What follows belongs to an exercise in optimizing a design on an open flow for small area and a short achievable clock period; a production flow would make more cautious choices. At most, simulation tests tie the RTL to the original design; equivalence was not proved. The series may have gaps, and a smaller design here may also do less where the tests do not look. No functional check of the RTL was part of runs 8 and 12.

`flow/run.sh`:
```
#!/bin/bash
# The standard layout (standard.sh: the standard flow's synthesis and ORFS flow), with the
# port buffers that placement inserts on every input and output made
# sky130_fd_sc_hd__buf_1 instead of the default buffer cell.
set -euo pipefail
export BUFFER_PORTS_ARGS="-buffer_cell sky130_fd_sc_hd__buf_1"
bash standard.sh > standard.log 2>&1
```
`standard.sh`:
```
#!/bin/bash
# synth_recipe.tcl (not shown) runs the flow's synth.tcl, then flattens the netlist and writes it again
# the make line also repeats each setting of config.mk as NAME=value (left out here)
make -C /OpenROAD-flow-scripts/flow DESIGN_CONFIG=/design/flow/config.mk WORK_HOME=/design/flow/orfs CLKGATE_MAP_FILE= SYNTH_SCRIPT=/design/flow/synth_recipe.tcl "${@:-finish}"
```
`config.mk`:
```
export PLATFORM = sky130hd
export DESIGN_NAME = uart_top
export DESIGN_NICKNAME = uart_top
export VERILOG_FILES = /design/flow/design.v
export SDC_FILE = /design/flow/constraint.sdc
export NUM_CORES = 4
export LEC_CHECK = 0
export CAP_MARGIN = 20
export CORE_MARGIN = 2
export CORE_UTILIZATION = 60
export CTS_BUF_LIST = sky130_fd_sc_hd__clkbuf_4
export CTS_CLUSTER_DIAMETER = 100
export CTS_CLUSTER_SIZE = 30
export PLACE_DENSITY = 0.7
export SLEW_MARGIN = 20
```
`constraint.sdc`:
```
create_clock -name core_clock -period 120.0 [get_ports {clk}]
set_input_delay 24.0000 -clock core_clock [delete_from_list [all_inputs] [get_ports {clk}]]
set_output_delay 24.0000 -clock core_clock [all_outputs]
set_load 0.01 [all_outputs]
```
`design.v`:
```
module uart_tx (
    input  wire        rst,
    input  wire        clk,
    input  wire [7:0]  data,
    input  wire [24:0] b,
    input  wire        z,
    input  wire        valid,
    input  wire [1:0]  stop_bits,
    input  wire        parity_en,
    input  wire        parity_type,  
    output reg         ready,
    output reg         tx
);
localparam [1:0] START = 2'd0, DATA = 2'd1, PARITY = 2'd2, STOP = 2'd3;
reg [1:0]  state;
reg [7:0]  shift_reg;
reg        parity_bit;
reg [2:0]  cnt;          
reg        valid_prev;
reg        busy;         
reg [24:0] d;
reg        neg;
wire last = busy & neg & ~z;    
reg       tick;
reg [2:0] cmax;
always @(*) begin
    tick = 1'b1;
    cmax = 3'd0;
    if (state == STOP) begin
        case ({parity_en, stop_bits})
            3'b100:         begin tick = 1'b1;                      cmax = 3'd0; end
            3'b101, 3'b000: begin tick = (cnt == 3'd1);             cmax = 3'd1; end
            3'b110:         begin tick = (cnt != 3'd1);             cmax = 3'd2; end
            3'b001:         begin tick = (cnt == 3'd2);             cmax = 3'd2; end
            default:        begin tick = (cnt == 3'd1) | (cnt == 3'd4); cmax = 3'd4; end
        endcase
    end
end
wire        reload = ~busy | last;
wire [24:0] d_next;
wire        neg_next;
uart_acc acc (
    .d(d), .load(reload), .b(b), .sub1(~reload & tick), .sub2(reload),
    .q(d_next), .neg(neg_next)
);
wire start = ~busy & valid & ~valid_prev;
always @(posedge clk or posedge rst) begin
    if (rst) begin
        tx         <= 1'b1;
        ready      <= 1'b1;
        busy       <= 1'b0;
        valid_prev <= 1'b0;
    end else begin
        valid_prev <= valid;
        if (!busy) begin
            tx <= 1'b1;
            if (start) begin
                ready <= 1'b0;
                busy  <= 1'b1;
            end
        end else begin
            case (state)
                START:   tx <= 1'b0;
                DATA:    tx <= shift_reg[0];
                PARITY:  tx <= parity_bit;
                default: tx <= 1'b1;
            endcase
            if (last && state == STOP) begin
                ready <= 1'b1;
                busy  <= 1'b0;
            end
        end
    end
end
always @(posedge clk) begin
    d   <= d_next;
    neg <= neg_next;
    if (!busy) state <= START;
    else if (last) begin
        case (state)
            START:   state <= DATA;
            DATA:    if (cnt == 3'd7) state <= parity_en ? PARITY : STOP;
            PARITY:  state <= STOP;
            default: ;
        endcase
    end
    if (!busy) begin
        cnt <= 3'd0;
        if (start) begin
            shift_reg  <= data;
            parity_bit <= parity_type;
        end
    end else if (last) begin
        if (state == DATA) begin
            shift_reg  <= {1'b0, shift_reg[7:1]};
            parity_bit <= parity_bit ^ shift_reg[0];
            cnt        <= cnt + 3'd1;
        end
    end else if (state == STOP) begin
        cnt <= (cnt == cmax) ? 3'd0 : cnt + 3'd1;
    end
end
endmodule
module uart_rx (
    input  wire        rst,
    input  wire        clk,
    input  wire        rx,
    input  wire [24:0] b,
    input  wire        z,
    input  wire        valid,
    input  wire [1:0]  stop_bits,
    input  wire        parity_en,
    input  wire        parity_type,
    output reg         parity_valid,
    output reg         ready,
    output reg  [7:0]  rx_data
);
localparam [2:0] IDLE = 3'd0, START = 3'd1, DATA = 3'd2, PARITY = 3'd3, STOP = 3'd4;
reg [2:0]  state;
reg [2:0]  cnt;
reg        parity_bit;
reg        parity_calc;
reg        rx_prev;
reg [24:0] d;
reg        neg;
reg       tick;
reg [2:0] cmax;
always @(*) begin
    tick = 1'b1;
    cmax = 3'd0;
    if (state == STOP) begin
        case (stop_bits)
            2'd1:    begin tick = (cnt == 3'd1); cmax = 3'd1; end
            2'd2:    begin tick = (cnt != 3'd1); cmax = 3'd2; end
            default: begin tick = 1'b1;          cmax = 3'd0; end
        endcase
    end
end
wire in_start = (state == START);
wire idle     = (state == IDLE);
wire [25:0] bw;
assign bw[0] = 1'b0;
genvar i;
generate
    for (i = 0; i < 25; i = i + 1) begin : g_lt
        assign bw[i+1] = (d[i] & b[i]) | (d[i] & bw[i]) | (b[i] & bw[i]);
    end
endgenerate
wire last = (neg | (in_start & bw[25])) & ~z & ~idle;
wire reload = idle | last;
wire [24:0] d_next;
wire        neg_next;
uart_acc acc (
    .d(d), .load(reload), .b(b),
    .sub1(~reload & ~in_start & tick), .sub2(reload | in_start),
    .q(d_next), .neg(neg_next)
);
always @(posedge clk or posedge rst) begin
    if (rst) begin
        state       <= IDLE;
        rx_data     <= 8'd0;
        ready       <= 1'b1;
        parity_bit  <= 1'b0;
        parity_calc <= 1'b0;
        rx_prev     <= 1'b1;
    end else begin
        rx_prev <= rx;
        case (state)
            IDLE: begin
                ready   <= 1'b1;
                rx_data <= 8'd0;
                if (valid && rx_prev && !rx) begin
                    state       <= START;
                    parity_calc <= 1'b0;
                    ready       <= 1'b0;
                end
            end
            START: if (last) state <= (valid && !rx) ? DATA : IDLE;
            DATA: if (last) begin
                if (valid) begin
                    rx_data[cnt] <= rx;
                    parity_calc  <= parity_calc ^ rx;
                end
                if (cnt == 3'd7) state <= parity_en ? PARITY : STOP;
            end
            PARITY: if (last) begin
                if (valid) parity_bit <= rx;
                state <= STOP;
            end
            default: if (last) begin
                state <= IDLE;
                ready <= 1'b1;
            end
        endcase
    end
end
always @(posedge clk) begin
    parity_valid <= ~parity_en | (parity_calc ^ parity_bit ^ ~parity_type);
    d   <= d_next;
    neg <= neg_next;
    if (idle || in_start) cnt <= 3'd0;
    else if (state == DATA) begin
        if (last) cnt <= cnt + 3'd1;
    end else if (state == STOP) begin
        if (!last) cnt <= (cnt == cmax) ? 3'd0 : cnt + 3'd1;
    end
end
endmodule
module uart_top (
    input  wire        clk,
    input  wire        rst,
    input  wire [31:0] baudrate,
    input  wire [1:0]  stop_bits,
    input  wire        parity_en,
    input  wire        parity_type,
    input  wire [7:0]  tx_data,
    input  wire        tx_valid,
    output wire        tx_ready,
    output wire        tx,
    input  wire        rx,
    input  wire        rx_valid,
    output wire        rx_ready,
    output wire [7:0]  rx_data,
    output wire        rx_parity_valid
);
reg [24:0] b;        
reg        b_hi;     
reg [1:0]  sb;
reg        pe;
always @(posedge clk) begin
    b    <= baudrate[24:0];
    b_hi <= |baudrate[31:25];
    sb   <= stop_bits;
    pe   <= parity_en;
end
wire z = b_hi | (b > 25'd25000000);
uart_tx u_tx (
    .rst(rst), .clk(clk), .data(tx_data), .b(b), .z(z), .valid(tx_valid),
    .stop_bits(sb), .parity_en(pe), .parity_type(parity_type),
    .ready(tx_ready), .tx(tx)
);
uart_rx u_rx (
    .rst(rst), .clk(clk), .rx(rx), .b(b), .z(z), .valid(rx_valid),
    .stop_bits(sb), .parity_en(pe), .parity_type(parity_type),
    .parity_valid(rx_parity_valid), .ready(rx_ready), .rx_data(rx_data)
);
endmodule
module uart_acc (
    input  wire [24:0] d,
    input  wire        load,
    input  wire [24:0] b,
    input  wire        sub1,
    input  wire        sub2,
    output wire [24:0] q,
    output wire        neg
);
localparam [24:0] E0 = 25'd8554431;    
wire [26:0] x = {2'b11, load ? E0 : d};
wire [26:0] y = (sub1 ? {2'b00, b} : 27'd0) | (sub2 ? {1'b0, b, 1'b0} : 27'd0);
wire [27:0] c;
assign c[0] = 1'b0;
genvar i;
generate
    for (i = 0; i < 27; i = i + 1) begin : g
        assign c[i+1] = (x[i] & y[i]) | (x[i] & c[i]) | (y[i] & c[i]);
    end
endgenerate
wire [26:0] s = x ^ y ^ c[26:0];
assign q   = s[24:0];
assign neg = ~s[26];
endmodule
```
==> flow_metrics.env, run 1 <==
export IMPL_status="timing/DRC/antenna clean"
export IMPL_place_hpwl_um=11200
export IMPL_slowest_stage="dfstp_2"
export IMPL_clockBufferDepth=2
export IMPL_critPathTopFamily="flip-flops"
export IMPL_holdPathStages=1
export IMPL_grt_max_degree=29
export IMPL_post_cts_setup_buffer_count=0
export IMPL_yosysSeqAreaShare_pct=36.6
export IMPL_cts_hold_buf=0
export IMPL_async_reset_ff_share_pct=16.1
export IMPL_max_freq_mhz=39.6
export IMPL_drc=0
export IMPL_fp_dieW_um=112
export IMPL_final_common_cell="dfxtp_1"
export IMPL_die_height_um=112
export IMPL_grt_usage_pct=27.2
export IMPL_place_gp_congestion=0.896
export IMPL_synth_cell_types=75
export IMPL_grt_first_pass_wirelength_um=27300
export IMPL_slew_headroom_pct=43.0
export IMPL_critPathKind="reg2out"
export IMPL_min_period_ns=25.23
export IMPL_drt_first_iter_violations=428
export IMPL_avgSynthCellArea_sq_um=9.60
export IMPL_r2r_slack_ns=107.51
export IMPL_largestRegisters="b (25), u_rx.d (25), u_tx.d (25)"
export IMPL_via_per_inst=6.14
export IMPL_drt_wirelength_per_cell_um=17.8
export IMPL_fin_skew_ns=0.0196
export IMPL_synthesis_area_sq_um=6970
export IMPL_placed_cells=887
export IMPL_ios=61
export IMPL_start_kind="flop"
export IMPL_layoutNonFillerInstCount=920
export IMPL_io_buffer_count=60
export IMPL_final_cell_mix="dfxtp_1 (90), inv_1 (71), buf_1 (60)"
export IMPL_core_area_sq_um=11400
export IMPL_holdCritStartpoint="u_rx.parity_calc"
export IMPL_fin_setup_tns_ns=0
export IMPL_cp_max_fo=2
export IMPL_rows=39
export IMPL_via_count=5646
export IMPL_drt_wl_total_um=16400
export IMPL_fin_nets=881
export IMPL_cts_tree="done"
export IMPL_gr_total_overflow=0
export IMPL_path_buf_inv=1
export IMPL_required_ns=96.00
export IMPL_drive_above_1_share_pct=8.76
export IMPL_r2r_start="b[10]"
export IMPL_hold_path_class="reg2reg"
export IMPL_synth_edf_count=9
export IMPL_synth_seq_cells=118
export IMPL_drv_cap=0
export IMPL_antenna_found_initial=1
export IMPL_area_growth_pct=8.58
export IMPL_fill_cells=942
export IMPL_start_util_pct=61.3
export IMPL_ctsResizeCount=0
export IMPL_slew_violations=0
export IMPL_crit_chain="buf_1"
export IMPL_critPathCaptureType="primary output"
export IMPL_worst_r2r_cell_count=32
export IMPL_ys_warnings_count=3
export IMPL_grt_pass1_vias=5433
export IMPL_die_area_sq_um=12500
export IMPL_grt_setup_unrepaired="no"
export IMPL_crit_arrival_ns=1.23
export IMPL_dr_pass1_iters=6
export IMPL_worstMarginPinSlew_ns=0.855
export IMPL_path_clk_slew_ns=0.10
export IMPL_final_hold_viol_count=0
export IMPL_ys_flop_type="dfxtp_1"
export IMPL_min_period_over_period_pct=21.0
export IMPL_insertion_delay_ns=0.54
export IMPL_ant_nets=0
export IMPL_holdPathEnd="u_rx.parity_calc"
export IMPL_r2r_end="u_rx.d[24]"
export IMPL_slowest_delay_ns=0.55
export IMPL_setup_viol=0
export IMPL_synthCells=726
-- run 1: worst max-delay path by stage --
stage,startpoint,endpoint,cells after the start
final,u_rx.ready,rx_ready,1
after global routing,u_rx.ready,rx_ready,1
after CTS,u_rx.ready,rx_ready,1
after detailed placement,rx_valid,u_rx.parity_bit,4
after global placement,rx_valid,u_rx.parity_bit,4
after floorplan,rx_valid,u_rx.parity_bit,3
-- run 1: cells by family (layout without fill, tap and decap cells) --
logic type	count (synthesis)	count (layout)	synth area share (%)
AOI/OAI and AO/OA	198	198	20.9
adders and majority gates	70	70	17.7
DFF	118	118	36.6
xor gates and xnor gates	7	7	0.880
buffers and inverters	122	172	7.02
and+or+nand+nor	198	198	14.8
muxes	13	13	2.08
other	0	1	0
-- run 1: cell usage after synthesis (15+ instances only) --
master,n,area [sq um]
or3_1,30,188
a22oi_1,17,128
dfxtp_1,90,1800
inv_1,71,267
a21oi_1,46,230
nand2_1,58,218
nor3_1,33,165
o22ai_1,17,106
clkbuf_1,38,143
ha_1,21,263
o21ai_0,16,80.1
fa_1,48,961
nor2_1,16,60.1
dfrtp_1,15,375
-- run 1: per-stage QoR --
step / setup slack (ns) / hold WS [ns] / cell area [sq um] / utilization [%]
3_5_place_dp: 94.80 / 0.502 / 7220 / 63.5
2_1_floorplan: 95.17 / 0.466 / 6970 / -
6_report: 94.77 / 0.511 / 7570 / 66.6
4_1_cts: 94.73 / 0.516 / 7560 / 66.5
5_1_grt: 94.71 / 0.526 / 7570 / 66.6
3_3_place_gp: 94.85 / 0.486 / 7220 / 63.5
-- run 1: layer usage --
layer  up-vias  share of wire [%]  global-route usage [%]
met2       225                 48                    43.8
met3        22                6.4                    6.21
li1       2681                  -                       -
met5         -                  0                       0
met4         0                1.8                    8.89
met1      2718                 44                    36.6
-- run 1: final cells by class --
| cell class | count | area (sq um) | share of cell area [%] |
|---|---|---|---|
| Clock inverter | 14 | 206 | 2.73 |
| Timing Repair Buffer | 69 | 293 | 3.87 |
| Clock buffer | 18 | 135 | 1.79 |
| Inverter | 71 | 267 | 3.52 |
| Sequential cell | 118 | 2550 | 33.7 |
| Multi-Input combinational cell | 486 | 3930 | 52.0 |
| Antenna cell | 1 | 2.50 | 0.0331 |
| Tap cell | 143 | 179 | 2.36 |
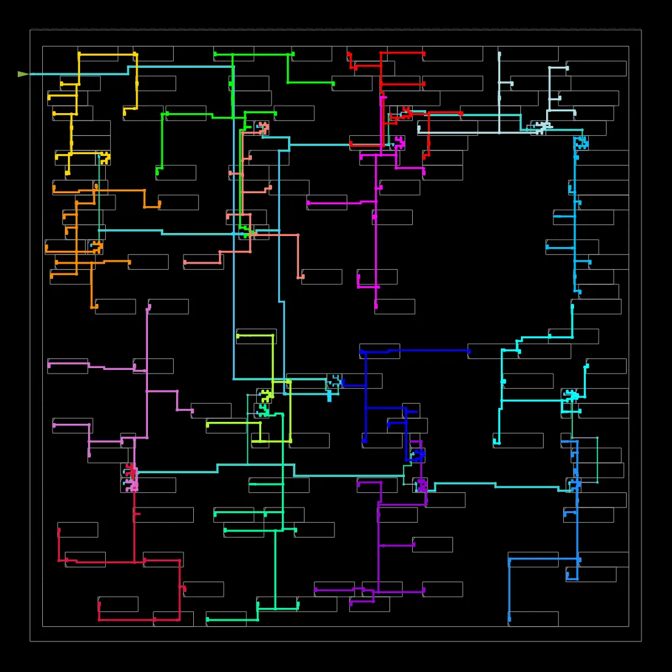
**Above:** run 1 (clock tree after CTS).
# clock sinks: 118
root buf cell: clkbuf_4
Inserted Clock Buffers: 17
H-tree depth: 4
num sequential: 118

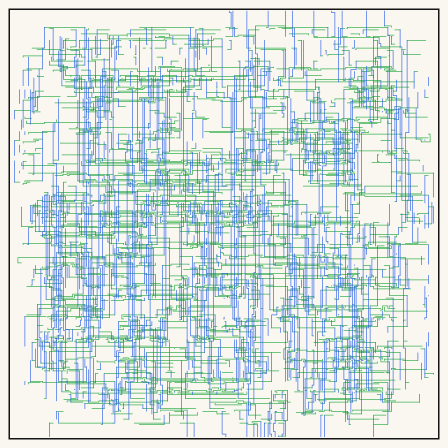
**Above:** run 1 (wiring by layer).
Two of the layers only.
| layer | colour | wire length |
|---|---|---|
| metal 1 | green | 7210 um |
| metal 2 | blue | 7850 um |

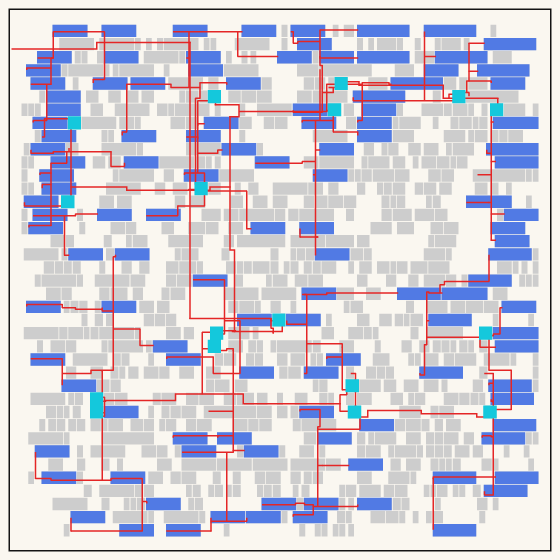
**Above:** run 1 (clock distribution).
[clock drivers] cyan | count: 17
[flip-flops] blue | count: 118
[clock wires] red | length: 1610 um
routed clock nets: 18
flops lie: widely spread

## Run 2: what changed since run 1
--- a/config.mk
+++ b/config.mk
@@ -9,7 +9,7 @@
 export CORE_MARGIN = 2
-export CORE_UTILIZATION = 60
-export CTS_BUF_LIST = sky130_fd_sc_hd__clkbuf_4
+export CORE_UTILIZATION = 40
+export CTS_BUF_LIST = sky130_fd_sc_hd__clkbuf_4 sky130_fd_sc_hd__clkbuf_8
 export CTS_CLUSTER_DIAMETER = 100
 export CTS_CLUSTER_SIZE = 30
-export PLACE_DENSITY = 0.7
+export PLACE_DENSITY = 0.6
 export SLEW_MARGIN = 20
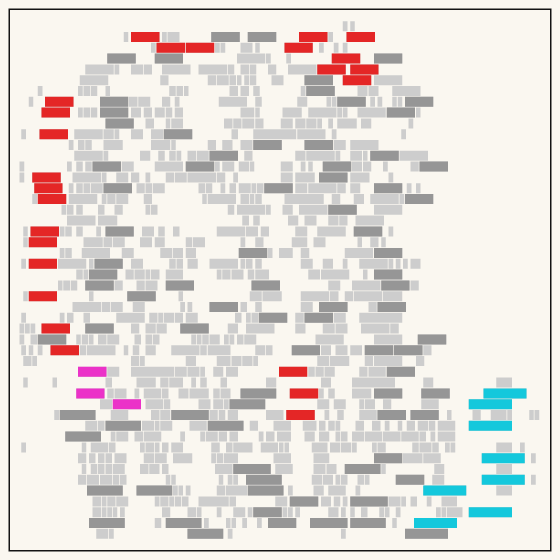
**Above:** run 2 (register map, names as in the netlist).
| name in the netlist | colour | sequential cells |
|---|---|---|
| u_rx.cnt | magenta | 3 |
| u_tx.shift_reg | cyan | 8 |
| b | red | 25 |
not coloured: 82

==> run 2 against run 1 <==
  * Still clean on timing, DRC and antenna
  * Flip-flop and latch count unchanged
  * Hold slack improved by 0.00095 ns
  * Critical path type unchanged
  * Count of clock-buffer cells in the layout decreased by 1
  * Register-to-register slack got worse by 0.08 ns
==> flow_metrics.env, run 2 <==
export IMPL_avgSynthCellArea_sq_um=9.60
export IMPL_cts_sinks=118
export IMPL_drt_wl_total_um=17400
export IMPL_cts_tree="done"
export IMPL_placed_cells=971
export IMPL_via_count=5706
export IMPL_synthTopCellsByCount="dfxtp_1 (90), inv_1 (71), nand2_1 (58)"
export IMPL_htreeDepth=4
export IMPL_drt_first_iter_violations=493
export IMPL_core_area_sq_um=17200
export IMPL_ctsResizeCount=0
export IMPL_die_area_sq_um=18500
export IMPL_setup_viol=0
export IMPL_slowest_stage="dfstp_2"
export IMPL_ys_warnings_count=3
export IMPL_synth_area_leaders="dfxtp_1 (26%), fa_1 (14%), dfrtp_1 (5.4%)"
export IMPL_place_gp_congestion=0.862
export IMPL_clockBufferDepth=2
export IMPL_place_hpwl_um=12100
export IMPL_insertedDiodeCount=0
export IMPL_grt_first_pass_wirelength_um=28900
export IMPL_synthesis_area_sq_um=6970
export IMPL_path_clk_slew_ns=0.08
export IMPL_critPathCaptureType="primary output"
export IMPL_multi_input_area_sq_um=3930
export IMPL_synth_top_area_cell="dfxtp_1"
export IMPL_drt_wirelength_per_cell_um=17.3
export IMPL_via_per_inst=5.69
export IMPL_grt_setup_unrepaired="no"
export IMPL_min_period_ns=25.16
export IMPL_placed_cell_area_sq_um=7340
export IMPL_yosysSeqAreaShare_pct=36.6
export IMPL_rows=48
export IMPL_worstMarginPinSlew_ns=0.889
export IMPL_ys_flop_type="dfxtp_1"
export IMPL_worstSetupPathDepth=1
export IMPL_grt_usage_pct=19.9
export IMPL_slowest_delay_ns=0.55
export IMPL_largestRegisters="b (25), u_rx.d (25), u_tx.d (25)"
export IMPL_yosysMostFrequentCell="dfxtp_1"
export IMPL_synthCells=726
export IMPL_max_freq_mhz=39.7
export IMPL_final_area_sq_um=7780
export IMPL_fin_setup_tns_ns=0
export IMPL_cts_hold_buf=0
export IMPL_cp_max_fo=2
export IMPL_cts_buffers=17
export IMPL_final_hold_viol_count=0
export IMPL_dr_pass1_iters=5
export IMPL_area_growth_pct=11.6
export IMPL_startpoint="u_rx.ready"
export IMPL_drive_above_1_share_pct=9.00
export IMPL_fill_cells=1665
export IMPL_r2r_start="b[10]"
export IMPL_async_reset_ff_share_pct=16.1
export IMPL_r2r_slack_ns=107.43
export IMPL_drc=0
export IMPL_drv_cap=0
export IMPL_start_util_pct=40.6
export IMPL_netlist_area_leader_share_pct=25.9
export IMPL_path_buf_inv=1
export IMPL_required_ns=96.00
export IMPL_slew_headroom_pct=40.8
export IMPL_r2r_end="u_rx.d[24]"
export IMPL_start_kind="flop"
export IMPL_ios=61
export IMPL_synth_edf_count=9
export IMPL_fin_nets=883
export IMPL_worst_r2r_cell_count=32
export IMPL_min_period_over_period_pct=21.0
export IMPL_regArea_sq_um=2550
export IMPL_grt_pass1_vias=5853
export IMPL_insertion_delay_ns=0.45
export IMPL_slew_violations=0
export IMPL_critPathKind="reg2out"
export IMPL_post_place_ws_ns=94.82
export IMPL_fp_dieW_um=136
export IMPL_post_cts_setup_buffer_count=0
export IMPL_layoutNonFillerInstCount=1003
export IMPL_ant_nets=0
export IMPL_crit_arrival_ns=1.16
export IMPL_fin_skew_ns=0.0114
export IMPL_final_cell_mix="dfxtp_1 (90), inv_1 (71), buf_1 (60)"
export IMPL_gr_total_overflow=0
export IMPL_setup_ws_ns=94.84
export IMPL_antenna_found_initial=0
export IMPL_grt_max_degree=29
export IMPL_critPathTopFamily="flip-flops"
export IMPL_cts_root_buffer="clkbuf_8"
export IMPL_status="timing/DRC/antenna clean"
export IMPL_final_common_cell="dfxtp_1"
export IMPL_crit_chain="buf_1"
export IMPL_synth_seq_cells=118
export IMPL_endpoint="rx_ready"
export IMPL_io_buffer_count=60
export IMPL_hold_path_class="reg2reg"
export IMPL_synth_cell_types=75
export IMPL_die_height_um=136
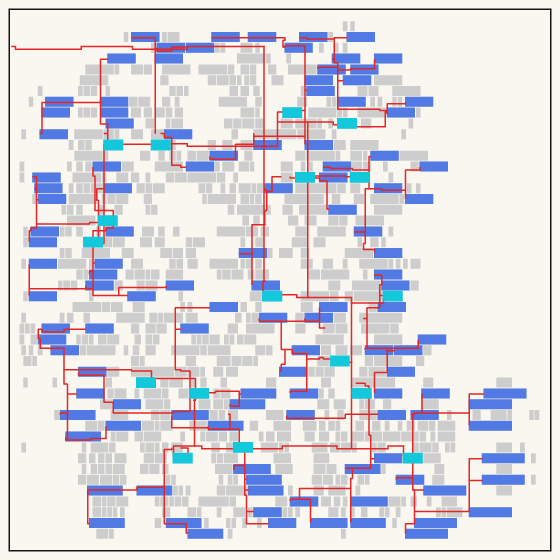
**Above:** run 2 (clock distribution).
[flip-flops] blue | count: 118
[clock wires] red | length: 1660 um
[clock drivers] cyan | count: 17
routed clock nets: 18
flops lie: widely spread

run 2: cell count changes in the layout (fill, tap and decap cells not counted):
cell        before  now
clkbuf_4        18    0
clkbuf_8         0   17
clkinv_2         4    1
clkinv_4         1    4
buf_4            9   11
bufinv_16        5    4
clkinvlp_4       2    3
diode_2          1    0
inv_6            1    2
run 2: final cells by class:
type	count	share of cell area (%)
clock buffers	17	3.01
clock inverters	15	2.62
inverters	71	3.43
multi-input cells	486	50.6
flip-flops and latches	118	32.8
well taps	225	3.62
repair buffers	71	3.96
run 2: cells by family after synthesis:
kind of cell / synth area share [%]
multiplexers: 2.08
flip-flops: 36.6
AND/OR/NAND/NOR: 14.8
XOR/XNOR: 0.880
adder cells (fa/ha/maj): 17.7
buffers and inverters: 7.02
AO/OA/AOI/OAI: 20.9
run 2: through the flow:
step | util, % | hold WS (ns)
5_1_grt | 45.3 | 0.535
2_1_floorplan | - | 0.466
3_3_place_gp | 42.7 | 0.496
6_report | 45.3 | 0.512
4_1_cts | 45.3 | 0.514
3_5_place_dp | 42.7 | 0.502
run 2: worst min path at each step:
stage                      from  depth (start not counted)  slack (ns)                to
2_1_floorplan  u_rx.parity_calc                          1        0.47  u_rx.parity_calc
3_3_place_gp   u_rx.parity_calc                          1        0.50  u_rx.parity_calc
3_5_place_dp         u_tx.ready                          1        0.50        u_tx.ready
4_1_cts              u_tx.ready                          1        0.51        u_tx.ready
5_1_grt              u_tx.ready                          1        0.54        u_tx.ready
6_report             u_tx.ready                          1        0.51        u_tx.ready
run 2: routing by layer:
| layer | up-vias | routed length (um) | GRT usage [%] |
|---|---|---|---|
| met3 | 25 | 1020 | 4.55 |
| met4 | 0 | 317 | 7.58 |
| met1 | 2778 | 7640 | 25.3 |
| met2 | 220 | 8420 | 33.1 |
| li1 | 2683 | - | - |
| met5 | - | 0 | 0 |
## Run 3: what changed since run 2
==> run.sh (new file) <==
#!/bin/bash
# synth_recipe.tcl (not shown) runs the flow's synth.tcl, then flattens the netlist and writes it again
# the make line also repeats each setting of config.mk as NAME=value (left out here)
make -C /OpenROAD-flow-scripts/flow DESIGN_CONFIG=/design/flow/config.mk WORK_HOME=/design/flow/orfs CLKGATE_MAP_FILE= SYNTH_SCRIPT=/design/flow/synth_recipe.tcl finish
--- a/config.mk
+++ b/config.mk
@@ -10,3 +10,3 @@
 export CORE_UTILIZATION = 40
-export CTS_BUF_LIST = sky130_fd_sc_hd__clkbuf_4 sky130_fd_sc_hd__clkbuf_8
+export CTS_BUF_LIST = sky130_fd_sc_hd__clkbuf_4
 export CTS_CLUSTER_DIAMETER = 100
removed: flow/run.sh
removed: standard.sh
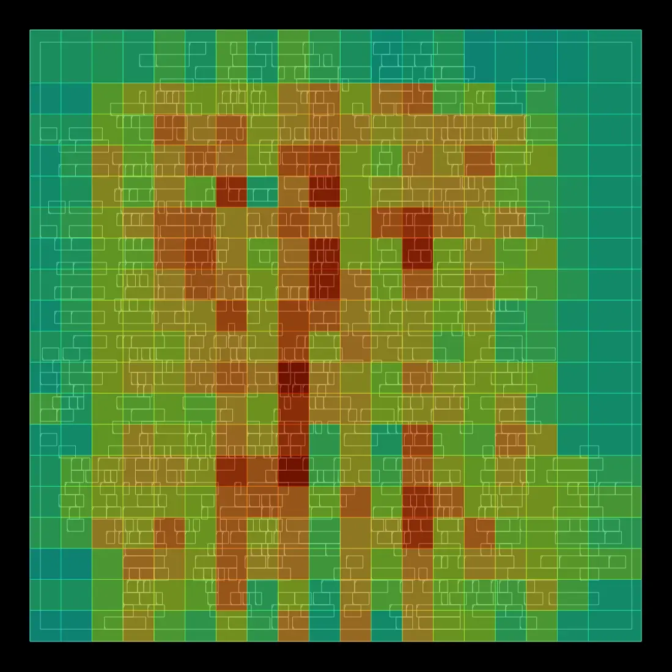
**Above:** run 3 (routing congestion map).
wire per inst: 17.0 um
fin util: 46.4%
met3 GRT Util: 4.03%
Tot GR Track Use: 19.5%
Top Usage Layer GRT: met2

==> run 3 against run 2 <==
  * Register-to-register slack improved by 0.13 ns
  * Die area unchanged
  * Synthesized cell count unchanged
  * Still clean
==> flow_metrics.env, run 3 <==
export IMPL_final_cell_mix="dfxtp_1 (90), inv_1 (71), clkdlybuf4s50_1 (60)"
export IMPL_cp_max_fo=2
export IMPL_r2r_end="u_rx.d[24]"
export IMPL_setup_viol=0
export IMPL_synthesis_area_sq_um=6970
export IMPL_grt_first_pass_wirelength_um=28100
export IMPL_path_clk_slew_ns=0.10
export IMPL_grt_setup_unrepaired="no"
export IMPL_drt_first_iter_violations=322
export IMPL_status="timing/DRC/antenna clean"
export IMPL_worst_r2r_cell_count=32
export IMPL_post_cts_setup_buffer_count=0
export IMPL_area_growth_pct=14.2
export IMPL_grt_max_degree=29
export IMPL_holdPathEnd="u_rx.parity_calc"
export IMPL_max_freq_mhz=39.0
export IMPL_via_count=5608
export IMPL_largestRegisters="b (25), u_rx.d (25), u_tx.d (25)"
export IMPL_crit_arrival_ns=1.65
export IMPL_synthTopCellsByCount="dfxtp_1 (90), inv_1 (71), nand2_1 (58)"
export IMPL_synthCells=726
export IMPL_cts_sinks=118
export IMPL_min_period_ns=25.65
export IMPL_holdPathStages=1
export IMPL_ys_flop_type="dfxtp_1"
export IMPL_path_buf_inv=1
export IMPL_yosysSeqAreaShare_pct=36.6
export IMPL_clockBufferDepth=2
export IMPL_async_reset_ff_share_pct=16.1
export IMPL_drv_cap=0
export IMPL_cts_root_buffer="clkbuf_4"
export IMPL_grt_pass1_vias=5610
export IMPL_critPathCaptureType="primary output"
export IMPL_drive_above_1_share_pct=8.38
export IMPL_cts_buffers=17
export IMPL_drt_wl_total_um=17000
export IMPL_synth_cell_types=75
export IMPL_gr_total_overflow=0
export IMPL_dr_pass1_iters=6
export IMPL_ys_warnings_count=3
export IMPL_fin_nets=881
export IMPL_final_hold_viol_count=0
export IMPL_htreeDepth=4
export IMPL_synth_area_leaders="dfxtp_1 (26%), fa_1 (14%), dfrtp_1 (5.4%)"
export IMPL_fin_skew_ns=0.0151
export IMPL_insertion_delay_ns=0.55
export IMPL_drc=0
export IMPL_use_met2_pct=31.9
export IMPL_slew_violations=0
export IMPL_slowest_delay_ns=0.56
export IMPL_core_area_sq_um=17200
export IMPL_avgSynthCellArea_sq_um=9.60
export IMPL_synth_top_area_cell="dfxtp_1"
export IMPL_io_buffer_count=60
export IMPL_slowest_stage="dfstp_2"
export IMPL_place_gp_congestion=0.844
export IMPL_yosysMostFrequentCell="dfxtp_1"
export IMPL_min_period_over_period_pct=21.4
export IMPL_fp_dieW_um=136
export IMPL_antenna_found_initial=1
export IMPL_critPathKind="reg2out"
export IMPL_fin_setup_tns_ns=0
export IMPL_die_height_um=136
export IMPL_start_util_pct=40.6
export IMPL_cts_tree="done"
export IMPL_final_common_cell="dfxtp_1"
export IMPL_r2r_slack_ns=107.56
export IMPL_ant_nets=0
export IMPL_ctsResizeCount=0
export IMPL_netlist_area_leader_share_pct=25.9
export IMPL_holdCritStartpoint="u_rx.parity_calc"
export IMPL_slew_headroom_pct=43.8
export IMPL_start_kind="flop"
export IMPL_via_per_inst=5.60
export IMPL_hold_path_class="reg2reg"
export IMPL_worstMarginPinSlew_ns=0.843
export IMPL_die_area_sq_um=18500
export IMPL_ios=61
export IMPL_synth_seq_cells=118
export IMPL_required_ns=96.00
export IMPL_critPathTopFamily="flip-flops"
export IMPL_place_hpwl_um=12200
export IMPL_whs_ns=0.521
export IMPL_use_met1_pct=26.0
export IMPL_rows=48
export IMPL_r2r_start="b[10]"
export IMPL_crit_chain="clkdlybuf4s50_1"
export IMPL_cts_hold_buf=0
export IMPL_synth_edf_count=9
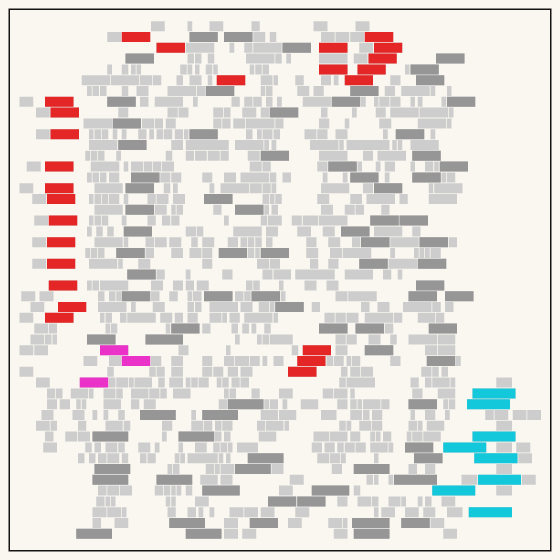
**Above:** run 3 (register map, names as in the netlist).
| name in the netlist | colour | sequential cells |
|---|---|---|
| u_rx.cnt | magenta | 3 |
| b | red | 25 |
| u_tx.shift_reg | cyan | 8 |
not coloured: 82

run 3: cell counts after synthesis:
Identical to the previous run, type by type.
run 3: cell type report:
cell class                 count  area (sq um)
clock inverter                13           115
multi-input combinational    486          3930
inverter                      71           267
timing repair buffer          69           668
fill                        1672          9220
antenna                        1          2.50
clock buffer                  19           143
sequential                   118          2550
tap                          225           282
run 3: cell families after synthesis:
family,count (synthesis),share of synthesized area [%]
compound gates,198,20.9
buf+inv,122,7.02
simple gates,198,14.8
mux,13,2.08
flops,118,36.6
fa+ha+maj,70,17.7
xor+xnor,7,0.880
run 3: per-layer routing:
layer	share of wire, %	up-vias	routed length [um]
met5	0	-	0
met3	4.7	24	795
met2	48	155	8230
li1	-	2679	-
met4	1.5	0	251
met1	45	2750	7740
run 3: worst max-delay path by stage:
stage,endpoint,slack [ns],startpoint,cells after the start
finish,rx_ready,94.35,u_rx.ready,1
CTS,rx_ready,94.31,u_rx.ready,1
global placement,u_rx.parity_bit,94.48,rx_valid,4
global route,rx_ready,94.28,u_rx.ready,1
floorplan,u_rx.parity_bit,95.17,rx_valid,3
detailed placement,u_rx.rx_data[1],94.40,rx_valid,4
run 3: metrics by stage:
step                      area [sq um]  util [%]  std cells  worst slack (ns)
after floorplan                   6970         -        726             95.17
after global placement            7700      44.8        969             94.48
after detailed placement          7700      44.8        969             94.40
after CTS                         7960      46.3       1001             94.31
after global routing              7960      46.4       1002             94.28
final                             7960      46.4       1002             94.35
## Run 4: what changed since run 3
--- a/config.mk
+++ b/config.mk
@@ -10,5 +10,2 @@
 export CORE_UTILIZATION = 40
-export CTS_BUF_LIST = sky130_fd_sc_hd__clkbuf_4
-export CTS_CLUSTER_DIAMETER = 100
-export CTS_CLUSTER_SIZE = 30
 export PLACE_DENSITY = 0.6
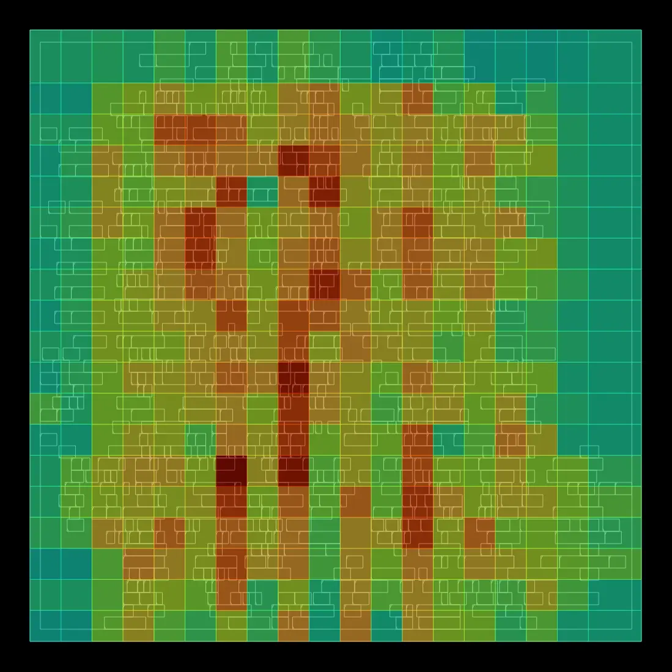
**Above:** run 4 (routing congestion map).
GRT met1 Usage: 26.2%
wire per inst: 17.1 um
met3 GRT Util: 4.36%

==> run 4 against run 3 <==
  * Design area rose by 4.1%
  * Hold slack got worse by 0.0088 ns
  * Wire length rose by 0.41%
==> flow_metrics.env, run 4 <==
export IMPL_start_util_pct=40.6
export IMPL_min_period_over_period_pct=21.3
export IMPL_start_kind="flop"
export IMPL_crit_arrival_ns=1.50
export IMPL_slew_violations=0
export IMPL_insertedDiodeCount=0
export IMPL_fin_skew_ns=0.00799
export IMPL_ys_flop_type="dfxtp_1"
export IMPL_ys_warnings_count=3
export IMPL_clockBufferDepth=2
export IMPL_min_period_ns=25.50
export IMPL_final_hold_viol_count=0
export IMPL_grt_max_degree=29
export IMPL_synthTopCellsByCount="dfxtp_1 (90), inv_1 (71), nand2_1 (58)"
export IMPL_place_gp_congestion=0.844
export IMPL_largestRegisters="b (25), u_rx.d (25), u_tx.d (25)"
export IMPL_io_buffer_count=60
export IMPL_placed_cells=969
export IMPL_slew_headroom_pct=43.3
export IMPL_ant_nets=0
export IMPL_async_reset_ff_share_pct=16.1
export IMPL_final_common_cell="dfxtp_1"
export IMPL_path_clk_slew_ns=0.05
export IMPL_fin_setup_tns_ns=0
export IMPL_fp_dieW_um=136
export IMPL_critPathKind="reg2out"
export IMPL_dr_pass1_iters=5
export IMPL_rows=48
export IMPL_drc=0
export IMPL_layoutNonFillerInstCount=1001
export IMPL_required_ns=96.00
export IMPL_cts_tree="done"
export IMPL_synth_cell_types=75
export IMPL_slowest_stage="clkdlybuf4s50_1"
export IMPL_synth_top_area_cell="dfxtp_1"
export IMPL_slowest_delay_ns=0.55
export IMPL_synth_seq_cells=118
export IMPL_grt_pass1_vias=5645
export IMPL_ios=61
export IMPL_synthesis_area_sq_um=6970
export IMPL_cts_buffers=17
export IMPL_fin_util_pct=48.3
export IMPL_die_area_sq_um=18500
export IMPL_cts_hold_buf=0
export IMPL_cp_max_fo=2
export IMPL_core_area_sq_um=17200
export IMPL_placed_cell_area_sq_um=7700
export IMPL_grt_usage_pct=19.7
export IMPL_path_buf_inv=1
export IMPL_drt_wl_total_um=17100
export IMPL_insertion_delay_ns=0.41
export IMPL_post_cts_setup_buffer_count=0
export IMPL_yosysMostFrequentCell="dfxtp_1"
export IMPL_max_freq_mhz=39.2
export IMPL_netlist_area_leader_share_pct=25.9
export IMPL_final_cell_mix="dfxtp_1 (90), inv_1 (71), clkdlybuf4s50_1 (60)"
export IMPL_fin_nets=881
export IMPL_antenna_found_initial=0
export IMPL_cts_sinks=118
export IMPL_cts_root_buffer="clkbuf_16"
export IMPL_crit_chain="clkdlybuf4s50_1"
export IMPL_ctsResizeCount=0
export IMPL_critPathCaptureType="primary output"
export IMPL_area_growth_pct=18.9
export IMPL_yosysSeqAreaShare_pct=36.6
export IMPL_gr_total_overflow=0
export IMPL_htreeDepth=4
export IMPL_via_count=5593
export IMPL_synthCells=726
export IMPL_synth_edf_count=9
export IMPL_avgSynthCellArea_sq_um=9.60
export IMPL_drv_cap=0
export IMPL_hold_path_class="reg2reg"
export IMPL_drt_first_iter_violations=308
export IMPL_drive_above_1_share_pct=8.63
export IMPL_synth_area_leaders="dfxtp_1 (26%), fa_1 (14%), dfrtp_1 (5.4%)"
export IMPL_status="timing/DRC/antenna clean"
export IMPL_critPathTopFamily="buffers and inverters"
export IMPL_grt_setup_unrepaired="no"
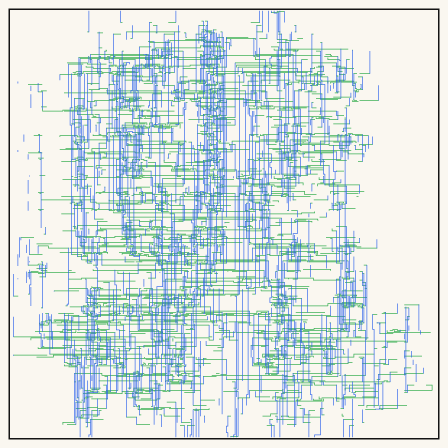
**Above:** run 4 (wiring by layer).
Two of the layers only.
| layer | colour | wire length |
|---|---|---|
| metal 1 | green | 7800 um |
| metal 2 | blue | 8270 um |

-- run 4: cell count changes in the layout (fill, tap and decap cells not counted), sizes merged --
cell,previous run,this run
clkbuf,19,23
diode,1,0
clkinv,9,5
-- run 4: final timing paths --
check,endpoint,cells after the start,startpoint,slack (ns)
max reg2reg,u_rx.d[24],32,b[10],107.54
max in group asynchronous,u_rx.state[1],2,rst,95.46
min reg2reg,u_rx.parity_calc,1,u_rx.parity_calc,0.51
min,u_rx.parity_calc,1,u_rx.parity_calc,0.51
max,rx_ready,1,u_rx.ready,94.50
min in group asynchronous,u_tx.valid_prev,2,rst,24.04
-- run 4: per-layer routing --
metal	part of all wire, %	track usage, %	routed length (um)	up-vias
met4	1.5	5.67	255	0
met3	4.5	4.36	761	22
met5	0	0	0	-
met1	46	26.2	7800	2747
li1	-	-	-	2682
met2	48	32.2	8270	142
-- run 4: cells by family after synthesis --
logic type,count (synthesis),synth area share [%]
muxes,13,2.08
DFF,118,36.6
buffers and inverters,122,7.02
and+or+nand+nor,198,14.8
xor gates and xnor gates,7,0.880
adders and majority gates,70,17.7
AOI/OAI and AO/OA,198,20.9
-- run 4: area by class of cell --
| class | count | area (sq um) |
|---|---|---|
| Multi-Input combinational cell | 486 | 3930 |
| Fill cell | 1632 | 8890 |
| Inverter | 71 | 267 |
| Sequential cell | 118 | 2550 |
| Timing Repair Buffer | 69 | 668 |
| Clock buffer | 23 | 488 |
| Clock inverter | 9 | 100 |
| Tap cell | 225 | 282 |
-- run 4: per-stage QoR --
stage / hold slack (ns) / setup WS [ns]
2_1_floorplan: 0.466 / 95.17
3_3_place_gp: 0.497 / 94.48
3_5_place_dp: 0.495 / 94.40
4_1_cts: 0.507 / 94.49
5_1_grt: 0.531 / 94.46
6_report: 0.513 / 94.50
## Run 5: what changed since run 4
--- a/config.mk
+++ b/config.mk
@@ -10,2 +10,5 @@
 export CORE_UTILIZATION = 40
+export CTS_BUF_LIST = sky130_fd_sc_hd__clkbuf_8
+export CTS_CLUSTER_DIAMETER = 200
+export CTS_CLUSTER_SIZE = 50
 export PLACE_DENSITY = 0.6
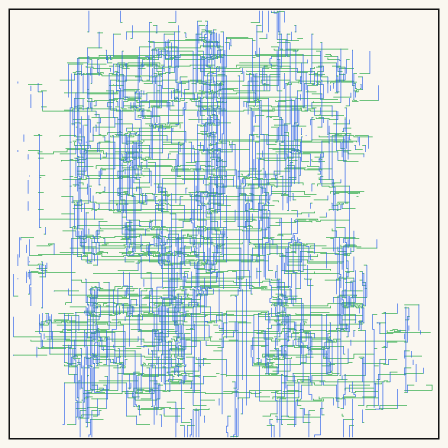
**Above:** run 5 (wiring by layer).
Two of the layers only.
| layer | colour | wire length |
|---|---|---|
| metal 1 | green | 7790 um |
| metal 2 | blue | 8200 um |

==> run 5 against run 4 <==
  * Core utilization fell by 1.1 points
  * Synthesized cell count is the same
  * Sequential share of layout area is 0.73 points higher
  * Highest routed layer unchanged
==> flow_metrics.env, run 5 <==
export IMPL_hold_path_class="reg2reg"
export IMPL_insertion_delay_ns=0.45
export IMPL_yosysMostFrequentCell="dfxtp_1"
export IMPL_cts_buffers=17
export IMPL_drc=0
export IMPL_ys_warnings_count=3
export IMPL_drive_above_1_share_pct=8.63
export IMPL_synth_fa_ha_area_share_pct=17.7
export IMPL_final_cell_mix="dfxtp_1 (90), inv_1 (73), clkdlybuf4s50_1 (60)"
export IMPL_multi_input_area_sq_um=3930
export IMPL_synth_cell_types=75
export IMPL_fin_util_pct=47.1
export IMPL_synth_top_family_by_area="compound AO/OA/AOI/OAI gates"
export IMPL_start_kind="flop"
export IMPL_synth_edf_count=9
export IMPL_cts_sinks=118
export IMPL_die_area_sq_um=18500
export IMPL_cts_tree="done"
export IMPL_path_clk_slew_ns=0.07
export IMPL_grt_use_met3_pct=4.14
export IMPL_required_ns=96.00
export IMPL_via_per_inst=5.58
export IMPL_fill_cells=1647
export IMPL_status="timing/DRC/antenna clean"
export IMPL_min_period_over_period_pct=21.3
export IMPL_htreeDepth=4
export IMPL_drt_first_iter_violations=339
export IMPL_synthMuxAreaShare_pct=2.08
export IMPL_netlist_area_leader_share_pct=25.9
export IMPL_synth_compound_area_share_pct=20.9
export IMPL_synth_simple_area_share_pct=14.8
export IMPL_whs_ns=0.514
export IMPL_min_period_ns=25.54
export IMPL_rows=48
export IMPL_start_util_pct=40.6
export IMPL_ios=61
export IMPL_placed_cells=969
export IMPL_die_height_um=136
export IMPL_insertedDiodeCount=0
export IMPL_ctsResizeCount=0
export IMPL_cts_hold_buf=0
export IMPL_slew_headroom_pct=44.4
export IMPL_synthCells=726
export IMPL_slowest_stage="dfstp_2"
export IMPL_final_area_sq_um=8100
export IMPL_regArea_sq_um=2550
export IMPL_largestRegisters="b (25), u_rx.d (25), u_tx.d (25)"
export IMPL_setup_viol=0
export IMPL_synthTopCellsByCount="dfxtp_1 (90), inv_1 (71), nand2_1 (58)"
export IMPL_yosysSeqAreaShare_pct=36.6
export IMPL_fin_nets=881
export IMPL_antenna_found_initial=0
export IMPL_cp_max_fo=2
export IMPL_via_count=5583
export IMPL_grt_max_degree=29
export IMPL_crit_chain="clkdlybuf4s50_1"
export IMPL_post_place_ws_ns=94.40
export IMPL_final_hold_viol_count=0
export IMPL_ant_nets=0
export IMPL_placed_cell_area_sq_um=7700
export IMPL_fin_skew_ns=0.0118
export IMPL_slew_violations=0
export IMPL_ys_flop_type="dfxtp_1"
export IMPL_clockBufferDepth=2
export IMPL_use_met1_pct=26.2
export IMPL_drv_cap=0
export IMPL_synth_area_leaders="dfxtp_1 (26%), fa_1 (14%), dfrtp_1 (5.4%)"
export IMPL_async_reset_ff_share_pct=16.1
export IMPL_grt_setup_unrepaired="no"
export IMPL_grt_pass1_vias=5612
export IMPL_synth_xor_area_share_pct=0.880
export IMPL_drt_wirelength_per_cell_um=17.0
export IMPL_fp_dieW_um=136
export IMPL_synthesis_area_sq_um=6970
export IMPL_post_cts_setup_buffer_count=0
export IMPL_avgSynthCellArea_sq_um=9.60
export IMPL_critPathCaptureType="primary output"
export IMPL_max_freq_mhz=39.2
export IMPL_crit_arrival_ns=1.54
export IMPL_critPathTopFamily="flip-flops"
export IMPL_grt_usage_pct=19.6
export IMPL_gr_total_overflow=0
export IMPL_area_growth_pct=16.2
export IMPL_layoutNonFillerInstCount=1001
export IMPL_path_buf_inv=1
export IMPL_final_common_cell="dfxtp_1"
export IMPL_drt_wl_total_um=17000
export IMPL_grt_first_pass_wirelength_um=28300
export IMPL_synth_seq_cells=118
export IMPL_critPathKind="reg2out"
export IMPL_slowest_delay_ns=0.55
export IMPL_fin_setup_tns_ns=0
export IMPL_worstMarginPinSlew_ns=0.834
export IMPL_use_met2_pct=31.8
export IMPL_cts_root_buffer="clkbuf_8"
export IMPL_place_gp_congestion=0.844
export IMPL_synth_top_area_cell="dfxtp_1"
export IMPL_top_usage_layer="met2"
export IMPL_place_hpwl_um=12200
export IMPL_io_buffer_count=60
export IMPL_setup_ws_ns=94.46
export IMPL_core_area_sq_um=17200
export IMPL_dr_pass1_iters=5
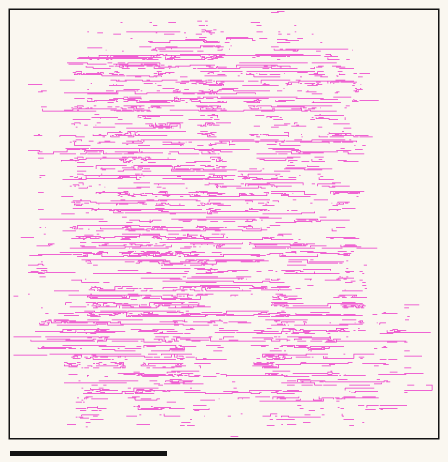
**Above:** run 5 (met1 routing).
Scale bar: 50 um.
main direction: horizontal
share of all routed wire: 46%
nets with wire on the layer: 791
wire length on this layer: 7790 um
longest straight run: 38.2 um

[run 5: cell types whose count changed in the layout (fill, tap and decap cells not counted)]
cell | before | now
clkbuf_8 | 4 | 21
clkbuf_1 | 2 | 0
clkbuf_16 | 17 | 0
inv_1 | 71 | 73
[run 5: layout make-up]
| type | instances | share of cell area (%) |
|---|---|---|
| inverters | 71 | 3.29 |
| well taps | 225 | 3.48 |
| multi-input cells | 486 | 48.6 |
| clock inverters | 11 | 1.33 |
| clock buffers | 21 | 3.57 |
| flip-flops and latches | 118 | 31.5 |
| repair buffers | 69 | 8.25 |
[run 5: per-layer routing]
metal  vias to the layer above  share of wire (%)
met5                         -                  0
met4                         0                1.6
met3                        23                4.4
met2                       129                 48
met1                      2754                 46
li1                       2677                  -
[run 5: final timing paths]
kind	start	endpoint	slack, ns	cells past startpoint
max in group asynchronous	rst	u_rx.state[1]	95.50	2
min in group asynchronous	rst	u_tx.valid_prev	24.00	2
setup / recovery	u_rx.ready	rx_ready	94.46	1
hold reg to reg	u_rx.parity_calc	u_rx.parity_calc	0.51	1
hold / removal	u_rx.parity_calc	u_rx.parity_calc	0.51	1
setup reg to reg	b[10]	u_rx.d[24]	107.53	32
[run 5: kinds of logic (layout without fill, tap and decap cells)]
kind of cell,after synthesis,after routing
buffers and inverters,122,172
xor gates and xnor gates,7,7
DFF,118,118
muxes,13,13
AOI/OAI and AO/OA,198,198
adders and majority gates,70,70
and+or+nand+nor,198,198
## Run 6: what changed since run 5
--- a/config.mk
+++ b/config.mk
@@ -10,5 +10,5 @@
 export CORE_UTILIZATION = 40
-export CTS_BUF_LIST = sky130_fd_sc_hd__clkbuf_8
-export CTS_CLUSTER_DIAMETER = 200
-export CTS_CLUSTER_SIZE = 50
+export CTS_BUF_LIST = sky130_fd_sc_hd__clkbuf_16
+export CTS_CLUSTER_DIAMETER = 500
+export CTS_CLUSTER_SIZE = 100
 export PLACE_DENSITY = 0.6
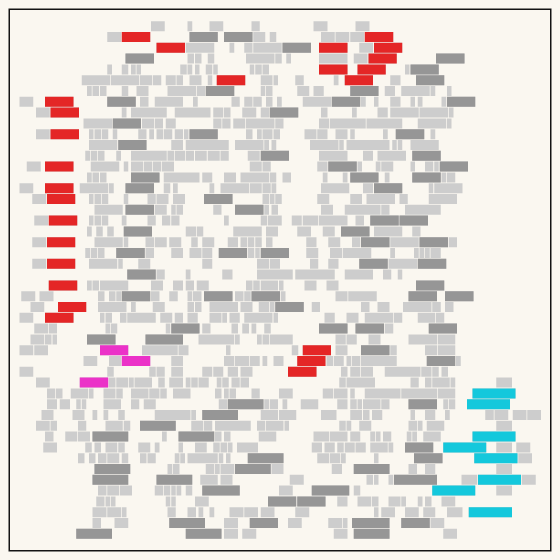
**Above:** run 6 (register map, names as in the netlist).
| name in the netlist | colour | sequential cells |
|---|---|---|
| u_tx.shift_reg | cyan | 8 |
| b | red | 25 |
| u_rx.cnt | magenta | 3 |
not coloured: 82

==> run 6 against run 5 <==
  * Synthesized cell count is the same
  * Final cell count stayed put
  * Non-clock buffer count is the same
  * Area after synthesis unchanged
  * Critical path depth did not move
  * Design area increased by 1.9%
  * Largest cell class unchanged
  * Highest routed layer unchanged
==> flow_metrics.env, run 6 <==
export IMPL_fp_dieW_um=136
export IMPL_synth_edf_count=9
export IMPL_synth_seq_cells=118
export IMPL_dr_pass1_iters=5
export IMPL_ys_warnings_count=3
export IMPL_crit_chain="clkdlybuf4s50_1"
export IMPL_synthTopCellsByCount="dfxtp_1 (90), inv_1 (71), nand2_1 (58)"
export IMPL_io_buffer_count=60
export IMPL_required_ns=96.00
export IMPL_yosysMostFrequentCell="dfxtp_1"
export IMPL_max_freq_mhz=39.2
export IMPL_crit_arrival_ns=1.50
export IMPL_setup_viol=0
export IMPL_largestRegisters="b (25), u_rx.d (25), u_tx.d (25)"
export IMPL_grt_setup_unrepaired="no"
export IMPL_grt_first_pass_wirelength_um=28400
export IMPL_netlist_area_leader_share_pct=25.9
export IMPL_async_reset_ff_share_pct=16.1
export IMPL_ys_flop_type="dfxtp_1"
export IMPL_synth_area_leaders="dfxtp_1 (26%), fa_1 (14%), dfrtp_1 (5.4%)"
export IMPL_avgSynthCellArea_sq_um=9.60
export IMPL_status="timing/DRC/antenna clean"
export IMPL_slowest_delay_ns=0.55
export IMPL_grt_max_degree=29
export IMPL_die_height_um=136
export IMPL_final_common_cell="dfxtp_1"
export IMPL_cts_buffers=17
export IMPL_clockBufferDepth=2
export IMPL_slowest_stage="clkdlybuf4s50_1"
export IMPL_final_hold_viol_count=0
export IMPL_path_buf_inv=1
export IMPL_drt_wirelength_per_cell_um=17.1
export IMPL_cp_max_fo=2
export IMPL_ios=61
export IMPL_slew_headroom_pct=43.4
export IMPL_path_clk_slew_ns=0.05
export IMPL_worstMarginPinSlew_ns=0.849
export IMPL_cts_sinks=118
export IMPL_fin_skew_ns=0.00785
export IMPL_rows=48
export IMPL_hold_path_class="reg2reg"
export IMPL_critPathTopFamily="buffers and inverters"
export IMPL_synth_top_area_cell="dfxtp_1"
export IMPL_ant_nets=0
export IMPL_via_per_inst=5.58
export IMPL_fin_nets=881
export IMPL_fin_util_pct=48.0
export IMPL_synthesis_area_sq_um=6970
export IMPL_place_gp_congestion=0.844
export IMPL_min_period_over_period_pct=21.3
export IMPL_grt_pass1_vias=5650
export IMPL_post_cts_setup_buffer_count=0
export IMPL_final_cell_mix="dfxtp_1 (90), inv_1 (73), clkdlybuf4s50_1 (60)"
export IMPL_synth_cell_types=75
export IMPL_cts_hold_buf=0
export IMPL_core_area_sq_um=17200
export IMPL_synthCells=726
export IMPL_antenna_found_initial=0
export IMPL_start_util_pct=40.6
export IMPL_die_area_sq_um=18500
export IMPL_gr_total_overflow=0
export IMPL_drt_first_iter_violations=331
export IMPL_critPathKind="reg2out"
export IMPL_fin_setup_tns_ns=0
export IMPL_grt_usage_pct=19.7
export IMPL_slew_violations=0
export IMPL_drv_cap=0
export IMPL_drive_above_1_share_pct=8.12
export IMPL_htreeDepth=4
export IMPL_yosysSeqAreaShare_pct=36.6
export IMPL_cts_tree="done"
export IMPL_via_count=5584
export IMPL_start_kind="flop"
export IMPL_area_growth_pct=18.4
export IMPL_place_hpwl_um=12200
export IMPL_min_period_ns=25.50
export IMPL_drc=0
export IMPL_cts_root_buffer="clkbuf_16"
export IMPL_insertion_delay_ns=0.41
export IMPL_critPathCaptureType="primary output"
export IMPL_insertedDiodeCount=0
export IMPL_drt_wl_total_um=17100
export IMPL_ctsResizeCount=0
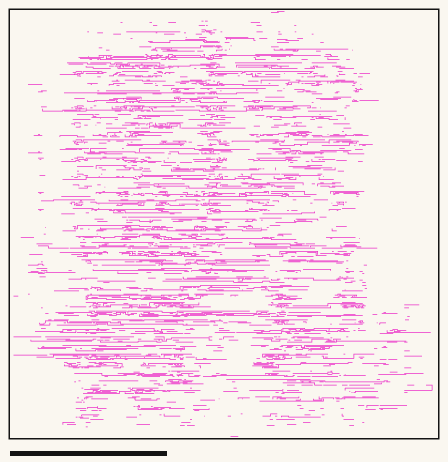
**Above:** run 6 (met1 routing).
Scale bar: 50 um.
main direction: horizontal
wire length on this layer: 7880 um
longest straight run: 48.3 um

run 6: cell counts after synthesis:
No cell type changed its count.
run 6: kinds of logic (layout without fill, tap and decap cells):
| group | Yosys count | after routing | share of synthesized area, % |
|---|---|---|---|
| compound gates | 198 | 198 | 20.9 |
| simple gates | 198 | 198 | 14.8 |
| buf+inv | 122 | 172 | 7.02 |
| flops | 118 | 118 | 36.6 |
| fa+ha+maj | 70 | 70 | 17.7 |
| mux | 13 | 13 | 2.08 |
| xor+xnor | 7 | 7 | 0.880 |
run 6: area by class of cell:
cell class | instances | area [sq um]
Tap cell | 225 | 282
Timing Repair Buffer | 69 | 668
Fill cell | 1643 | 8930
Multi-Input combinational cell | 486 | 3930
Inverter | 71 | 267
Clock inverter | 15 | 123
Clock buffer | 17 | 425
Sequential cell | 118 | 2550
run 6: through the flow:
step / cell area [sq um] / std cells / worst slack [ns] / hold slack, ns
3_5_place_dp: 7700 / 969 / 94.40 / 0.495
5_1_grt: 8250 / 1001 / 94.45 / 0.531
3_3_place_gp: 7700 / 969 / 94.48 / 0.497
6_report: 8250 / 1001 / 94.50 / 0.513
4_1_cts: 8250 / 1001 / 94.49 / 0.507
2_1_floorplan: 6970 / 726 / 95.17 / 0.466
run 6: final timing paths:
check	startpoint	to	slack (ns)	cells past startpoint
hold reg to reg	u_rx.parity_calc	u_rx.parity_calc	0.51	1
hold / removal	u_rx.parity_calc	u_rx.parity_calc	0.51	1
min in group asynchronous	rst	u_tx.valid_prev	24.03	2
setup reg to reg	b[10]	u_rx.d[24]	107.53	32
setup / recovery	u_rx.ready	rx_ready	94.50	1
max in group asynchronous	rst	u_rx.state[1]	95.47	2
run 6: metal layers:
layer / wire [um] / global-route usage (%) / vias to the layer above / part of all wire [%]
li1: - / - / 2683 / -
met5: 0 / 0 / - / 0
met3: 742 / 4.47 / 18 / 4.3
met4: 220 / 5.67 / 0 / 1.3
met1: 7880 / 26.2 / 2755 / 46
met2: 8260 / 32.2 / 128 / 48
## Run 7: what changed since run 6
==> flow/run.sh (new file) <==
#!/bin/bash
# The standard layout (standard.sh: the standard flow's synthesis and ORFS flow) with two
# changes: the port buffers that placement inserts on every input and output
# are sky130_fd_sc_hd__buf_1 instead of the default buffer cell, and the
# buffers ABC inserted during synthesis are removed at floorplan (ORFS's
# REMOVE_ABC_BUFFERS), leaving repair_design to buffer what needs it.
set -euo pipefail
export BUFFER_PORTS_ARGS="-buffer_cell sky130_fd_sc_hd__buf_1"
export REMOVE_ABC_BUFFERS=1
bash standard.sh > standard.log 2>&1
==> standard.sh (new file) <==
#!/bin/bash
# synth_recipe.tcl (not shown) runs the flow's synth.tcl, then flattens the netlist and writes it again
# the make line also repeats each setting of config.mk as NAME=value (left out here)
make -C /OpenROAD-flow-scripts/flow DESIGN_CONFIG=/design/flow/config.mk WORK_HOME=/design/flow/orfs CLKGATE_MAP_FILE= SYNTH_SCRIPT=/design/flow/synth_recipe.tcl "${@:-finish}"
--- a/config.mk
+++ b/config.mk
@@ -10,5 +10,5 @@
 export CORE_UTILIZATION = 40
-export CTS_BUF_LIST = sky130_fd_sc_hd__clkbuf_16
-export CTS_CLUSTER_DIAMETER = 500
-export CTS_CLUSTER_SIZE = 100
+export CTS_BUF_LIST = sky130_fd_sc_hd__clkbuf_4 sky130_fd_sc_hd__clkbuf_8
+export CTS_CLUSTER_DIAMETER = 100
+export CTS_CLUSTER_SIZE = 30
 export PLACE_DENSITY = 0.6
removed: run.sh
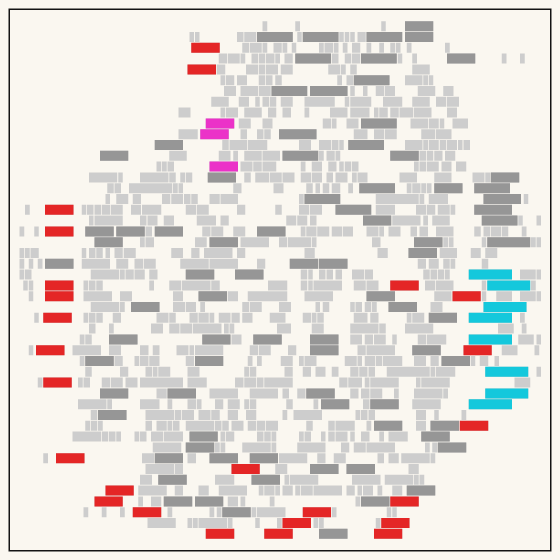
**Above:** run 7 (register map, names as in the netlist).
| name in the netlist | colour | sequential cells |
|---|---|---|
| u_rx.cnt | magenta | 3 |
| u_tx.shift_reg | cyan | 8 |
| b | red | 25 |

==> run 7 against run 6 <==
  * Maximum frequency grew 1.4%
  * Still clean
  * Via count grew 0.47%
==> flow_metrics.env, run 7 <==
export IMPL_final_hold_viol_count=0
export IMPL_cts_hold_buf=0
export IMPL_place_hpwl_um=11800
export IMPL_fin_nets=883
export IMPL_ant_nets=0
export IMPL_r2r_start="u_rx.state[1]"
export IMPL_via_per_inst=5.59
export IMPL_worstMarginPinSlew_ns=0.860
export IMPL_status="timing/DRC/antenna clean"
export IMPL_cp_max_fo=2
export IMPL_drt_wl_total_um=17400
export IMPL_synth_cell_types=75
export IMPL_die_height_um=136
export IMPL_via_count=5610
export IMPL_post_cts_setup_buffer_count=0
export IMPL_grt_setup_unrepaired="no"
export IMPL_critPathKind="reg2out"
export IMPL_final_common_cell="dfxtp_1"
export IMPL_synth_area_leaders="dfxtp_1 (26%), fa_1 (14%), dfrtp_1 (5.4%)"
export IMPL_fp_dieW_um=136
export IMPL_synthCells=726
export IMPL_synth_seq_cells=118
export IMPL_htreeDepth=4
export IMPL_grt_pass1_vias=5618
export IMPL_crit_chain="buf_1"
export IMPL_area_growth_pct=11.8
export IMPL_async_reset_ff_share_pct=16.1
export IMPL_synthesis_area_sq_um=6970
export IMPL_largestRegisters="b (25), u_rx.d (25), u_tx.d (25)"
export IMPL_critPathCaptureType="primary output"
export IMPL_worstSetupPathDepth=1
export IMPL_ys_flop_type="dfxtp_1"
export IMPL_synth_edf_count=9
export IMPL_insertedDiodeCount=0
export IMPL_cts_sinks=118
export IMPL_hold_path_class="reg2reg"
export IMPL_gr_total_overflow=0
export IMPL_antenna_found_initial=0
export IMPL_drt_wirelength_per_cell_um=17.3
export IMPL_ctsResizeCount=0
export IMPL_dr_pass1_iters=6
export IMPL_r2r_slack_ns=107.27
export IMPL_cts_buffers=17
export IMPL_die_area_sq_um=18500
export IMPL_grt_max_degree=29
export IMPL_setup_viol=0
export IMPL_whs_ns=0.511
export IMPL_core_area_sq_um=17200
export IMPL_ys_warnings_count=3
export IMPL_critPathTopFamily="flip-flops"
export IMPL_synth_top_area_cell="dfxtp_1"
export IMPL_min_period_over_period_pct=21.0
export IMPL_drt_first_iter_violations=427
export IMPL_io_buffer_count=60
export IMPL_synthTopCellsByCount="dfxtp_1 (90), inv_1 (71), nand2_1 (58)"
export IMPL_path_clk_slew_ns=0.07
export IMPL_startpoint="u_rx.ready"
export IMPL_insertion_delay_ns=0.47
export IMPL_drv_cap=0
export IMPL_required_ns=96.00
export IMPL_slowest_stage="dfstp_2"
export IMPL_crit_arrival_ns=1.15
export IMPL_final_cell_mix="dfxtp_1 (90), inv_1 (71), buf_1 (60)"
export IMPL_start_kind="flop"
export IMPL_slew_violations=0
export IMPL_ios=61
export IMPL_place_gp_congestion=0.816
export IMPL_worst_r2r_cell_count=34
export IMPL_fin_skew_ns=0.0157
export IMPL_slew_headroom_pct=42.6
export IMPL_r2r_end="u_rx.d[24]"
export IMPL_rows=48
export IMPL_drive_above_1_share_pct=9.13
export IMPL_endpoint="rx_ready"
export IMPL_yosysSeqAreaShare_pct=36.6
export IMPL_avgSynthCellArea_sq_um=9.60
export IMPL_grt_usage_pct=20.1
export IMPL_yosysMostFrequentCell="dfxtp_1"
export IMPL_drc=0
export IMPL_fin_setup_tns_ns=0
export IMPL_clockBufferDepth=2
export IMPL_slowest_delay_ns=0.54
export IMPL_min_period_ns=25.15
export IMPL_netlist_area_leader_share_pct=25.9
export IMPL_max_freq_mhz=39.8
export IMPL_path_buf_inv=1
export IMPL_grt_first_pass_wirelength_um=28900
export IMPL_start_util_pct=40.6
export IMPL_cts_tree="done"
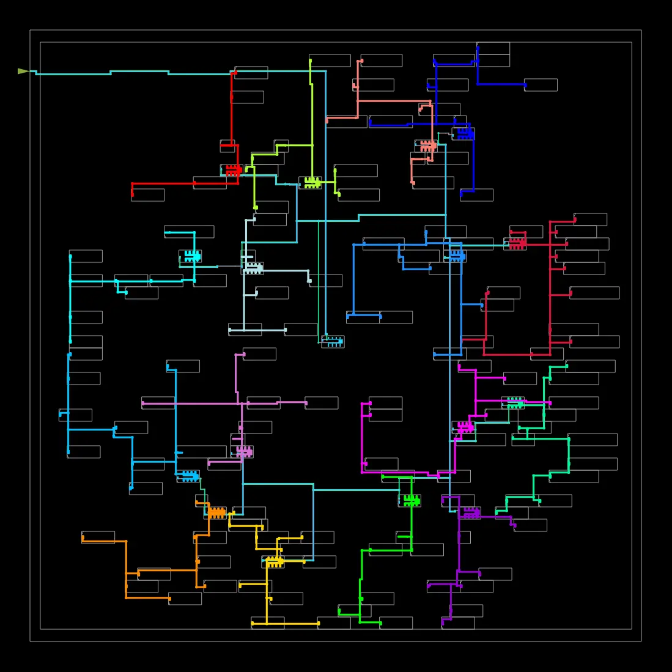
**Above:** run 7 (clock tree after CTS).
root buf cell: clkbuf_8

[run 7: layout make-up]
cell class | count | area [sq um]
inverter | 71 | 267
clock inverter | 14 | 199
clock buffer | 18 | 248
timing repair buffer | 71 | 308
multi-input combinational | 486 | 3940
fill | 1684 | 9390
tap | 225 | 282
sequential | 118 | 2550
[run 7: worst min-delay path by stage]
stage | slack, ns | from | cells past startpoint | to
detailed placement | 0.50 | u_rx.parity_calc | 1 | u_rx.parity_calc
global route | 0.53 | u_tx.ready | 1 | u_tx.ready
floorplan | 0.47 | u_rx.parity_calc | 1 | u_rx.parity_calc
finish | 0.51 | u_rx.parity_calc | 1 | u_rx.parity_calc
CTS | 0.51 | u_rx.parity_calc | 1 | u_rx.parity_calc
global placement | 0.49 | u_rx.parity_calc | 1 | u_rx.parity_calc
[run 7: per-layer routing]
layer  track usage, %  vias up  share of wire (%)
li1                 -     2685                  -
met2             32.8      175                 48
met5                0        -                  0
met1             26.1     2725                 44
met3             5.33       25                5.7
met4             6.60        0                1.5
[run 7: per-stage QoR]
stage | setup slack [ns] | utilization [%] | cell area, sq um | cells
6_report | 94.85 | 45.4 | 7790 | 1003
2_1_floorplan | 95.16 | - | 6750 | 675
5_1_grt | 94.79 | 45.4 | 7790 | 1003
4_1_cts | 94.82 | 45.4 | 7790 | 1003
3_3_place_gp | 94.85 | 42.8 | 7340 | 971
3_5_place_dp | 94.82 | 42.8 | 7340 | 971
[run 7: logic make-up after synthesis]
group / count (synthesis) / synth area share, %
adder cells (fa/ha/maj): 70 / 17.7
flip-flops: 118 / 36.6
multiplexers: 13 / 2.08
XOR/XNOR: 7 / 0.880
AO/OA/AOI/OAI: 198 / 20.9
buffers and inverters: 122 / 7.02
AND/OR/NAND/NOR: 198 / 14.8
## Run 8: what changed since run 7
--- a/design.v
+++ b/design.v
@@ -9,3 +9,3 @@
     input  wire        parity_en,
-    input  wire        parity_type,  
+    input  wire        parity_type,
     output reg         ready,
@@ -19,6 +19,5 @@
 reg        valid_prev;
-reg        busy;         
 reg [24:0] d;
 reg        neg;
-wire last = busy & neg & ~z;    
+wire last = ~ready & neg & ~z;    
 reg       tick;
@@ -38,3 +37,3 @@
 end
-wire        reload = ~busy | last;
+wire        reload = ready | last;
 wire [24:0] d_next;
@@ -45,8 +44,8 @@
 );
-wire start = ~busy & valid & ~valid_prev;
+wire start = ready & valid & ~valid_prev;
 always @(posedge clk or posedge rst) begin
     if (rst) begin
+        state      <= START;
         tx         <= 1'b1;
         ready      <= 1'b1;
-        busy       <= 1'b0;
         valid_prev <= 1'b0;
@@ -54,3 +53,3 @@
         valid_prev <= valid;
-        if (!busy) begin
+        if (ready) begin
             tx <= 1'b1;
@@ -58,3 +57,3 @@
                 ready <= 1'b0;
-                busy  <= 1'b1;
+                state <= START;
             end
@@ -67,5 +66,9 @@
             endcase
-            if (last && state == STOP) begin
-                ready <= 1'b1;
-                busy  <= 1'b0;
+            if (last) begin
+                case (state)
+                    START:   state <= DATA;
+                    DATA:    if (cnt == 3'd7) state <= parity_en ? PARITY : STOP;
+                    PARITY:  state <= STOP;
+                    default: ready <= 1'b1;
+                endcase
             end
@@ -77,12 +80,3 @@
     neg <= neg_next;
-    if (!busy) state <= START;
-    else if (last) begin
-        case (state)
-            START:   state <= DATA;
-            DATA:    if (cnt == 3'd7) state <= parity_en ? PARITY : STOP;
-            PARITY:  state <= STOP;
-            default: ;
-        endcase
-    end
-    if (!busy) begin
+    if (ready) begin
         cnt <= 3'd0;
@@ -228,3 +222,3 @@
 reg [1:0]  sb;
-reg        pe;
+reg        pe, pt;
 always @(posedge clk) begin
@@ -234,2 +228,3 @@
     pe   <= parity_en;
+    pt   <= parity_type;
 end
@@ -238,3 +233,3 @@
     .rst(rst), .clk(clk), .data(tx_data), .b(b), .z(z), .valid(tx_valid),
-    .stop_bits(sb), .parity_en(pe), .parity_type(parity_type),
+    .stop_bits(sb), .parity_en(pe), .parity_type(pt),
     .ready(tx_ready), .tx(tx)
@@ -243,3 +238,3 @@
     .rst(rst), .clk(clk), .rx(rx), .b(b), .z(z), .valid(rx_valid),
-    .stop_bits(sb), .parity_en(pe), .parity_type(parity_type),
+    .stop_bits(sb), .parity_en(pe), .parity_type(pt),
     .parity_valid(rx_parity_valid), .ready(rx_ready), .rx_data(rx_data)
==> run.sh (new file) <==
#!/bin/bash
# synth_recipe.tcl (not shown) runs the flow's synth.tcl, then flattens the netlist and writes it again
# the make line also repeats each setting of config.mk as NAME=value (left out here)
make -C /OpenROAD-flow-scripts/flow DESIGN_CONFIG=/design/flow/config.mk WORK_HOME=/design/flow/orfs CLKGATE_MAP_FILE= SYNTH_SCRIPT=/design/flow/synth_recipe.tcl finish
--- a/config.mk
+++ b/config.mk
@@ -10,5 +10,2 @@
 export CORE_UTILIZATION = 40
-export CTS_BUF_LIST = sky130_fd_sc_hd__clkbuf_4 sky130_fd_sc_hd__clkbuf_8
-export CTS_CLUSTER_DIAMETER = 100
-export CTS_CLUSTER_SIZE = 30
 export PLACE_DENSITY = 0.6
removed: flow/run.sh
removed: standard.sh
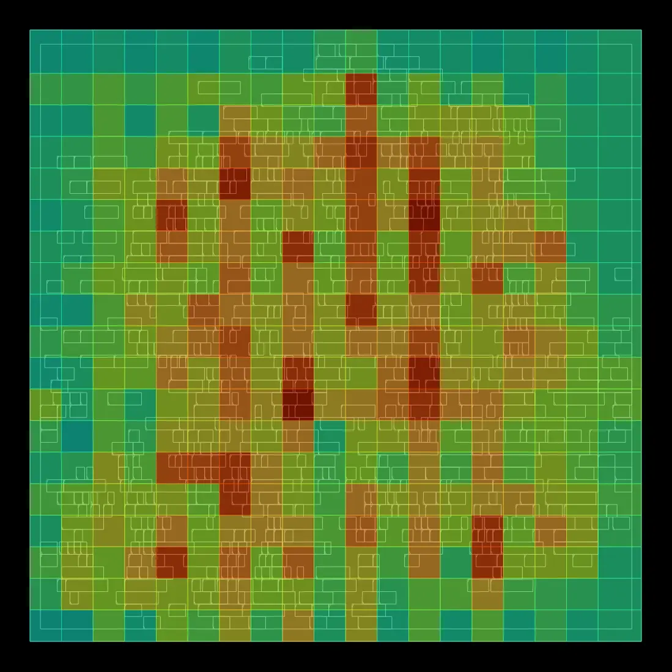
**Above:** run 8 (routing congestion map).
met3 GRT Util: 4.15%
GRT met1 Usage: 25.2%

==> run 8 against run 7 <==
  * Still clean
  * Flip-flop and latch count did not move
  * Sequential share of layout area fell by 0.95 points
  * Final cell count fell by 2.1%
  * Maximum frequency fell by 3.6%
  * Hold slack barely moved
  * Area after synthesis fell by 3.5%
  * Largest cell class unchanged
==> flow_metrics.env, run 8 <==
export IMPL_status="timing/DRC/antenna clean"
export IMPL_fin_util_pct=48.6
export IMPL_final_cell_mix="dfxtp_1 (89), nand2_1 (63), inv_1 (61)"
export IMPL_cts_root_buffer="clkbuf_16"
export IMPL_antenna_found_initial=0
export IMPL_ys_flop_type="dfxtp_1"
export IMPL_required_ns=96.00
export IMPL_final_hold_viol_count=0
export IMPL_place_gp_congestion=0.820
export IMPL_slew_headroom_pct=41.4
export IMPL_cts_hold_buf=0
export IMPL_critPathTopFamily="flip-flops"
export IMPL_min_period_ns=26.10
export IMPL_largestRegisters="b (25), u_rx.d (25), u_tx.d (25)"
export IMPL_start_util_pct=40.7
export IMPL_drt_first_iter_violations=323
export IMPL_r2r_slack_ns=107.50
export IMPL_htreeDepth=4
export IMPL_hold_path_class="reg2reg"
export IMPL_drt_wl_total_um=15600
export IMPL_use_met2_pct=29.8
export IMPL_drt_wirelength_per_cell_um=15.8
export IMPL_ant_nets=0
export IMPL_regArea_sq_um=2560
export IMPL_fp_dieW_um=134
export IMPL_path_clk_slew_ns=0.05
export IMPL_cts_buffers=17
export IMPL_avgSynthCellArea_sq_um=9.54
export IMPL_grt_max_degree=38
export IMPL_synth_cell_types=76
export IMPL_async_reset_ff_share_pct=16.9
export IMPL_synth_seq_cells=118
export IMPL_place_hpwl_um=10900
export IMPL_multi_input_area_sq_um=3730
export IMPL_synth_area_leaders="dfxtp_1 (26%), fa_1 (14%), dfrtp_1 (6.0%)"
export IMPL_crit_arrival_ns=2.10
export IMPL_grt_usage_pct=18.7
export IMPL_die_height_um=134
export IMPL_placed_cell_area_sq_um=7420
export IMPL_dr_pass1_iters=4
export IMPL_cts_tree="done"
export IMPL_clockBufferDepth=2
export IMPL_top_usage_layer="met2"
export IMPL_io_buffer_count=60
export IMPL_synth_edf_count=9
export IMPL_fin_skew_ns=0.00745
export IMPL_via_per_inst=5.35
export IMPL_fin_setup_tns_ns=0
export IMPL_synthTopCellsByCount="dfxtp_1 (89), nand2_1 (63), inv_1 (61)"
export IMPL_die_area_sq_um=17900
export IMPL_area_growth_pct=19.5
export IMPL_cts_sinks=118
export IMPL_gr_total_overflow=0
export IMPL_min_period_over_period_pct=21.7
export IMPL_crit_chain="clkdlybuf4s50_1"
export IMPL_yosysMostFrequentCell="dfxtp_1"
export IMPL_synthCells=705
export IMPL_slew_violations=0
export IMPL_grt_setup_unrepaired="no"
export IMPL_ios=61
export IMPL_netlist_area_leader_share_pct=26.5
export IMPL_ctsResizeCount=0
export IMPL_post_place_ws_ns=94.33
export IMPL_drive_above_1_share_pct=7.74
export IMPL_rows=47
export IMPL_setup_ws_ns=93.90
export IMPL_synth_top_area_cell="dfxtp_1"
export IMPL_setup_viol=0
export IMPL_drv_cap=0
export IMPL_yosysSeqAreaShare_pct=38.0
export IMPL_insertedDiodeCount=0
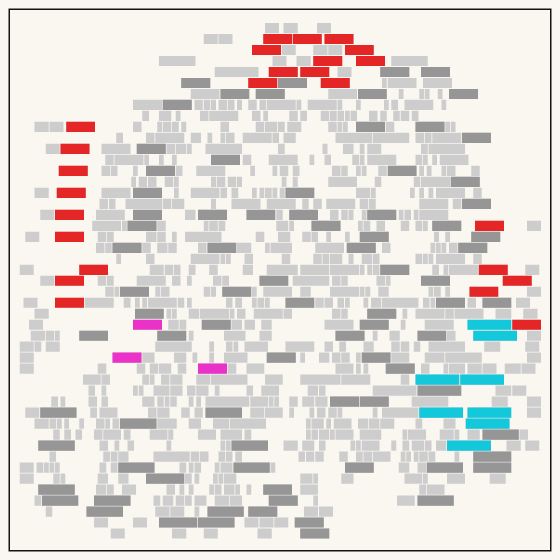
**Above:** run 8 (register map, names as in the netlist).
| name in the netlist | colour | sequential cells |
|---|---|---|
| b | red | 25 |
| u_tx.shift_reg | cyan | 8 |
| u_rx.cnt | magenta | 3 |

run 8: final cells by class:
| type | instances | area share (%) |
|---|---|---|
| Timing Repair Buffer | 65 | 7.94 |
| Inverter | 61 | 2.85 |
| Multi-Input combinational cell | 486 | 46.4 |
| Clock buffer | 25 | 6.18 |
| Clock inverter | 7 | 1.45 |
| Tap cell | 220 | 3.42 |
| Sequential cell | 118 | 31.8 |
run 8: per-stage QoR:
step,hold WS [ns],std cells
3_3_place_gp,0.493,950
5_1_grt,0.536,982
4_1_cts,0.510,982
3_5_place_dp,0.502,950
2_1_floorplan,0.464,705
6_report,0.510,982
run 8: worst register-to-register path, delay by kind of cell (launching register included):
family / cells / cell delay, ns
DFF: 1 / 0.49
buffers and inverters: 2 / 0.12
adders and majority gates: 25 / 9.78
and+or+nand+nor: 3 / 1.28
AOI/OAI and AO/OA: 3 / 0.71
run 8: final timing paths:
| path | start | to | cells after the start |
|---|---|---|---|
| max in group asynchronous | rst | u_tx.state[0] | 2 |
| max | u_tx.ready | tx_ready | 1 |
| min | u_rx.parity_bit | u_rx.parity_bit | 1 |
| min in group asynchronous | rst | u_rx.rx_data[2] | 2 |
| min reg2reg | u_rx.parity_bit | u_rx.parity_bit | 1 |
| max reg2reg | b[13] | u_rx.d[24] | 33 |
run 8: kinds of logic (layout without fill, tap and decap cells):
kind of cell               count (synthesis)  after routing  share of synthesized area (%)
muxes                                     15             15                           2.46
xor gates and xnor gates                   8              8                           1.04
adders and majority gates                 71             71                           18.5
DFF                                      118            118                           38.0
buffers and inverters                    101            158                           6.68
and+or+nand+nor                          241            241                           18.1
AOI/OAI and AO/OA                        151            151                           15.2
run 8: layer usage:
| layer | routed length, um | vias to the layer above |
|---|---|---|
| met3 | 657 | 21 |
| met5 | 0 | - |
| li1 | - | 2521 |
| met1 | 7330 | 2589 |
| met4 | 218 | 0 |
| met2 | 7350 | 122 |
## Run 9: what changed since run 8
--- a/design.v
+++ b/design.v
@@ -9,5 +9,5 @@
     input  wire        parity_en,
-    input  wire        parity_type,
-    output reg         ready,
-    output reg         tx
+    input  wire        parity_type,  
+    output wire        ready,
+    output wire        tx
 );
@@ -19,5 +19,11 @@
 reg        valid_prev;
+reg        rdy;          
+reg        busy_o;       
+reg        tx_n;         
+assign ready = ~busy_o;
+assign tx    = ~tx_n;
+wire   busy  = ~rdy;
 reg [24:0] d;
 reg        neg;
-wire last = ~ready & neg & ~z;    
+wire last = busy & neg & ~z;    
 reg       tick;
@@ -37,3 +43,3 @@
 end
-wire        reload = ready | last;
+wire        reload = ~busy | last;
 wire [24:0] d_next;
@@ -44,8 +50,8 @@
 );
-wire start = ready & valid & ~valid_prev;
+wire start = ~busy & valid & ~valid_prev;
 always @(posedge clk or posedge rst) begin
     if (rst) begin
-        state      <= START;
-        tx         <= 1'b1;
-        ready      <= 1'b1;
+        tx_n       <= 1'b0;
+        busy_o     <= 1'b0;
+        rdy        <= 1'b1;
         valid_prev <= 1'b0;
@@ -53,7 +59,7 @@
         valid_prev <= valid;
-        if (ready) begin
-            tx <= 1'b1;
+        if (!busy) begin
+            tx_n <= 1'b0;
             if (start) begin
-                ready <= 1'b0;
-                state <= START;
+                busy_o <= 1'b1;
+                rdy    <= 1'b0;
             end
@@ -61,14 +67,10 @@
             case (state)
-                START:   tx <= 1'b0;
-                DATA:    tx <= shift_reg[0];
-                PARITY:  tx <= parity_bit;
-                default: tx <= 1'b1;
+                START:   tx_n <= 1'b1;
+                DATA:    tx_n <= ~shift_reg[0];
+                PARITY:  tx_n <= ~parity_bit;
+                default: tx_n <= 1'b0;
             endcase
-            if (last) begin
-                case (state)
-                    START:   state <= DATA;
-                    DATA:    if (cnt == 3'd7) state <= parity_en ? PARITY : STOP;
-                    PARITY:  state <= STOP;
-                    default: ready <= 1'b1;
-                endcase
+            if (last && state == STOP) begin
+                busy_o <= 1'b0;
+                rdy    <= 1'b1;
             end
@@ -80,3 +82,12 @@
     neg <= neg_next;
-    if (ready) begin
+    if (!busy) state <= START;
+    else if (last) begin
+        case (state)
+            START:   state <= DATA;
+            DATA:    if (cnt == 3'd7) state <= parity_en ? PARITY : STOP;
+            PARITY:  state <= STOP;
+            default: ;
+        endcase
+    end
+    if (!busy) begin
         cnt <= 3'd0;
@@ -108,3 +119,3 @@
     output reg         parity_valid,
-    output reg         ready,
+    output wire        ready,
     output reg  [7:0]  rx_data
@@ -117,2 +128,4 @@
 reg        rx_prev;
+reg        busy_o;       
+assign ready = ~busy_o;
 reg [24:0] d;
@@ -155,3 +168,3 @@
         rx_data     <= 8'd0;
-        ready       <= 1'b1;
+        busy_o      <= 1'b0;
         parity_bit  <= 1'b0;
@@ -163,3 +176,3 @@
             IDLE: begin
-                ready   <= 1'b1;
+                busy_o  <= 1'b0;
                 rx_data <= 8'd0;
@@ -168,3 +181,3 @@
                     parity_calc <= 1'b0;
-                    ready       <= 1'b0;
+                    busy_o      <= 1'b1;
                 end
@@ -184,4 +197,4 @@
             default: if (last) begin
-                state <= IDLE;
-                ready <= 1'b1;
+                state  <= IDLE;
+                busy_o <= 1'b0;
             end
@@ -222,3 +235,3 @@
 reg [1:0]  sb;
-reg        pe, pt;
+reg        pe;
 always @(posedge clk) begin
@@ -228,3 +241,2 @@
     pe   <= parity_en;
-    pt   <= parity_type;
 end
@@ -233,3 +245,3 @@
     .rst(rst), .clk(clk), .data(tx_data), .b(b), .z(z), .valid(tx_valid),
-    .stop_bits(sb), .parity_en(pe), .parity_type(pt),
+    .stop_bits(sb), .parity_en(pe), .parity_type(parity_type),
     .ready(tx_ready), .tx(tx)
@@ -238,3 +250,3 @@
     .rst(rst), .clk(clk), .rx(rx), .b(b), .z(z), .valid(rx_valid),
-    .stop_bits(sb), .parity_en(pe), .parity_type(pt),
+    .stop_bits(sb), .parity_en(pe), .parity_type(parity_type),
     .parity_valid(rx_parity_valid), .ready(rx_ready), .rx_data(rx_data)
==> flow/run.sh (new file) <==
#!/bin/bash
# The standard layout (standard.sh: the standard flow's synthesis and ORFS flow), with the
# port buffers that placement inserts on every input and output made
# sky130_fd_sc_hd__buf_1 instead of the default buffer cell.
set -euo pipefail
export BUFFER_PORTS_ARGS="-buffer_cell sky130_fd_sc_hd__buf_1"
bash standard.sh > standard.log 2>&1
==> standard.sh (new file) <==
#!/bin/bash
# synth_recipe.tcl (not shown) runs the flow's synth.tcl, then flattens the netlist and writes it again
# the make line also repeats each setting of config.mk as NAME=value (left out here)
make -C /OpenROAD-flow-scripts/flow DESIGN_CONFIG=/design/flow/config.mk WORK_HOME=/design/flow/orfs CLKGATE_MAP_FILE= SYNTH_SCRIPT=/design/flow/synth_recipe.tcl "${@:-finish}"
--- a/config.mk
+++ b/config.mk
@@ -9,4 +9,7 @@
 export CORE_MARGIN = 2
-export CORE_UTILIZATION = 40
-export PLACE_DENSITY = 0.6
+export CORE_UTILIZATION = 75
+export CTS_BUF_LIST = sky130_fd_sc_hd__clkbuf_4
+export CTS_CLUSTER_DIAMETER = 100
+export CTS_CLUSTER_SIZE = 30
+export PLACE_DENSITY = 0.85
 export SLEW_MARGIN = 20
removed: run.sh
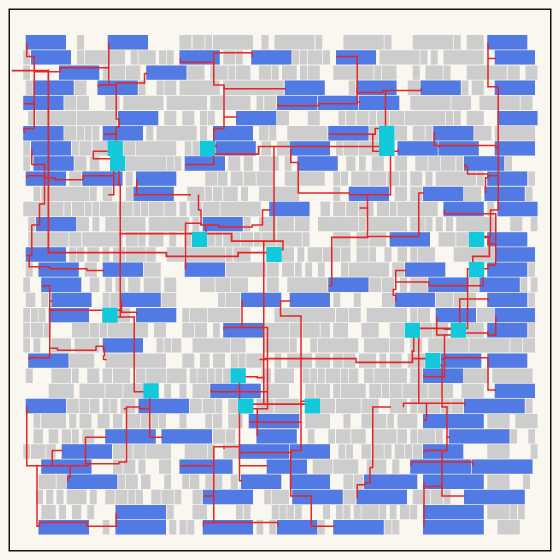
**Above:** run 9 (clock distribution).
[clock wires] red | length: 1370 um
[flip-flops] blue | count: 118
[clock drivers] cyan | count: 17
flops lie: widely spread
routed clock nets: 18

==> run 9 against run 8 <==
  * Still clean
  * Area after synthesis decreased by 3.7%
  * Global-route usage increased by 12 points
  * Design area decreased by 13%
  * Core utilization increased by 36 points
  * Highest routed layer unchanged
==> flow_metrics.env, run 9 <==
export IMPL_ctsResizeCount=0
export IMPL_setup_viol=0
export IMPL_antenna_found_initial=0
export IMPL_path_clk_slew_ns=0.10
export IMPL_drt_wl_total_um=13900
export IMPL_r2r_start="b[15]"
export IMPL_ant_nets=0
export IMPL_worstMarginPinSlew_ns=1.07
export IMPL_final_common_cell="dfxtp_1"
export IMPL_drive_above_1_share_pct=10.3
export IMPL_drt_first_iter_violations=385
export IMPL_synth_top_area_cell="dfxtp_1"
export IMPL_required_ns=96.00
export IMPL_io_buffer_count=60
export IMPL_area_growth_pct=8.12
export IMPL_critPathKind="reg2out"
export IMPL_critPathCaptureType="primary output"
export IMPL_ys_warnings_count=3
export IMPL_core_area_sq_um=8300
export IMPL_holdPathEnd="u_rx.parity_valid"
export IMPL_cp_max_fo=3
export IMPL_clockBufferDepth=2
export IMPL_slew_violations=0
export IMPL_insertedDiodeCount=0
export IMPL_die_area_sq_um=9390
export IMPL_insertion_delay_ns=0.52
export IMPL_die_height_um=96.9
export IMPL_synth_cell_types=68
export IMPL_placed_cells=794
export IMPL_fin_setup_tns_ns=0
export IMPL_drc=0
export IMPL_multi_input_area_sq_um=3500
export IMPL_crit_arrival_ns=1.12
export IMPL_fp_dieW_um=96.9
export IMPL_regArea_sq_um=2550
export IMPL_via_per_inst=6.12
export IMPL_synth_area_leaders="dfxtp_1 (28%), fa_1 (15%), dfrtp_1 (6.6%)"
export IMPL_final_cell_mix="dfxtp_1 (90), inv_1 (69), buf_1 (60)"
export IMPL_largestRegisters="b (25), u_rx.d (25), u_tx.d (25)"
export IMPL_fill_cells=489
export IMPL_cts_root_buffer="clkbuf_4"
export IMPL_r2r_end="u_rx.d[24]"
export IMPL_netlist_area_leader_share_pct=27.8
export IMPL_rows=33
export IMPL_worst_r2r_cell_count=34
export IMPL_dr_pass1_iters=7
export IMPL_htreeDepth=4
export IMPL_cts_sinks=118
export IMPL_slowest_delay_ns=0.41
export IMPL_start_util_pct=78.0
export IMPL_max_freq_mhz=39.8
export IMPL_drv_cap=0
export IMPL_grt_usage_pct=30.4
export IMPL_place_gp_congestion=0.879
export IMPL_grt_first_pass_wirelength_um=23300
export IMPL_synth_seq_cells=118
export IMPL_synthCells=653
export IMPL_ys_flop_type="dfxtp_1"
export IMPL_post_cts_setup_buffer_count=0
export IMPL_drt_wirelength_per_cell_um=16.8
export IMPL_synthTopCellsByCount="dfxtp_1 (90), inv_1 (69), nand2_1 (58)"
export IMPL_gr_total_overflow=0
export IMPL_start_kind="flop"
export IMPL_grt_max_degree=49
export IMPL_place_hpwl_um=9590
export IMPL_startpoint="u_tx.busy_o"
export IMPL_status="timing/DRC/antenna clean"
export IMPL_synthesis_area_sq_um=6470
export IMPL_yosysSeqAreaShare_pct=39.4
export IMPL_crit_chain="inv_1, buf_1"
export IMPL_r2r_slack_ns=107.63
export IMPL_fin_nets=826
export IMPL_cts_hold_buf=0
export IMPL_holdPathStages=1
export IMPL_grt_pass1_vias=5011
export IMPL_cts_tree="done"
export IMPL_via_count=5053
export IMPL_slew_headroom_pct=28.2
export IMPL_hold_path_class="reg2reg"
export IMPL_yosysMostFrequentCell="dfxtp_1"
export IMPL_cts_buffers=17
export IMPL_fin_skew_ns=0.0188
export IMPL_ios=61
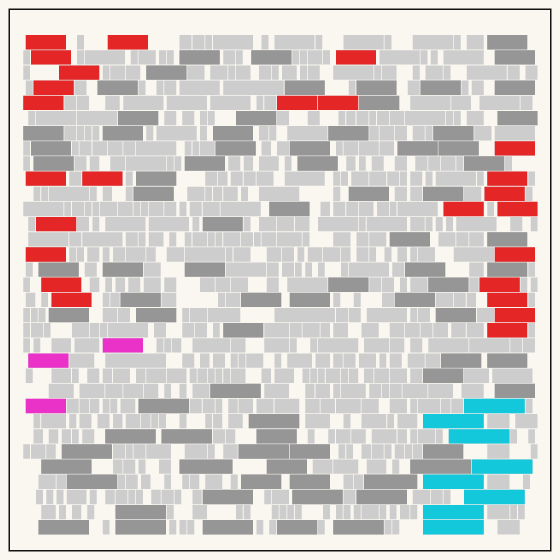
**Above:** run 9 (register map, names as in the netlist).
| name in the netlist | colour | sequential cells |
|---|---|---|
| u_rx.cnt | magenta | 3 |
| b | red | 25 |
| u_tx.shift_reg | cyan | 8 |
not coloured: 82

==> run 9: cell types whose count changed in the layout (fill, tap and decap cells not counted), sizes merged, moves of 13 or more <==
cell and change:
a22o +18, nor2b +22, a21oi -33, buf +60, or3 -13, and3 -36, clkdlybuf4s50 -60, a31oi +20
==> run 9: through the flow <==
stage	setup WS [ns]	hold slack [ns]	instance area [sq um]	util (%)
floorplan	95.04	0.414	6470	-
global placement	94.83	0.464	6710	80.8
detailed placement	94.77	0.476	6710	80.8
CTS	94.86	0.500	7000	84.4
global route	94.80	0.518	7000	84.4
finish	94.88	0.501	7000	84.4
==> run 9: critical path: cells and delay by family (launching register included) <==
family	cells	cell delay (ns)
buffers and inverters	2	0.20
flip-flops	1	0.41
==> run 9: how the worst max path moves through the flow <==
| stage | cells past startpoint | slack [ns] | endpoint |
|---|---|---|---|
| after floorplan | 3 | 95.04 | u_tx.parity_bit |
| after global placement | 4 | 94.83 | u_tx.shift_reg[4] |
| after detailed placement | 4 | 94.77 | u_tx.parity_bit |
| after CTS | 2 | 94.86 | tx_ready |
| after global routing | 2 | 94.80 | tx_ready |
| final | 2 | 94.88 | tx_ready |
==> run 9: metal layers <==
layer / share of wire (%) / global-route usage [%] / up-vias
met2: 47 / 48.7 / 231
met1: 44 / 42.3 / 2435
met5: 0 / 0 / -
li1: - / - / 2359
met4: 1.5 / 9.64 / 0
met3: 6.9 / 5.78 / 28
==> run 9: cell type report <==
type / count / share of cell area, %
Tap cell: 105 / 1.88
Clock buffer: 18 / 1.93
Multi-Input combinational cell: 436 / 50.0
Clock inverter: 13 / 2.23
Sequential cell: 118 / 36.4
Inverter: 70 / 3.75
Timing Repair Buffer: 65 / 3.75
==> run 9: kinds of logic (layout without fill, tap and decap cells) <==
group / count (synthesis) / in the layout / share of synthesized area [%]
and+or+nand+nor: 191 / 191 / 14.6
xor gates and xnor gates: 7 / 7 / 0.947
muxes: 14 / 14 / 2.34
adders and majority gates: 70 / 70 / 19.1
DFF: 118 / 118 / 39.4
AOI/OAI and AO/OA: 154 / 154 / 17.2
buffers and inverters: 99 / 166 / 6.53
## Run 10: what changed since run 9
--- a/config.mk
+++ b/config.mk
@@ -9,3 +9,3 @@
 export CORE_MARGIN = 2
-export CORE_UTILIZATION = 75
+export CORE_UTILIZATION = 60
 export CTS_BUF_LIST = sky130_fd_sc_hd__clkbuf_4
@@ -13,3 +13,3 @@
 export CTS_CLUSTER_SIZE = 30
-export PLACE_DENSITY = 0.85
+export PLACE_DENSITY = 0.7
 export SLEW_MARGIN = 20
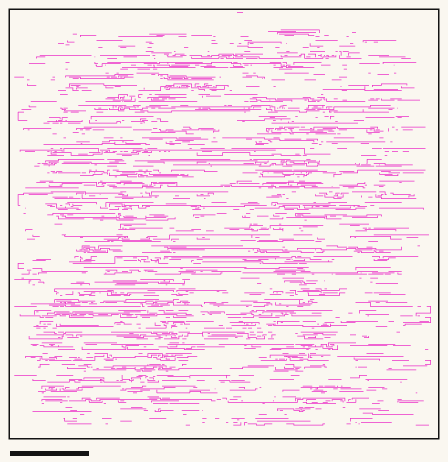
**Above:** run 10 (met1 routing).
Scale bar: 20 um.
longest straight run: 40.9 um
share of all routed wire: 47%

==> run 10 against run 9 <==
  * Critical path depth is the same
  * Global-route usage shrank 4.8 points
  * Via count shrank 2.8%
  * Core utilization shrank 17 points
  * Non-clock buffer count shrank 1
  * Setup slack lost 0.041 ns
  * Area after synthesis is the same
  * Final cell count grew 3.8%
==> flow_metrics.env, run 10 <==
export IMPL_setup_viol=0
export IMPL_required_ns=96.00
export IMPL_gr_total_overflow=0
export IMPL_holdCritStartpoint="pe"
export IMPL_fin_setup_tns_ns=0
export IMPL_synth_edf_count=9
export IMPL_via_count=4911
export IMPL_dr_pass1_iters=5
export IMPL_post_cts_setup_buffer_count=0
export IMPL_ys_flop_type="dfxtp_1"
export IMPL_ctsResizeCount=0
export IMPL_insertion_delay_ns=0.55
export IMPL_setup_ws_ns=94.84
export IMPL_cts_buffers=17
export IMPL_cts_tree="done"
export IMPL_final_cell_mix="dfxtp_1 (90), inv_1 (69), buf_1 (60)"
export IMPL_whs_ns=0.478
export IMPL_synth_seq_cells=118
export IMPL_hold_path_class="reg2reg"
export IMPL_synthTopCellsByCount="dfxtp_1 (90), inv_1 (69), nand2_1 (58)"
export IMPL_synth_top_area_cell="dfxtp_1"
export IMPL_drt_first_iter_violations=256
export IMPL_io_buffer_count=60
export IMPL_max_freq_mhz=39.7
export IMPL_grt_first_pass_wirelength_um=23100
export IMPL_min_period_ns=25.16
export IMPL_r2r_slack_ns=107.58
export IMPL_fill_cells=851
export IMPL_die_height_um=108
export IMPL_placed_cells=824
export IMPL_slew_headroom_pct=38.0
export IMPL_synth_area_leaders="dfxtp_1 (28%), fa_1 (15%), dfrtp_1 (6.6%)"
export IMPL_yosysSeqAreaShare_pct=39.4
export IMPL_clockBufferDepth=2
export IMPL_crit_arrival_ns=1.16
export IMPL_layoutNonFillerInstCount=856
export IMPL_area_growth_pct=8.50
export IMPL_drt_wl_total_um=13300
export IMPL_min_period_over_period_pct=21.0
export IMPL_place_hpwl_um=9420
export IMPL_synthCells=653
export IMPL_worstMarginPinSlew_ns=0.930
export IMPL_slew_violations=0
export IMPL_cts_sinks=118
export IMPL_grt_max_degree=49
export IMPL_drv_cap=0
export IMPL_yosysMostFrequentCell="dfxtp_1"
export IMPL_netlist_area_leader_share_pct=27.8
export IMPL_largestRegisters="b (25), u_rx.d (25), u_tx.d (25)"
export IMPL_async_reset_ff_share_pct=16.1
export IMPL_core_area_sq_um=10400
export IMPL_critPathKind="reg2out"
export IMPL_die_area_sq_um=11600
export IMPL_fin_nets=825
export IMPL_htreeDepth=4
export IMPL_status="timing/DRC/antenna clean"
export IMPL_grt_usage_pct=25.6
export IMPL_fp_dieW_um=108
export IMPL_fin_skew_ns=0.0158
export IMPL_final_common_cell="dfxtp_1"
export IMPL_drive_above_1_share_pct=9.72
export IMPL_antenna_found_initial=0
export IMPL_cp_max_fo=3
export IMPL_r2r_start="b[15]"
export IMPL_via_per_inst=5.74
export IMPL_ys_warnings_count=3
export IMPL_insertedDiodeCount=0
export IMPL_synthesis_area_sq_um=6470
export IMPL_path_clk_slew_ns=0.10
export IMPL_startpoint="u_tx.busy_o"
export IMPL_rows=37
export IMPL_grt_setup_unrepaired="no"
export IMPL_avgSynthCellArea_sq_um=9.92
export IMPL_post_place_ws_ns=94.75
export IMPL_final_hold_viol_count=0
export IMPL_cts_root_buffer="clkbuf_4"
export IMPL_ant_nets=0
export IMPL_critPathCaptureType="primary output"
export IMPL_drt_wirelength_per_cell_um=15.5
export IMPL_cts_hold_buf=0
export IMPL_ios=61
export IMPL_start_util_pct=62.2
export IMPL_start_kind="flop"
export IMPL_synth_cell_types=68
export IMPL_place_gp_congestion=0.822
export IMPL_drc=0
export IMPL_grt_pass1_vias=4834
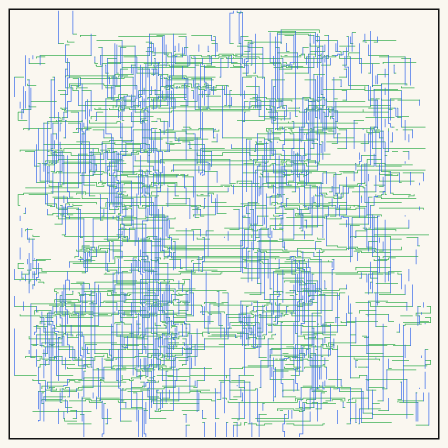
**Above:** run 10 (wiring by layer).
Two of the layers only.
| layer | colour | wire length |
|---|---|---|
| metal 1 | green | 6290 um |
| metal 2 | blue | 6000 um |

[run 10: kinds of logic after synthesis]
logic type	share of synthesized area, %
compound gates	17.2
xor+xnor	0.947
fa+ha+maj	19.1
buf+inv	6.53
flops	39.4
mux	2.34
simple gates	14.6
[run 10: path summary, 6_finish.rpt]
kind / end / depth (start not counted)
worst max-delay path: tx_ready / 2
worst min-delay path: u_rx.parity_valid / 1
worst max register to register: u_rx.d[24] / 34
worst min register to register: u_rx.parity_valid / 1
max in group asynchronous: u_rx.rx_data[3] / 2
min in group asynchronous: u_rx.parity_calc / 2
[run 10: critical path, stage by stage, from the launching register on]
cell and delay [ns]:
dfrtp_1 0.42, inv_1 0.06, buf_1 0.14
[run 10: per-stage QoR]
step	cell area (sq um)	utilization (%)
2_1_floorplan	6470	-
6_report	7030	67.4
4_1_cts	7030	67.4
3_3_place_gp	6740	64.7
5_1_grt	7030	67.4
3_5_place_dp	6740	64.7
[run 10: layer usage]
metal | global-route usage [%] | routed length [um] | share of wire (%) | vias up
met5 | 0 | 0 | 0 | -
met2 | 38.6 | 6000 | 45 | 133
met4 | 9.16 | 241 | 1.8 | 0
met1 | 35.7 | 6290 | 47 | 2386
met3 | 6.78 | 739 | 5.6 | 26
li1 | - | - | - | 2366
[run 10: final cells by class]
type	count	area (sq um)	share of cell area, %
Clock buffer	20	150	2.14
Multi-Input combinational cell	436	3500	49.8
Tap cell	136	170	2.42
Clock inverter	12	135	1.92
Inverter	70	263	3.74
Timing Repair Buffer	64	255	3.63
Sequential cell	118	2550	36.3
## Run 11: what changed since run 10
==> flow/run.sh (replaced) <==
#!/bin/bash
# The standard layout (standard.sh: the standard flow's synthesis and ORFS flow) with two
# changes:
#  - the port buffers that placement inserts on every input and output are
#    sky130_fd_sc_hd__buf_1 instead of the default buffer cell;
set -euo pipefail
export BUFFER_PORTS_ARGS="-buffer_cell sky130_fd_sc_hd__buf_1"
export CTS_ARGS="-sink_clustering_enable -repair_clock_nets -sink_clustering_size 30 -sink_clustering_max_diameter 100 -buf_list sky130_fd_sc_hd__clkbuf_4 -dont_use_dummy_load"
bash standard.sh > standard.log 2>&1
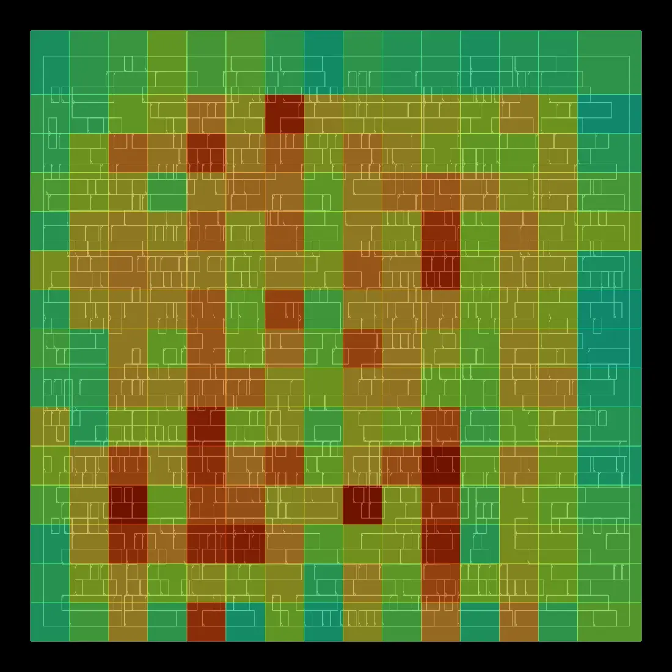
**Above:** run 11 (routing congestion map).
met3 GRT Util: 6.17%
GRT met1 Usage: 35.6%

==> run 11 against run 10 <==
  * Area after synthesis unchanged
  * Non-clock buffer count unchanged
  * Via count down 0.69%
  * Largest cell class unchanged
==> flow_metrics.env, run 11 <==
export IMPL_ctsResizeCount=0
export IMPL_slowest_stage="dfrtp_1"
export IMPL_synth_top_area_cell="dfxtp_1"
export IMPL_holdPathEnd="u_rx.parity_valid"
export IMPL_synthCells=653
export IMPL_synth_area_leaders="dfxtp_1 (28%), fa_1 (15%), dfrtp_1 (6.6%)"
export IMPL_holdPathStages=1
export IMPL_ant_nets=0
export IMPL_crit_chain="inv_1, buf_1"
export IMPL_startpoint="u_tx.busy_o"
export IMPL_avgSynthCellArea_sq_um=9.92
export IMPL_r2r_slack_ns=107.60
export IMPL_largestRegisters="b (25), u_rx.d (25), u_tx.d (25)"
export IMPL_multi_input_area_sq_um=3500
export IMPL_post_cts_setup_buffer_count=0
export IMPL_cts_root_buffer="clkbuf_4"
export IMPL_synthesis_area_sq_um=6470
export IMPL_die_area_sq_um=11600
export IMPL_cp_max_fo=3
export IMPL_final_common_cell="dfxtp_1"
export IMPL_synth_cell_types=68
export IMPL_grt_setup_unrepaired="no"
export IMPL_final_cell_mix="dfxtp_1 (90), inv_1 (69), buf_1 (60)"
export IMPL_worstMarginPinSlew_ns=0.931
export IMPL_slowest_delay_ns=0.41
export IMPL_drt_first_iter_violations=243
export IMPL_place_gp_congestion=0.822
export IMPL_slew_headroom_pct=37.9
export IMPL_grt_usage_pct=25.1
export IMPL_setup_viol=0
export IMPL_slew_violations=0
export IMPL_cts_tree="done"
export IMPL_drt_wirelength_per_cell_um=15.6
export IMPL_antenna_found_initial=0
export IMPL_insertion_delay_ns=0.52
export IMPL_holdCritStartpoint="pe"
export IMPL_ios=61
export IMPL_yosysSeqAreaShare_pct=39.4
export IMPL_cts_sinks=118
export IMPL_async_reset_ff_share_pct=16.1
export IMPL_die_height_um=108
export IMPL_fin_nets=825
export IMPL_start_util_pct=62.2
export IMPL_drv_cap=0
export IMPL_yosysMostFrequentCell="dfxtp_1"
export IMPL_core_area_sq_um=10400
export IMPL_wl_met3_um=678
export IMPL_insertedDiodeCount=0
export IMPL_htreeDepth=4
export IMPL_top_layer="met4"
export IMPL_start_kind="flop"
export IMPL_m1WireLength_um=6370
export IMPL_cts_hold_buf=0
export IMPL_critPathKind="reg2out"
export IMPL_max_freq_mhz=39.8
export IMPL_r2r_start="b[15]"
export IMPL_fill_cells=871
export IMPL_regArea_sq_um=2550
export IMPL_critPathCaptureType="primary output"
export IMPL_worst_r2r_cell_count=34
export IMPL_dr_pass1_iters=8
export IMPL_grt_first_pass_wirelength_um=22800
export IMPL_rows=37
export IMPL_synth_seq_cells=118
export IMPL_wl_met2_um=5910
export IMPL_via_per_inst=5.80
export IMPL_drt_wl_total_um=13200
export IMPL_ys_flop_type="dfxtp_1"
export IMPL_min_period_over_period_pct=20.9
export IMPL_ys_warnings_count=3
export IMPL_area_growth_pct=6.07
export IMPL_drive_above_1_share_pct=8.37
export IMPL_fin_setup_tns_ns=0
export IMPL_drc=0
export IMPL_status="timing/DRC/antenna clean"
export IMPL_final_hold_viol_count=0
export IMPL_place_hpwl_um=9420
export IMPL_r2r_end="u_rx.d[24]"
export IMPL_synthTopCellsByCount="dfxtp_1 (90), inv_1 (69), nand2_1 (58)"
export IMPL_cts_buffers=17
export IMPL_required_ns=96.00
export IMPL_synth_edf_count=9
export IMPL_fp_dieW_um=108
export IMPL_hold_path_class="reg2reg"
export IMPL_fin_skew_ns=0.0267
export IMPL_clockBufferDepth=2
export IMPL_grt_pass1_vias=4803
export IMPL_min_period_ns=25.12
export IMPL_crit_arrival_ns=1.12
export IMPL_netlist_area_leader_share_pct=27.8
export IMPL_io_buffer_count=60
export IMPL_gr_total_overflow=0
export IMPL_path_clk_slew_ns=0.09
export IMPL_via_count=4877
export IMPL_grt_max_degree=49
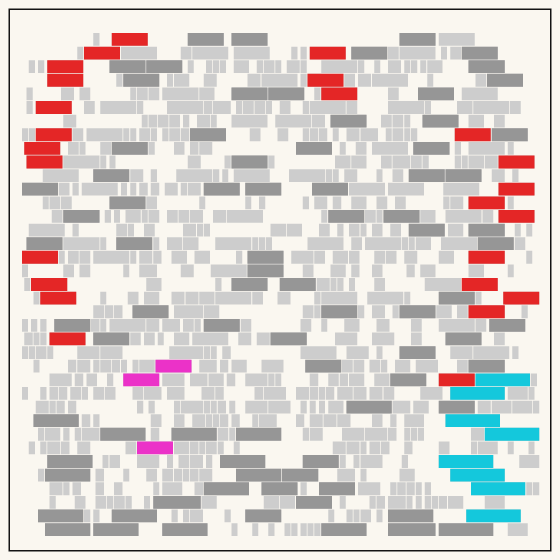
**Above:** run 11 (register map, names as in the netlist).
| name in the netlist | colour | sequential cells |
|---|---|---|
| b | red | 25 |
| u_tx.shift_reg | cyan | 8 |
| u_rx.cnt | magenta | 3 |
not coloured: 82

-- run 11: cell type report --
class | instances | area share (%)
Clock buffer | 17 | 1.86
Inverter | 70 | 3.83
Multi-Input combinational cell | 436 | 51.0
Sequential cell | 118 | 37.1
Tap cell | 136 | 2.48
Timing Repair Buffer | 64 | 3.72
-- run 11: logic make-up (layout without fill, tap and decap cells) --
kind of cell | count (synthesis) | after routing | synth area share (%)
simple gates | 191 | 191 | 14.6
compound gates | 154 | 154 | 17.2
flops | 118 | 118 | 39.4
buf+inv | 99 | 151 | 6.53
fa+ha+maj | 70 | 70 | 19.1
mux | 14 | 14 | 2.34
xor+xnor | 7 | 7 | 0.947
-- run 11: per-layer routing --
| layer | vias up | global-route usage [%] |
|---|---|---|
| met2 | 130 | 37.5 |
| met3 | 22 | 6.17 |
| met5 | - | 0 |
| met4 | 0 | 9.07 |
| li1 | 2350 | - |
| met1 | 2375 | 35.6 |
-- run 11: critical path, delay by kind of cell (launching register included) --
kind | cells | cell delay [ns]
buf+inv | 2 | 0.20
flops | 1 | 0.41
-- run 11: worst max path at each step --
stage | to | cells past startpoint
final | tx_ready | 2
after global routing | tx_ready | 2
after CTS | rx_ready | 2
after detailed placement | u_tx.shift_reg[3] | 4
after global placement | u_tx.shift_reg[4] | 4
after floorplan | u_tx.parity_bit | 3
-- run 11: through the flow --
step	util, %	instances	hold slack [ns]	setup slack, ns	cell area, sq um
2_1_floorplan	-	653	0.414	95.04	6470
3_3_place_gp	64.7	824	0.458	94.80	6740
3_5_place_dp	64.7	824	0.454	94.75	6740
4_1_cts	65.9	841	0.477	94.85	6870
5_1_grt	65.9	841	0.495	94.78	6870
6_report	65.9	841	0.473	94.88	6870
## Run 12: what changed since run 11
--- a/design.v
+++ b/design.v
@@ -15,3 +15,4 @@
 reg [1:0]  state;
-reg [7:0]  shift_reg;
+reg [7:0]  data_r;       
+wire       bit_cur = data_r[cnt];
 reg        parity_bit;
@@ -68,3 +69,3 @@
                 START:   tx_n <= 1'b1;
-                DATA:    tx_n <= ~shift_reg[0];
+                DATA:    tx_n <= ~bit_cur;
                 PARITY:  tx_n <= ~parity_bit;
@@ -94,3 +95,3 @@
         if (start) begin
-            shift_reg  <= data;
+            data_r     <= data;
             parity_bit <= parity_type;
@@ -99,4 +100,3 @@
         if (state == DATA) begin
-            shift_reg  <= {1'b0, shift_reg[7:1]};
-            parity_bit <= parity_bit ^ shift_reg[0];
+            parity_bit <= parity_bit ^ bit_cur;
             cnt        <= cnt + 3'd1;
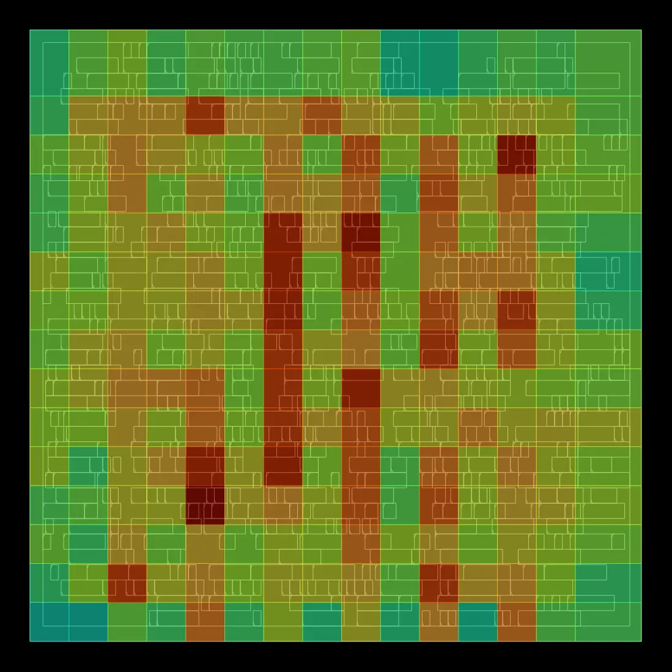
**Above:** run 12 (routing congestion map).
M2 GR Usage: 40.8%
Tot GR Track Use: 24.7%

==> run 12 against run 11 <==
  * Still clean
  * Non-clock buffer count shrank 1
  * Synthesized cell count grew 4.1%
  * Wire length shrank 1.2%
  * First-iteration DRC count shrank 3.7%
  * Global-route usage shrank 0.38 points
  * Critical path type unchanged
==> flow_metrics.env, run 12 <==
export IMPL_synthCells=680
export IMPL_worstMarginPinSlew_ns=0.873
export IMPL_crit_arrival_ns=1.09
export IMPL_grt_pass1_vias=4878
export IMPL_drt_wl_total_um=13000
export IMPL_clockBufferDepth=2
export IMPL_antenna_found_initial=0
export IMPL_cts_hold_buf=0
export IMPL_rows=38
export IMPL_synth_area_leaders="dfxtp_1 (28%), fa_1 (15%), dfrtp_1 (6.5%)"
export IMPL_fin_skew_ns=0.0310
export IMPL_setup_viol=0
export IMPL_post_place_ws_ns=94.59
export IMPL_final_common_cell="dfxtp_1"
export IMPL_cts_tree="done"
export IMPL_required_ns=96.00
export IMPL_layoutNonFillerInstCount=867
export IMPL_final_hold_viol_count=0
export IMPL_netlist_area_leader_share_pct=27.6
export IMPL_insertion_delay_ns=0.54
export IMPL_gr_total_overflow=0
export IMPL_final_cell_mix="dfxtp_1 (90), nand2_1 (76), inv_1 (68)"
export IMPL_slew_headroom_pct=41.7
export IMPL_yosysMostFrequentCell="dfxtp_1"
export IMPL_core_area_sq_um=10700
export IMPL_ant_nets=0
export IMPL_min_period_ns=25.09
export IMPL_cp_max_fo=2
export IMPL_placed_cell_area_sq_um=6820
export IMPL_drc=0
export IMPL_ios=61
export IMPL_min_period_over_period_pct=20.9
export IMPL_setup_ws_ns=94.91
export IMPL_die_area_sq_um=11700
export IMPL_via_count=4849
export IMPL_path_clk_slew_ns=0.08
export IMPL_via_per_inst=5.59
export IMPL_dr_pass1_iters=5
export IMPL_grt_max_degree=51
export IMPL_status="timing/DRC/antenna clean"
export IMPL_avgSynthCellArea_sq_um=9.60
export IMPL_ctsResizeCount=0
export IMPL_hold_path_class="reg2reg"
export IMPL_synth_top_area_cell="dfxtp_1"
export IMPL_io_buffer_count=60
export IMPL_max_freq_mhz=39.8
export IMPL_start_util_pct=60.7
export IMPL_critPathCaptureType="primary output"
export IMPL_htreeDepth=4
export IMPL_die_height_um=108
export IMPL_cts_buffers=17
export IMPL_async_reset_ff_share_pct=16.1
export IMPL_path_buf_inv=2
export IMPL_largestRegisters="b (25), u_rx.d (25), u_tx.d (25)"
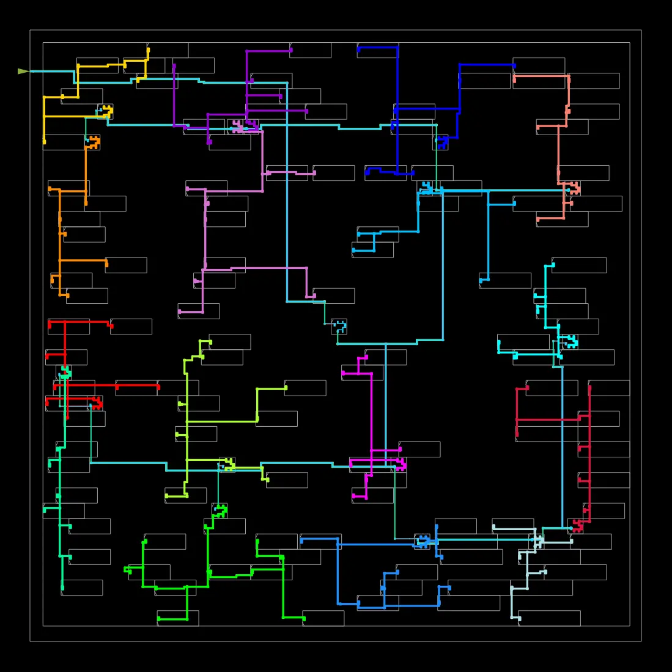
**Above:** run 12 (clock tree after CTS).
root buf cell: clkbuf_4

run 12: cell types whose count changed after synthesis, sizes merged, moves of 18 or more:
cell,delta
a21oi,+31
nand2,+18
a31oi,-20
a22o,-19
nor3b,+24
nor2b,-18
run 12: worst paths after layout:
path                                   from              end  slack, ns  cells past startpoint
worst max-delay path            u_tx.busy_o         tx_ready      94.91                      2
max in group asynchronous               rst  u_rx.rx_data[0]      96.00                      2
worst min register to register  u_tx.busy_o      u_tx.busy_o       0.48                      2
worst min-delay path            u_tx.busy_o      u_tx.busy_o       0.48                      2
min in group asynchronous               rst  u_rx.rx_data[5]      23.55                      2
worst max register to register        b[24]       u_rx.d[24]     107.75                     34
run 12: cell type report:
class	count	area (sq um)
repair buffers	63	248
clock buffers	17	128
well taps	140	175
inverters	68	255
flip-flops and latches	118	2550
fillers	951	3800
multi-input cells	461	3590
run 12: routing by layer:
layer | up-vias | GRT usage (%)
met1 | 2325 | 31.4
met5 | - | 0
met4 | 0 | 7.78
li1 | 2406 | -
met3 | 14 | 7.35
met2 | 104 | 40.8
run 12: tightest hold or removal path: stages, from the launching register on:
cell and delay (ns):
dfrtp_1 0.35, nand2_1 0.05, nand2_1 0.05
run 12: cells by family (layout without fill, tap and decap cells):
| kind of cell | Yosys count | count (layout) | synth area share, % |
|---|---|---|---|
| AO/OA/AOI/OAI | 136 | 136 | 13.6 |
| XOR/XNOR | 7 | 7 | 0.939 |
| multiplexers | 11 | 11 | 2.11 |
| adder cells (fa/ha/maj) | 71 | 71 | 19.1 |
| flip-flops | 118 | 118 | 39.1 |
| buffers and inverters | 101 | 148 | 6.15 |
| AND/OR/NAND/NOR | 236 | 236 | 19.1 |
## Run 13: what changed since run 12
--- a/design.v
+++ b/design.v
@@ -15,4 +15,3 @@
 reg [1:0]  state;
-reg [7:0]  data_r;       
-wire       bit_cur = data_r[cnt];
+reg [7:0]  shift_reg;
 reg        parity_bit;
@@ -69,3 +68,3 @@
                 START:   tx_n <= 1'b1;
-                DATA:    tx_n <= ~bit_cur;
+                DATA:    tx_n <= ~shift_reg[0];
                 PARITY:  tx_n <= ~parity_bit;
@@ -95,3 +94,3 @@
         if (start) begin
-            data_r     <= data;
+            shift_reg  <= data;
             parity_bit <= parity_type;
@@ -100,3 +99,4 @@
         if (state == DATA) begin
-            parity_bit <= parity_bit ^ bit_cur;
+            shift_reg  <= {1'b0, shift_reg[7:1]};
+            parity_bit <= parity_bit ^ shift_reg[0];
             cnt        <= cnt + 3'd1;
==> flow/run.sh (replaced) <==
#!/bin/bash
# The standard layout (standard.sh: the standard flow's synthesis and ORFS flow) with three
# changes:
#  - the port buffers that placement inserts on every input and output are
#    sky130_fd_sc_hd__buf_1 instead of the default buffer cell;
#  - after the placement resize step, cells are sized down where the timing
#    slack allows (flow/recover.tcl).
# make's full output goes to standard.log; ORFS keeps each tool's log under
# orfs/logs.
set -euo pipefail
export BUFFER_PORTS_ARGS="-buffer_cell sky130_fd_sc_hd__buf_1"
export CTS_ARGS="-sink_clustering_enable -repair_clock_nets -sink_clustering_size 30 -sink_clustering_max_diameter 100 -buf_list sky130_fd_sc_hd__clkbuf_4 -dont_use_dummy_load"
export POST_RESIZE_TCL="$PWD/flow/recover.tcl"
bash standard.sh > standard.log 2>&1
==> flow/recover.tcl (new file) <==
# Sourced by ORFS after its placement resize step (POST_RESIZE_TCL): size
# cells down where the timing slack allows.
repair_timing -recover_power 100
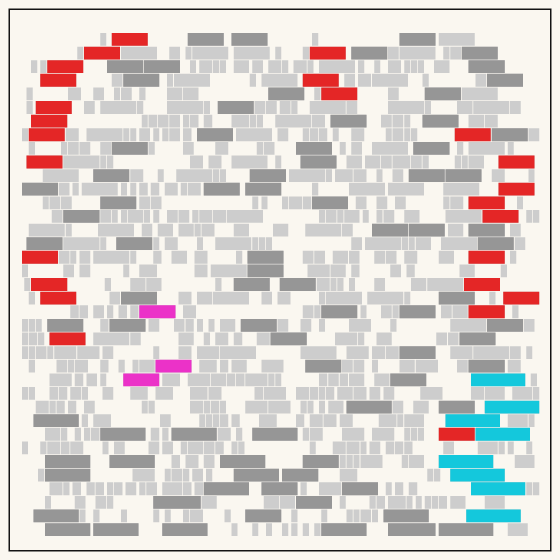
**Above:** run 13 (register map, names as in the netlist).
| name in the netlist | colour | sequential cells |
|---|---|---|
| u_rx.cnt | magenta | 3 |
| u_tx.shift_reg | cyan | 8 |
| b | red | 25 |
not coloured: 82

==> run 13 against run 12 <==
  * Critical path depth unchanged
  * Wire length is 2.3% higher
  * Final cell count fell by 2.9%
  * First-iteration DRC count increased by 29%
  * Area after synthesis shrank 0.81%
==> flow_metrics.env, run 13 <==
export IMPL_status="timing/DRC/antenna clean"
export IMPL_grt_max_degree=49
export IMPL_rows=37
export IMPL_placed_cell_area_sq_um=6710
export IMPL_yosysSeqAreaShare_pct=39.4
export IMPL_critPathCaptureType="primary output"
export IMPL_grt_usage_pct=25.3
export IMPL_setup_viol=0
export IMPL_final_hold_viol_count=0
export IMPL_post_place_ws_ns=94.76
export IMPL_multi_input_area_sq_um=3480
export IMPL_min_period_ns=25.12
export IMPL_grt_setup_unrepaired="no"
export IMPL_grt_first_pass_wirelength_um=22800
export IMPL_synthTopCellsByCount="dfxtp_1 (90), inv_1 (69), nand2_1 (58)"
export IMPL_place_gp_congestion=0.822
export IMPL_final_common_cell="dfxtp_1"
export IMPL_worst_r2r_cell_count=34
export IMPL_critPathKind="reg2out"
export IMPL_htreeDepth=4
export IMPL_io_buffer_count=60
export IMPL_use_met1_pct=35.4
export IMPL_r2r_start="b[9]"
export IMPL_setup_ws_ns=94.88
export IMPL_synthCells=653
export IMPL_area_growth_pct=5.91
export IMPL_slowest_delay_ns=0.41
export IMPL_yosysMostFrequentCell="dfxtp_1"
export IMPL_synth_edf_count=9
export IMPL_r2r_end="u_rx.d[24]"
export IMPL_synthesis_area_sq_um=6470
export IMPL_insertedDiodeCount=0
export IMPL_ant_nets=0
export IMPL_regArea_sq_um=2550
export IMPL_fin_nets=826
export IMPL_synth_top_area_cell="dfxtp_1"
export IMPL_min_period_over_period_pct=20.9
export IMPL_async_reset_ff_share_pct=16.1
export IMPL_hold_path_class="reg2reg"
export IMPL_drive_above_1_share_pct=7.93
export IMPL_drt_wl_total_um=13300
export IMPL_start_util_pct=62.2
export IMPL_holdPathEnd="u_rx.parity_valid"
export IMPL_slew_headroom_pct=35.8
export IMPL_drt_first_iter_violations=301
export IMPL_antenna_found_initial=0
export IMPL_via_per_inst=5.79
export IMPL_post_cts_setup_buffer_count=0
export IMPL_ys_flop_type="dfxtp_1"
export IMPL_dr_pass1_iters=6
export IMPL_crit_chain="inv_1, buf_1"
export IMPL_largestRegisters="b (25), u_rx.d (25), u_tx.d (25)"
export IMPL_cts_root_buffer="clkbuf_4"
export IMPL_drv_cap=0
export IMPL_place_hpwl_um=9430
export IMPL_path_clk_slew_ns=0.09
export IMPL_avgSynthCellArea_sq_um=9.92
export IMPL_use_met2_pct=38.3
export IMPL_clockBufferDepth=2
export IMPL_final_area_sq_um=6860
export IMPL_insertion_delay_ns=0.53
export IMPL_required_ns=96.00
export IMPL_holdCritStartpoint="pe"
export IMPL_core_area_sq_um=10400
export IMPL_fp_dieW_um=108
export IMPL_drc=0
export IMPL_grt_use_met3_pct=6.90
export IMPL_holdPathStages=1
export IMPL_die_area_sq_um=11600
export IMPL_grt_pass1_vias=4780
export IMPL_crit_arrival_ns=1.12
export IMPL_cts_sinks=118
export IMPL_fill_cells=867
export IMPL_ios=61
export IMPL_fin_util_pct=65.8
export IMPL_slowest_stage="dfrtp_1"
export IMPL_synth_seq_cells=118
export IMPL_ys_warnings_count=3
export IMPL_cts_hold_buf=0
export IMPL_slew_violations=0
export IMPL_synth_area_leaders="dfxtp_1 (28%), fa_1 (15%), dfrtp_1 (6.6%)"
export IMPL_netlist_area_leader_share_pct=27.8
export IMPL_fin_setup_tns_ns=0
export IMPL_fin_skew_ns=0.0365
export IMPL_cts_tree="done"
export IMPL_gr_total_overflow=0
export IMPL_synth_cell_types=68
export IMPL_worstMarginPinSlew_ns=0.963
export IMPL_max_freq_mhz=39.8
export IMPL_layoutNonFillerInstCount=842
export IMPL_drt_wirelength_per_cell_um=15.8
export IMPL_via_count=4875
export IMPL_top_usage_layer="met2"
export IMPL_die_height_um=108
export IMPL_final_cell_mix="dfxtp_1 (90), inv_1 (69), buf_1 (60)"
export IMPL_cts_buffers=17
export IMPL_placed_cells=824
export IMPL_cp_max_fo=3
export IMPL_r2r_slack_ns=107.36
export IMPL_ctsResizeCount=0
export IMPL_start_kind="flop"
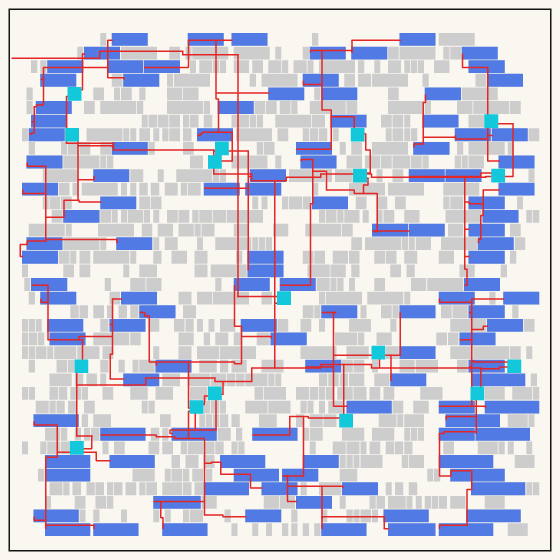
**Above:** run 13 (clock distribution).
[clock drivers] cyan | count: 17
[flip-flops] blue | count: 118
[clock wires] red | length: 1470 um
flops lie: widely spread
routed clock nets: 18

run 13: worst max-delay path, delay by kind of cell (launching register included):
kind,cells,cell delay (ns)
buffers and inverters,2,0.20
flip-flops,1,0.41
run 13: worst max path at each step:
stage	slack, ns	end	start
floorplan	95.04	u_tx.parity_bit	tx_valid
global placement	94.80	u_tx.shift_reg[4]	tx_valid
detailed placement	94.76	u_tx.shift_reg[3]	tx_valid
CTS	94.83	tx_ready	u_tx.busy_o
global route	94.75	tx_ready	u_tx.busy_o
finish	94.88	tx_ready	u_tx.busy_o
run 13: cell families after synthesis:
| logic type | after synthesis | share of synthesized area (%) |
|---|---|---|
| compound gates | 154 | 17.2 |
| xor+xnor | 7 | 0.947 |
| fa+ha+maj | 70 | 19.1 |
| buf+inv | 99 | 6.53 |
| flops | 118 | 39.4 |
| mux | 14 | 2.34 |
| simple gates | 191 | 14.6 |
run 13: area by class of cell:
cell class                 count  share of cell area [%]
tap                          136                    2.48
clock buffer                  17                    1.86
multi-input combinational    436                    50.7
sequential                   118                    37.2
timing repair buffer          65                    3.92
inverter                      70                    3.83
run 13: stage by stage:
step           hold WS (ns)
2_1_floorplan         0.414
3_3_place_gp          0.458
3_5_place_dp          0.456
4_1_cts               0.480
5_1_grt               0.494
6_report              0.475
run 13: per-layer routing:
layer	wire length, um	vias to the layer above
met5	0	-
met4	126	0
met3	833	12
met2	6130	152
met1	6210	2365
li1	-	2346

## afterwards: timing with drivers on the ports
The flow's constraints put no driver on any port. The routed layouts listed below were extracted and timed again, unchanged, in two steps.
Step 1 assumes that a clkbuf_16 drives the clock port and a buf_2 every other input.
Step 2 moves the port delays by t, midway between the first and last clock arrival at a register: inputs arrive t later, outputs are due t later. That takes back most of the time a late clock gives input paths.
Three values: ideal ports, drivers, drivers and shift; two values: the first two.
run	t (ns)	setup slack, ns	worst data-port slew with drivers (ns)
run 1	0.571	94.766 / 94.728 / 94.786	0.03
run 2	0.483	94.837 / 94.796 / 94.807	0.04
run 3	0.577	94.354 / 94.315 / 94.424	0.04
run 4	0.454	94.500 / 94.454 / 94.408	0.04
run 5	0.481	94.464 / 94.422 / 94.419	0.04
run 6	0.457	94.499 / 94.453 / 94.404	0.04
run 7	0.496	94.847 / 94.808 / 94.768	0.04
run 8	0.461	93.900 / 93.856 / 94.300	0.04
run 9	0.540	94.881 / 94.850 / 94.815	0.03
run 10	0.574	94.840 / 94.808 / 94.818	0.04
run 11	0.545	94.883 / 94.849 / 94.829	0.04
run 12	0.557	94.906 / 94.872 / 94.536	0.04
run 13	0.544	94.884 / 94.850 / 94.838	0.03
After both steps every run listed still meets setup and hold. The setup slack of run 12, which loses most, moves by -0.034 ns with the drivers and by -0.370 ns with both steps.
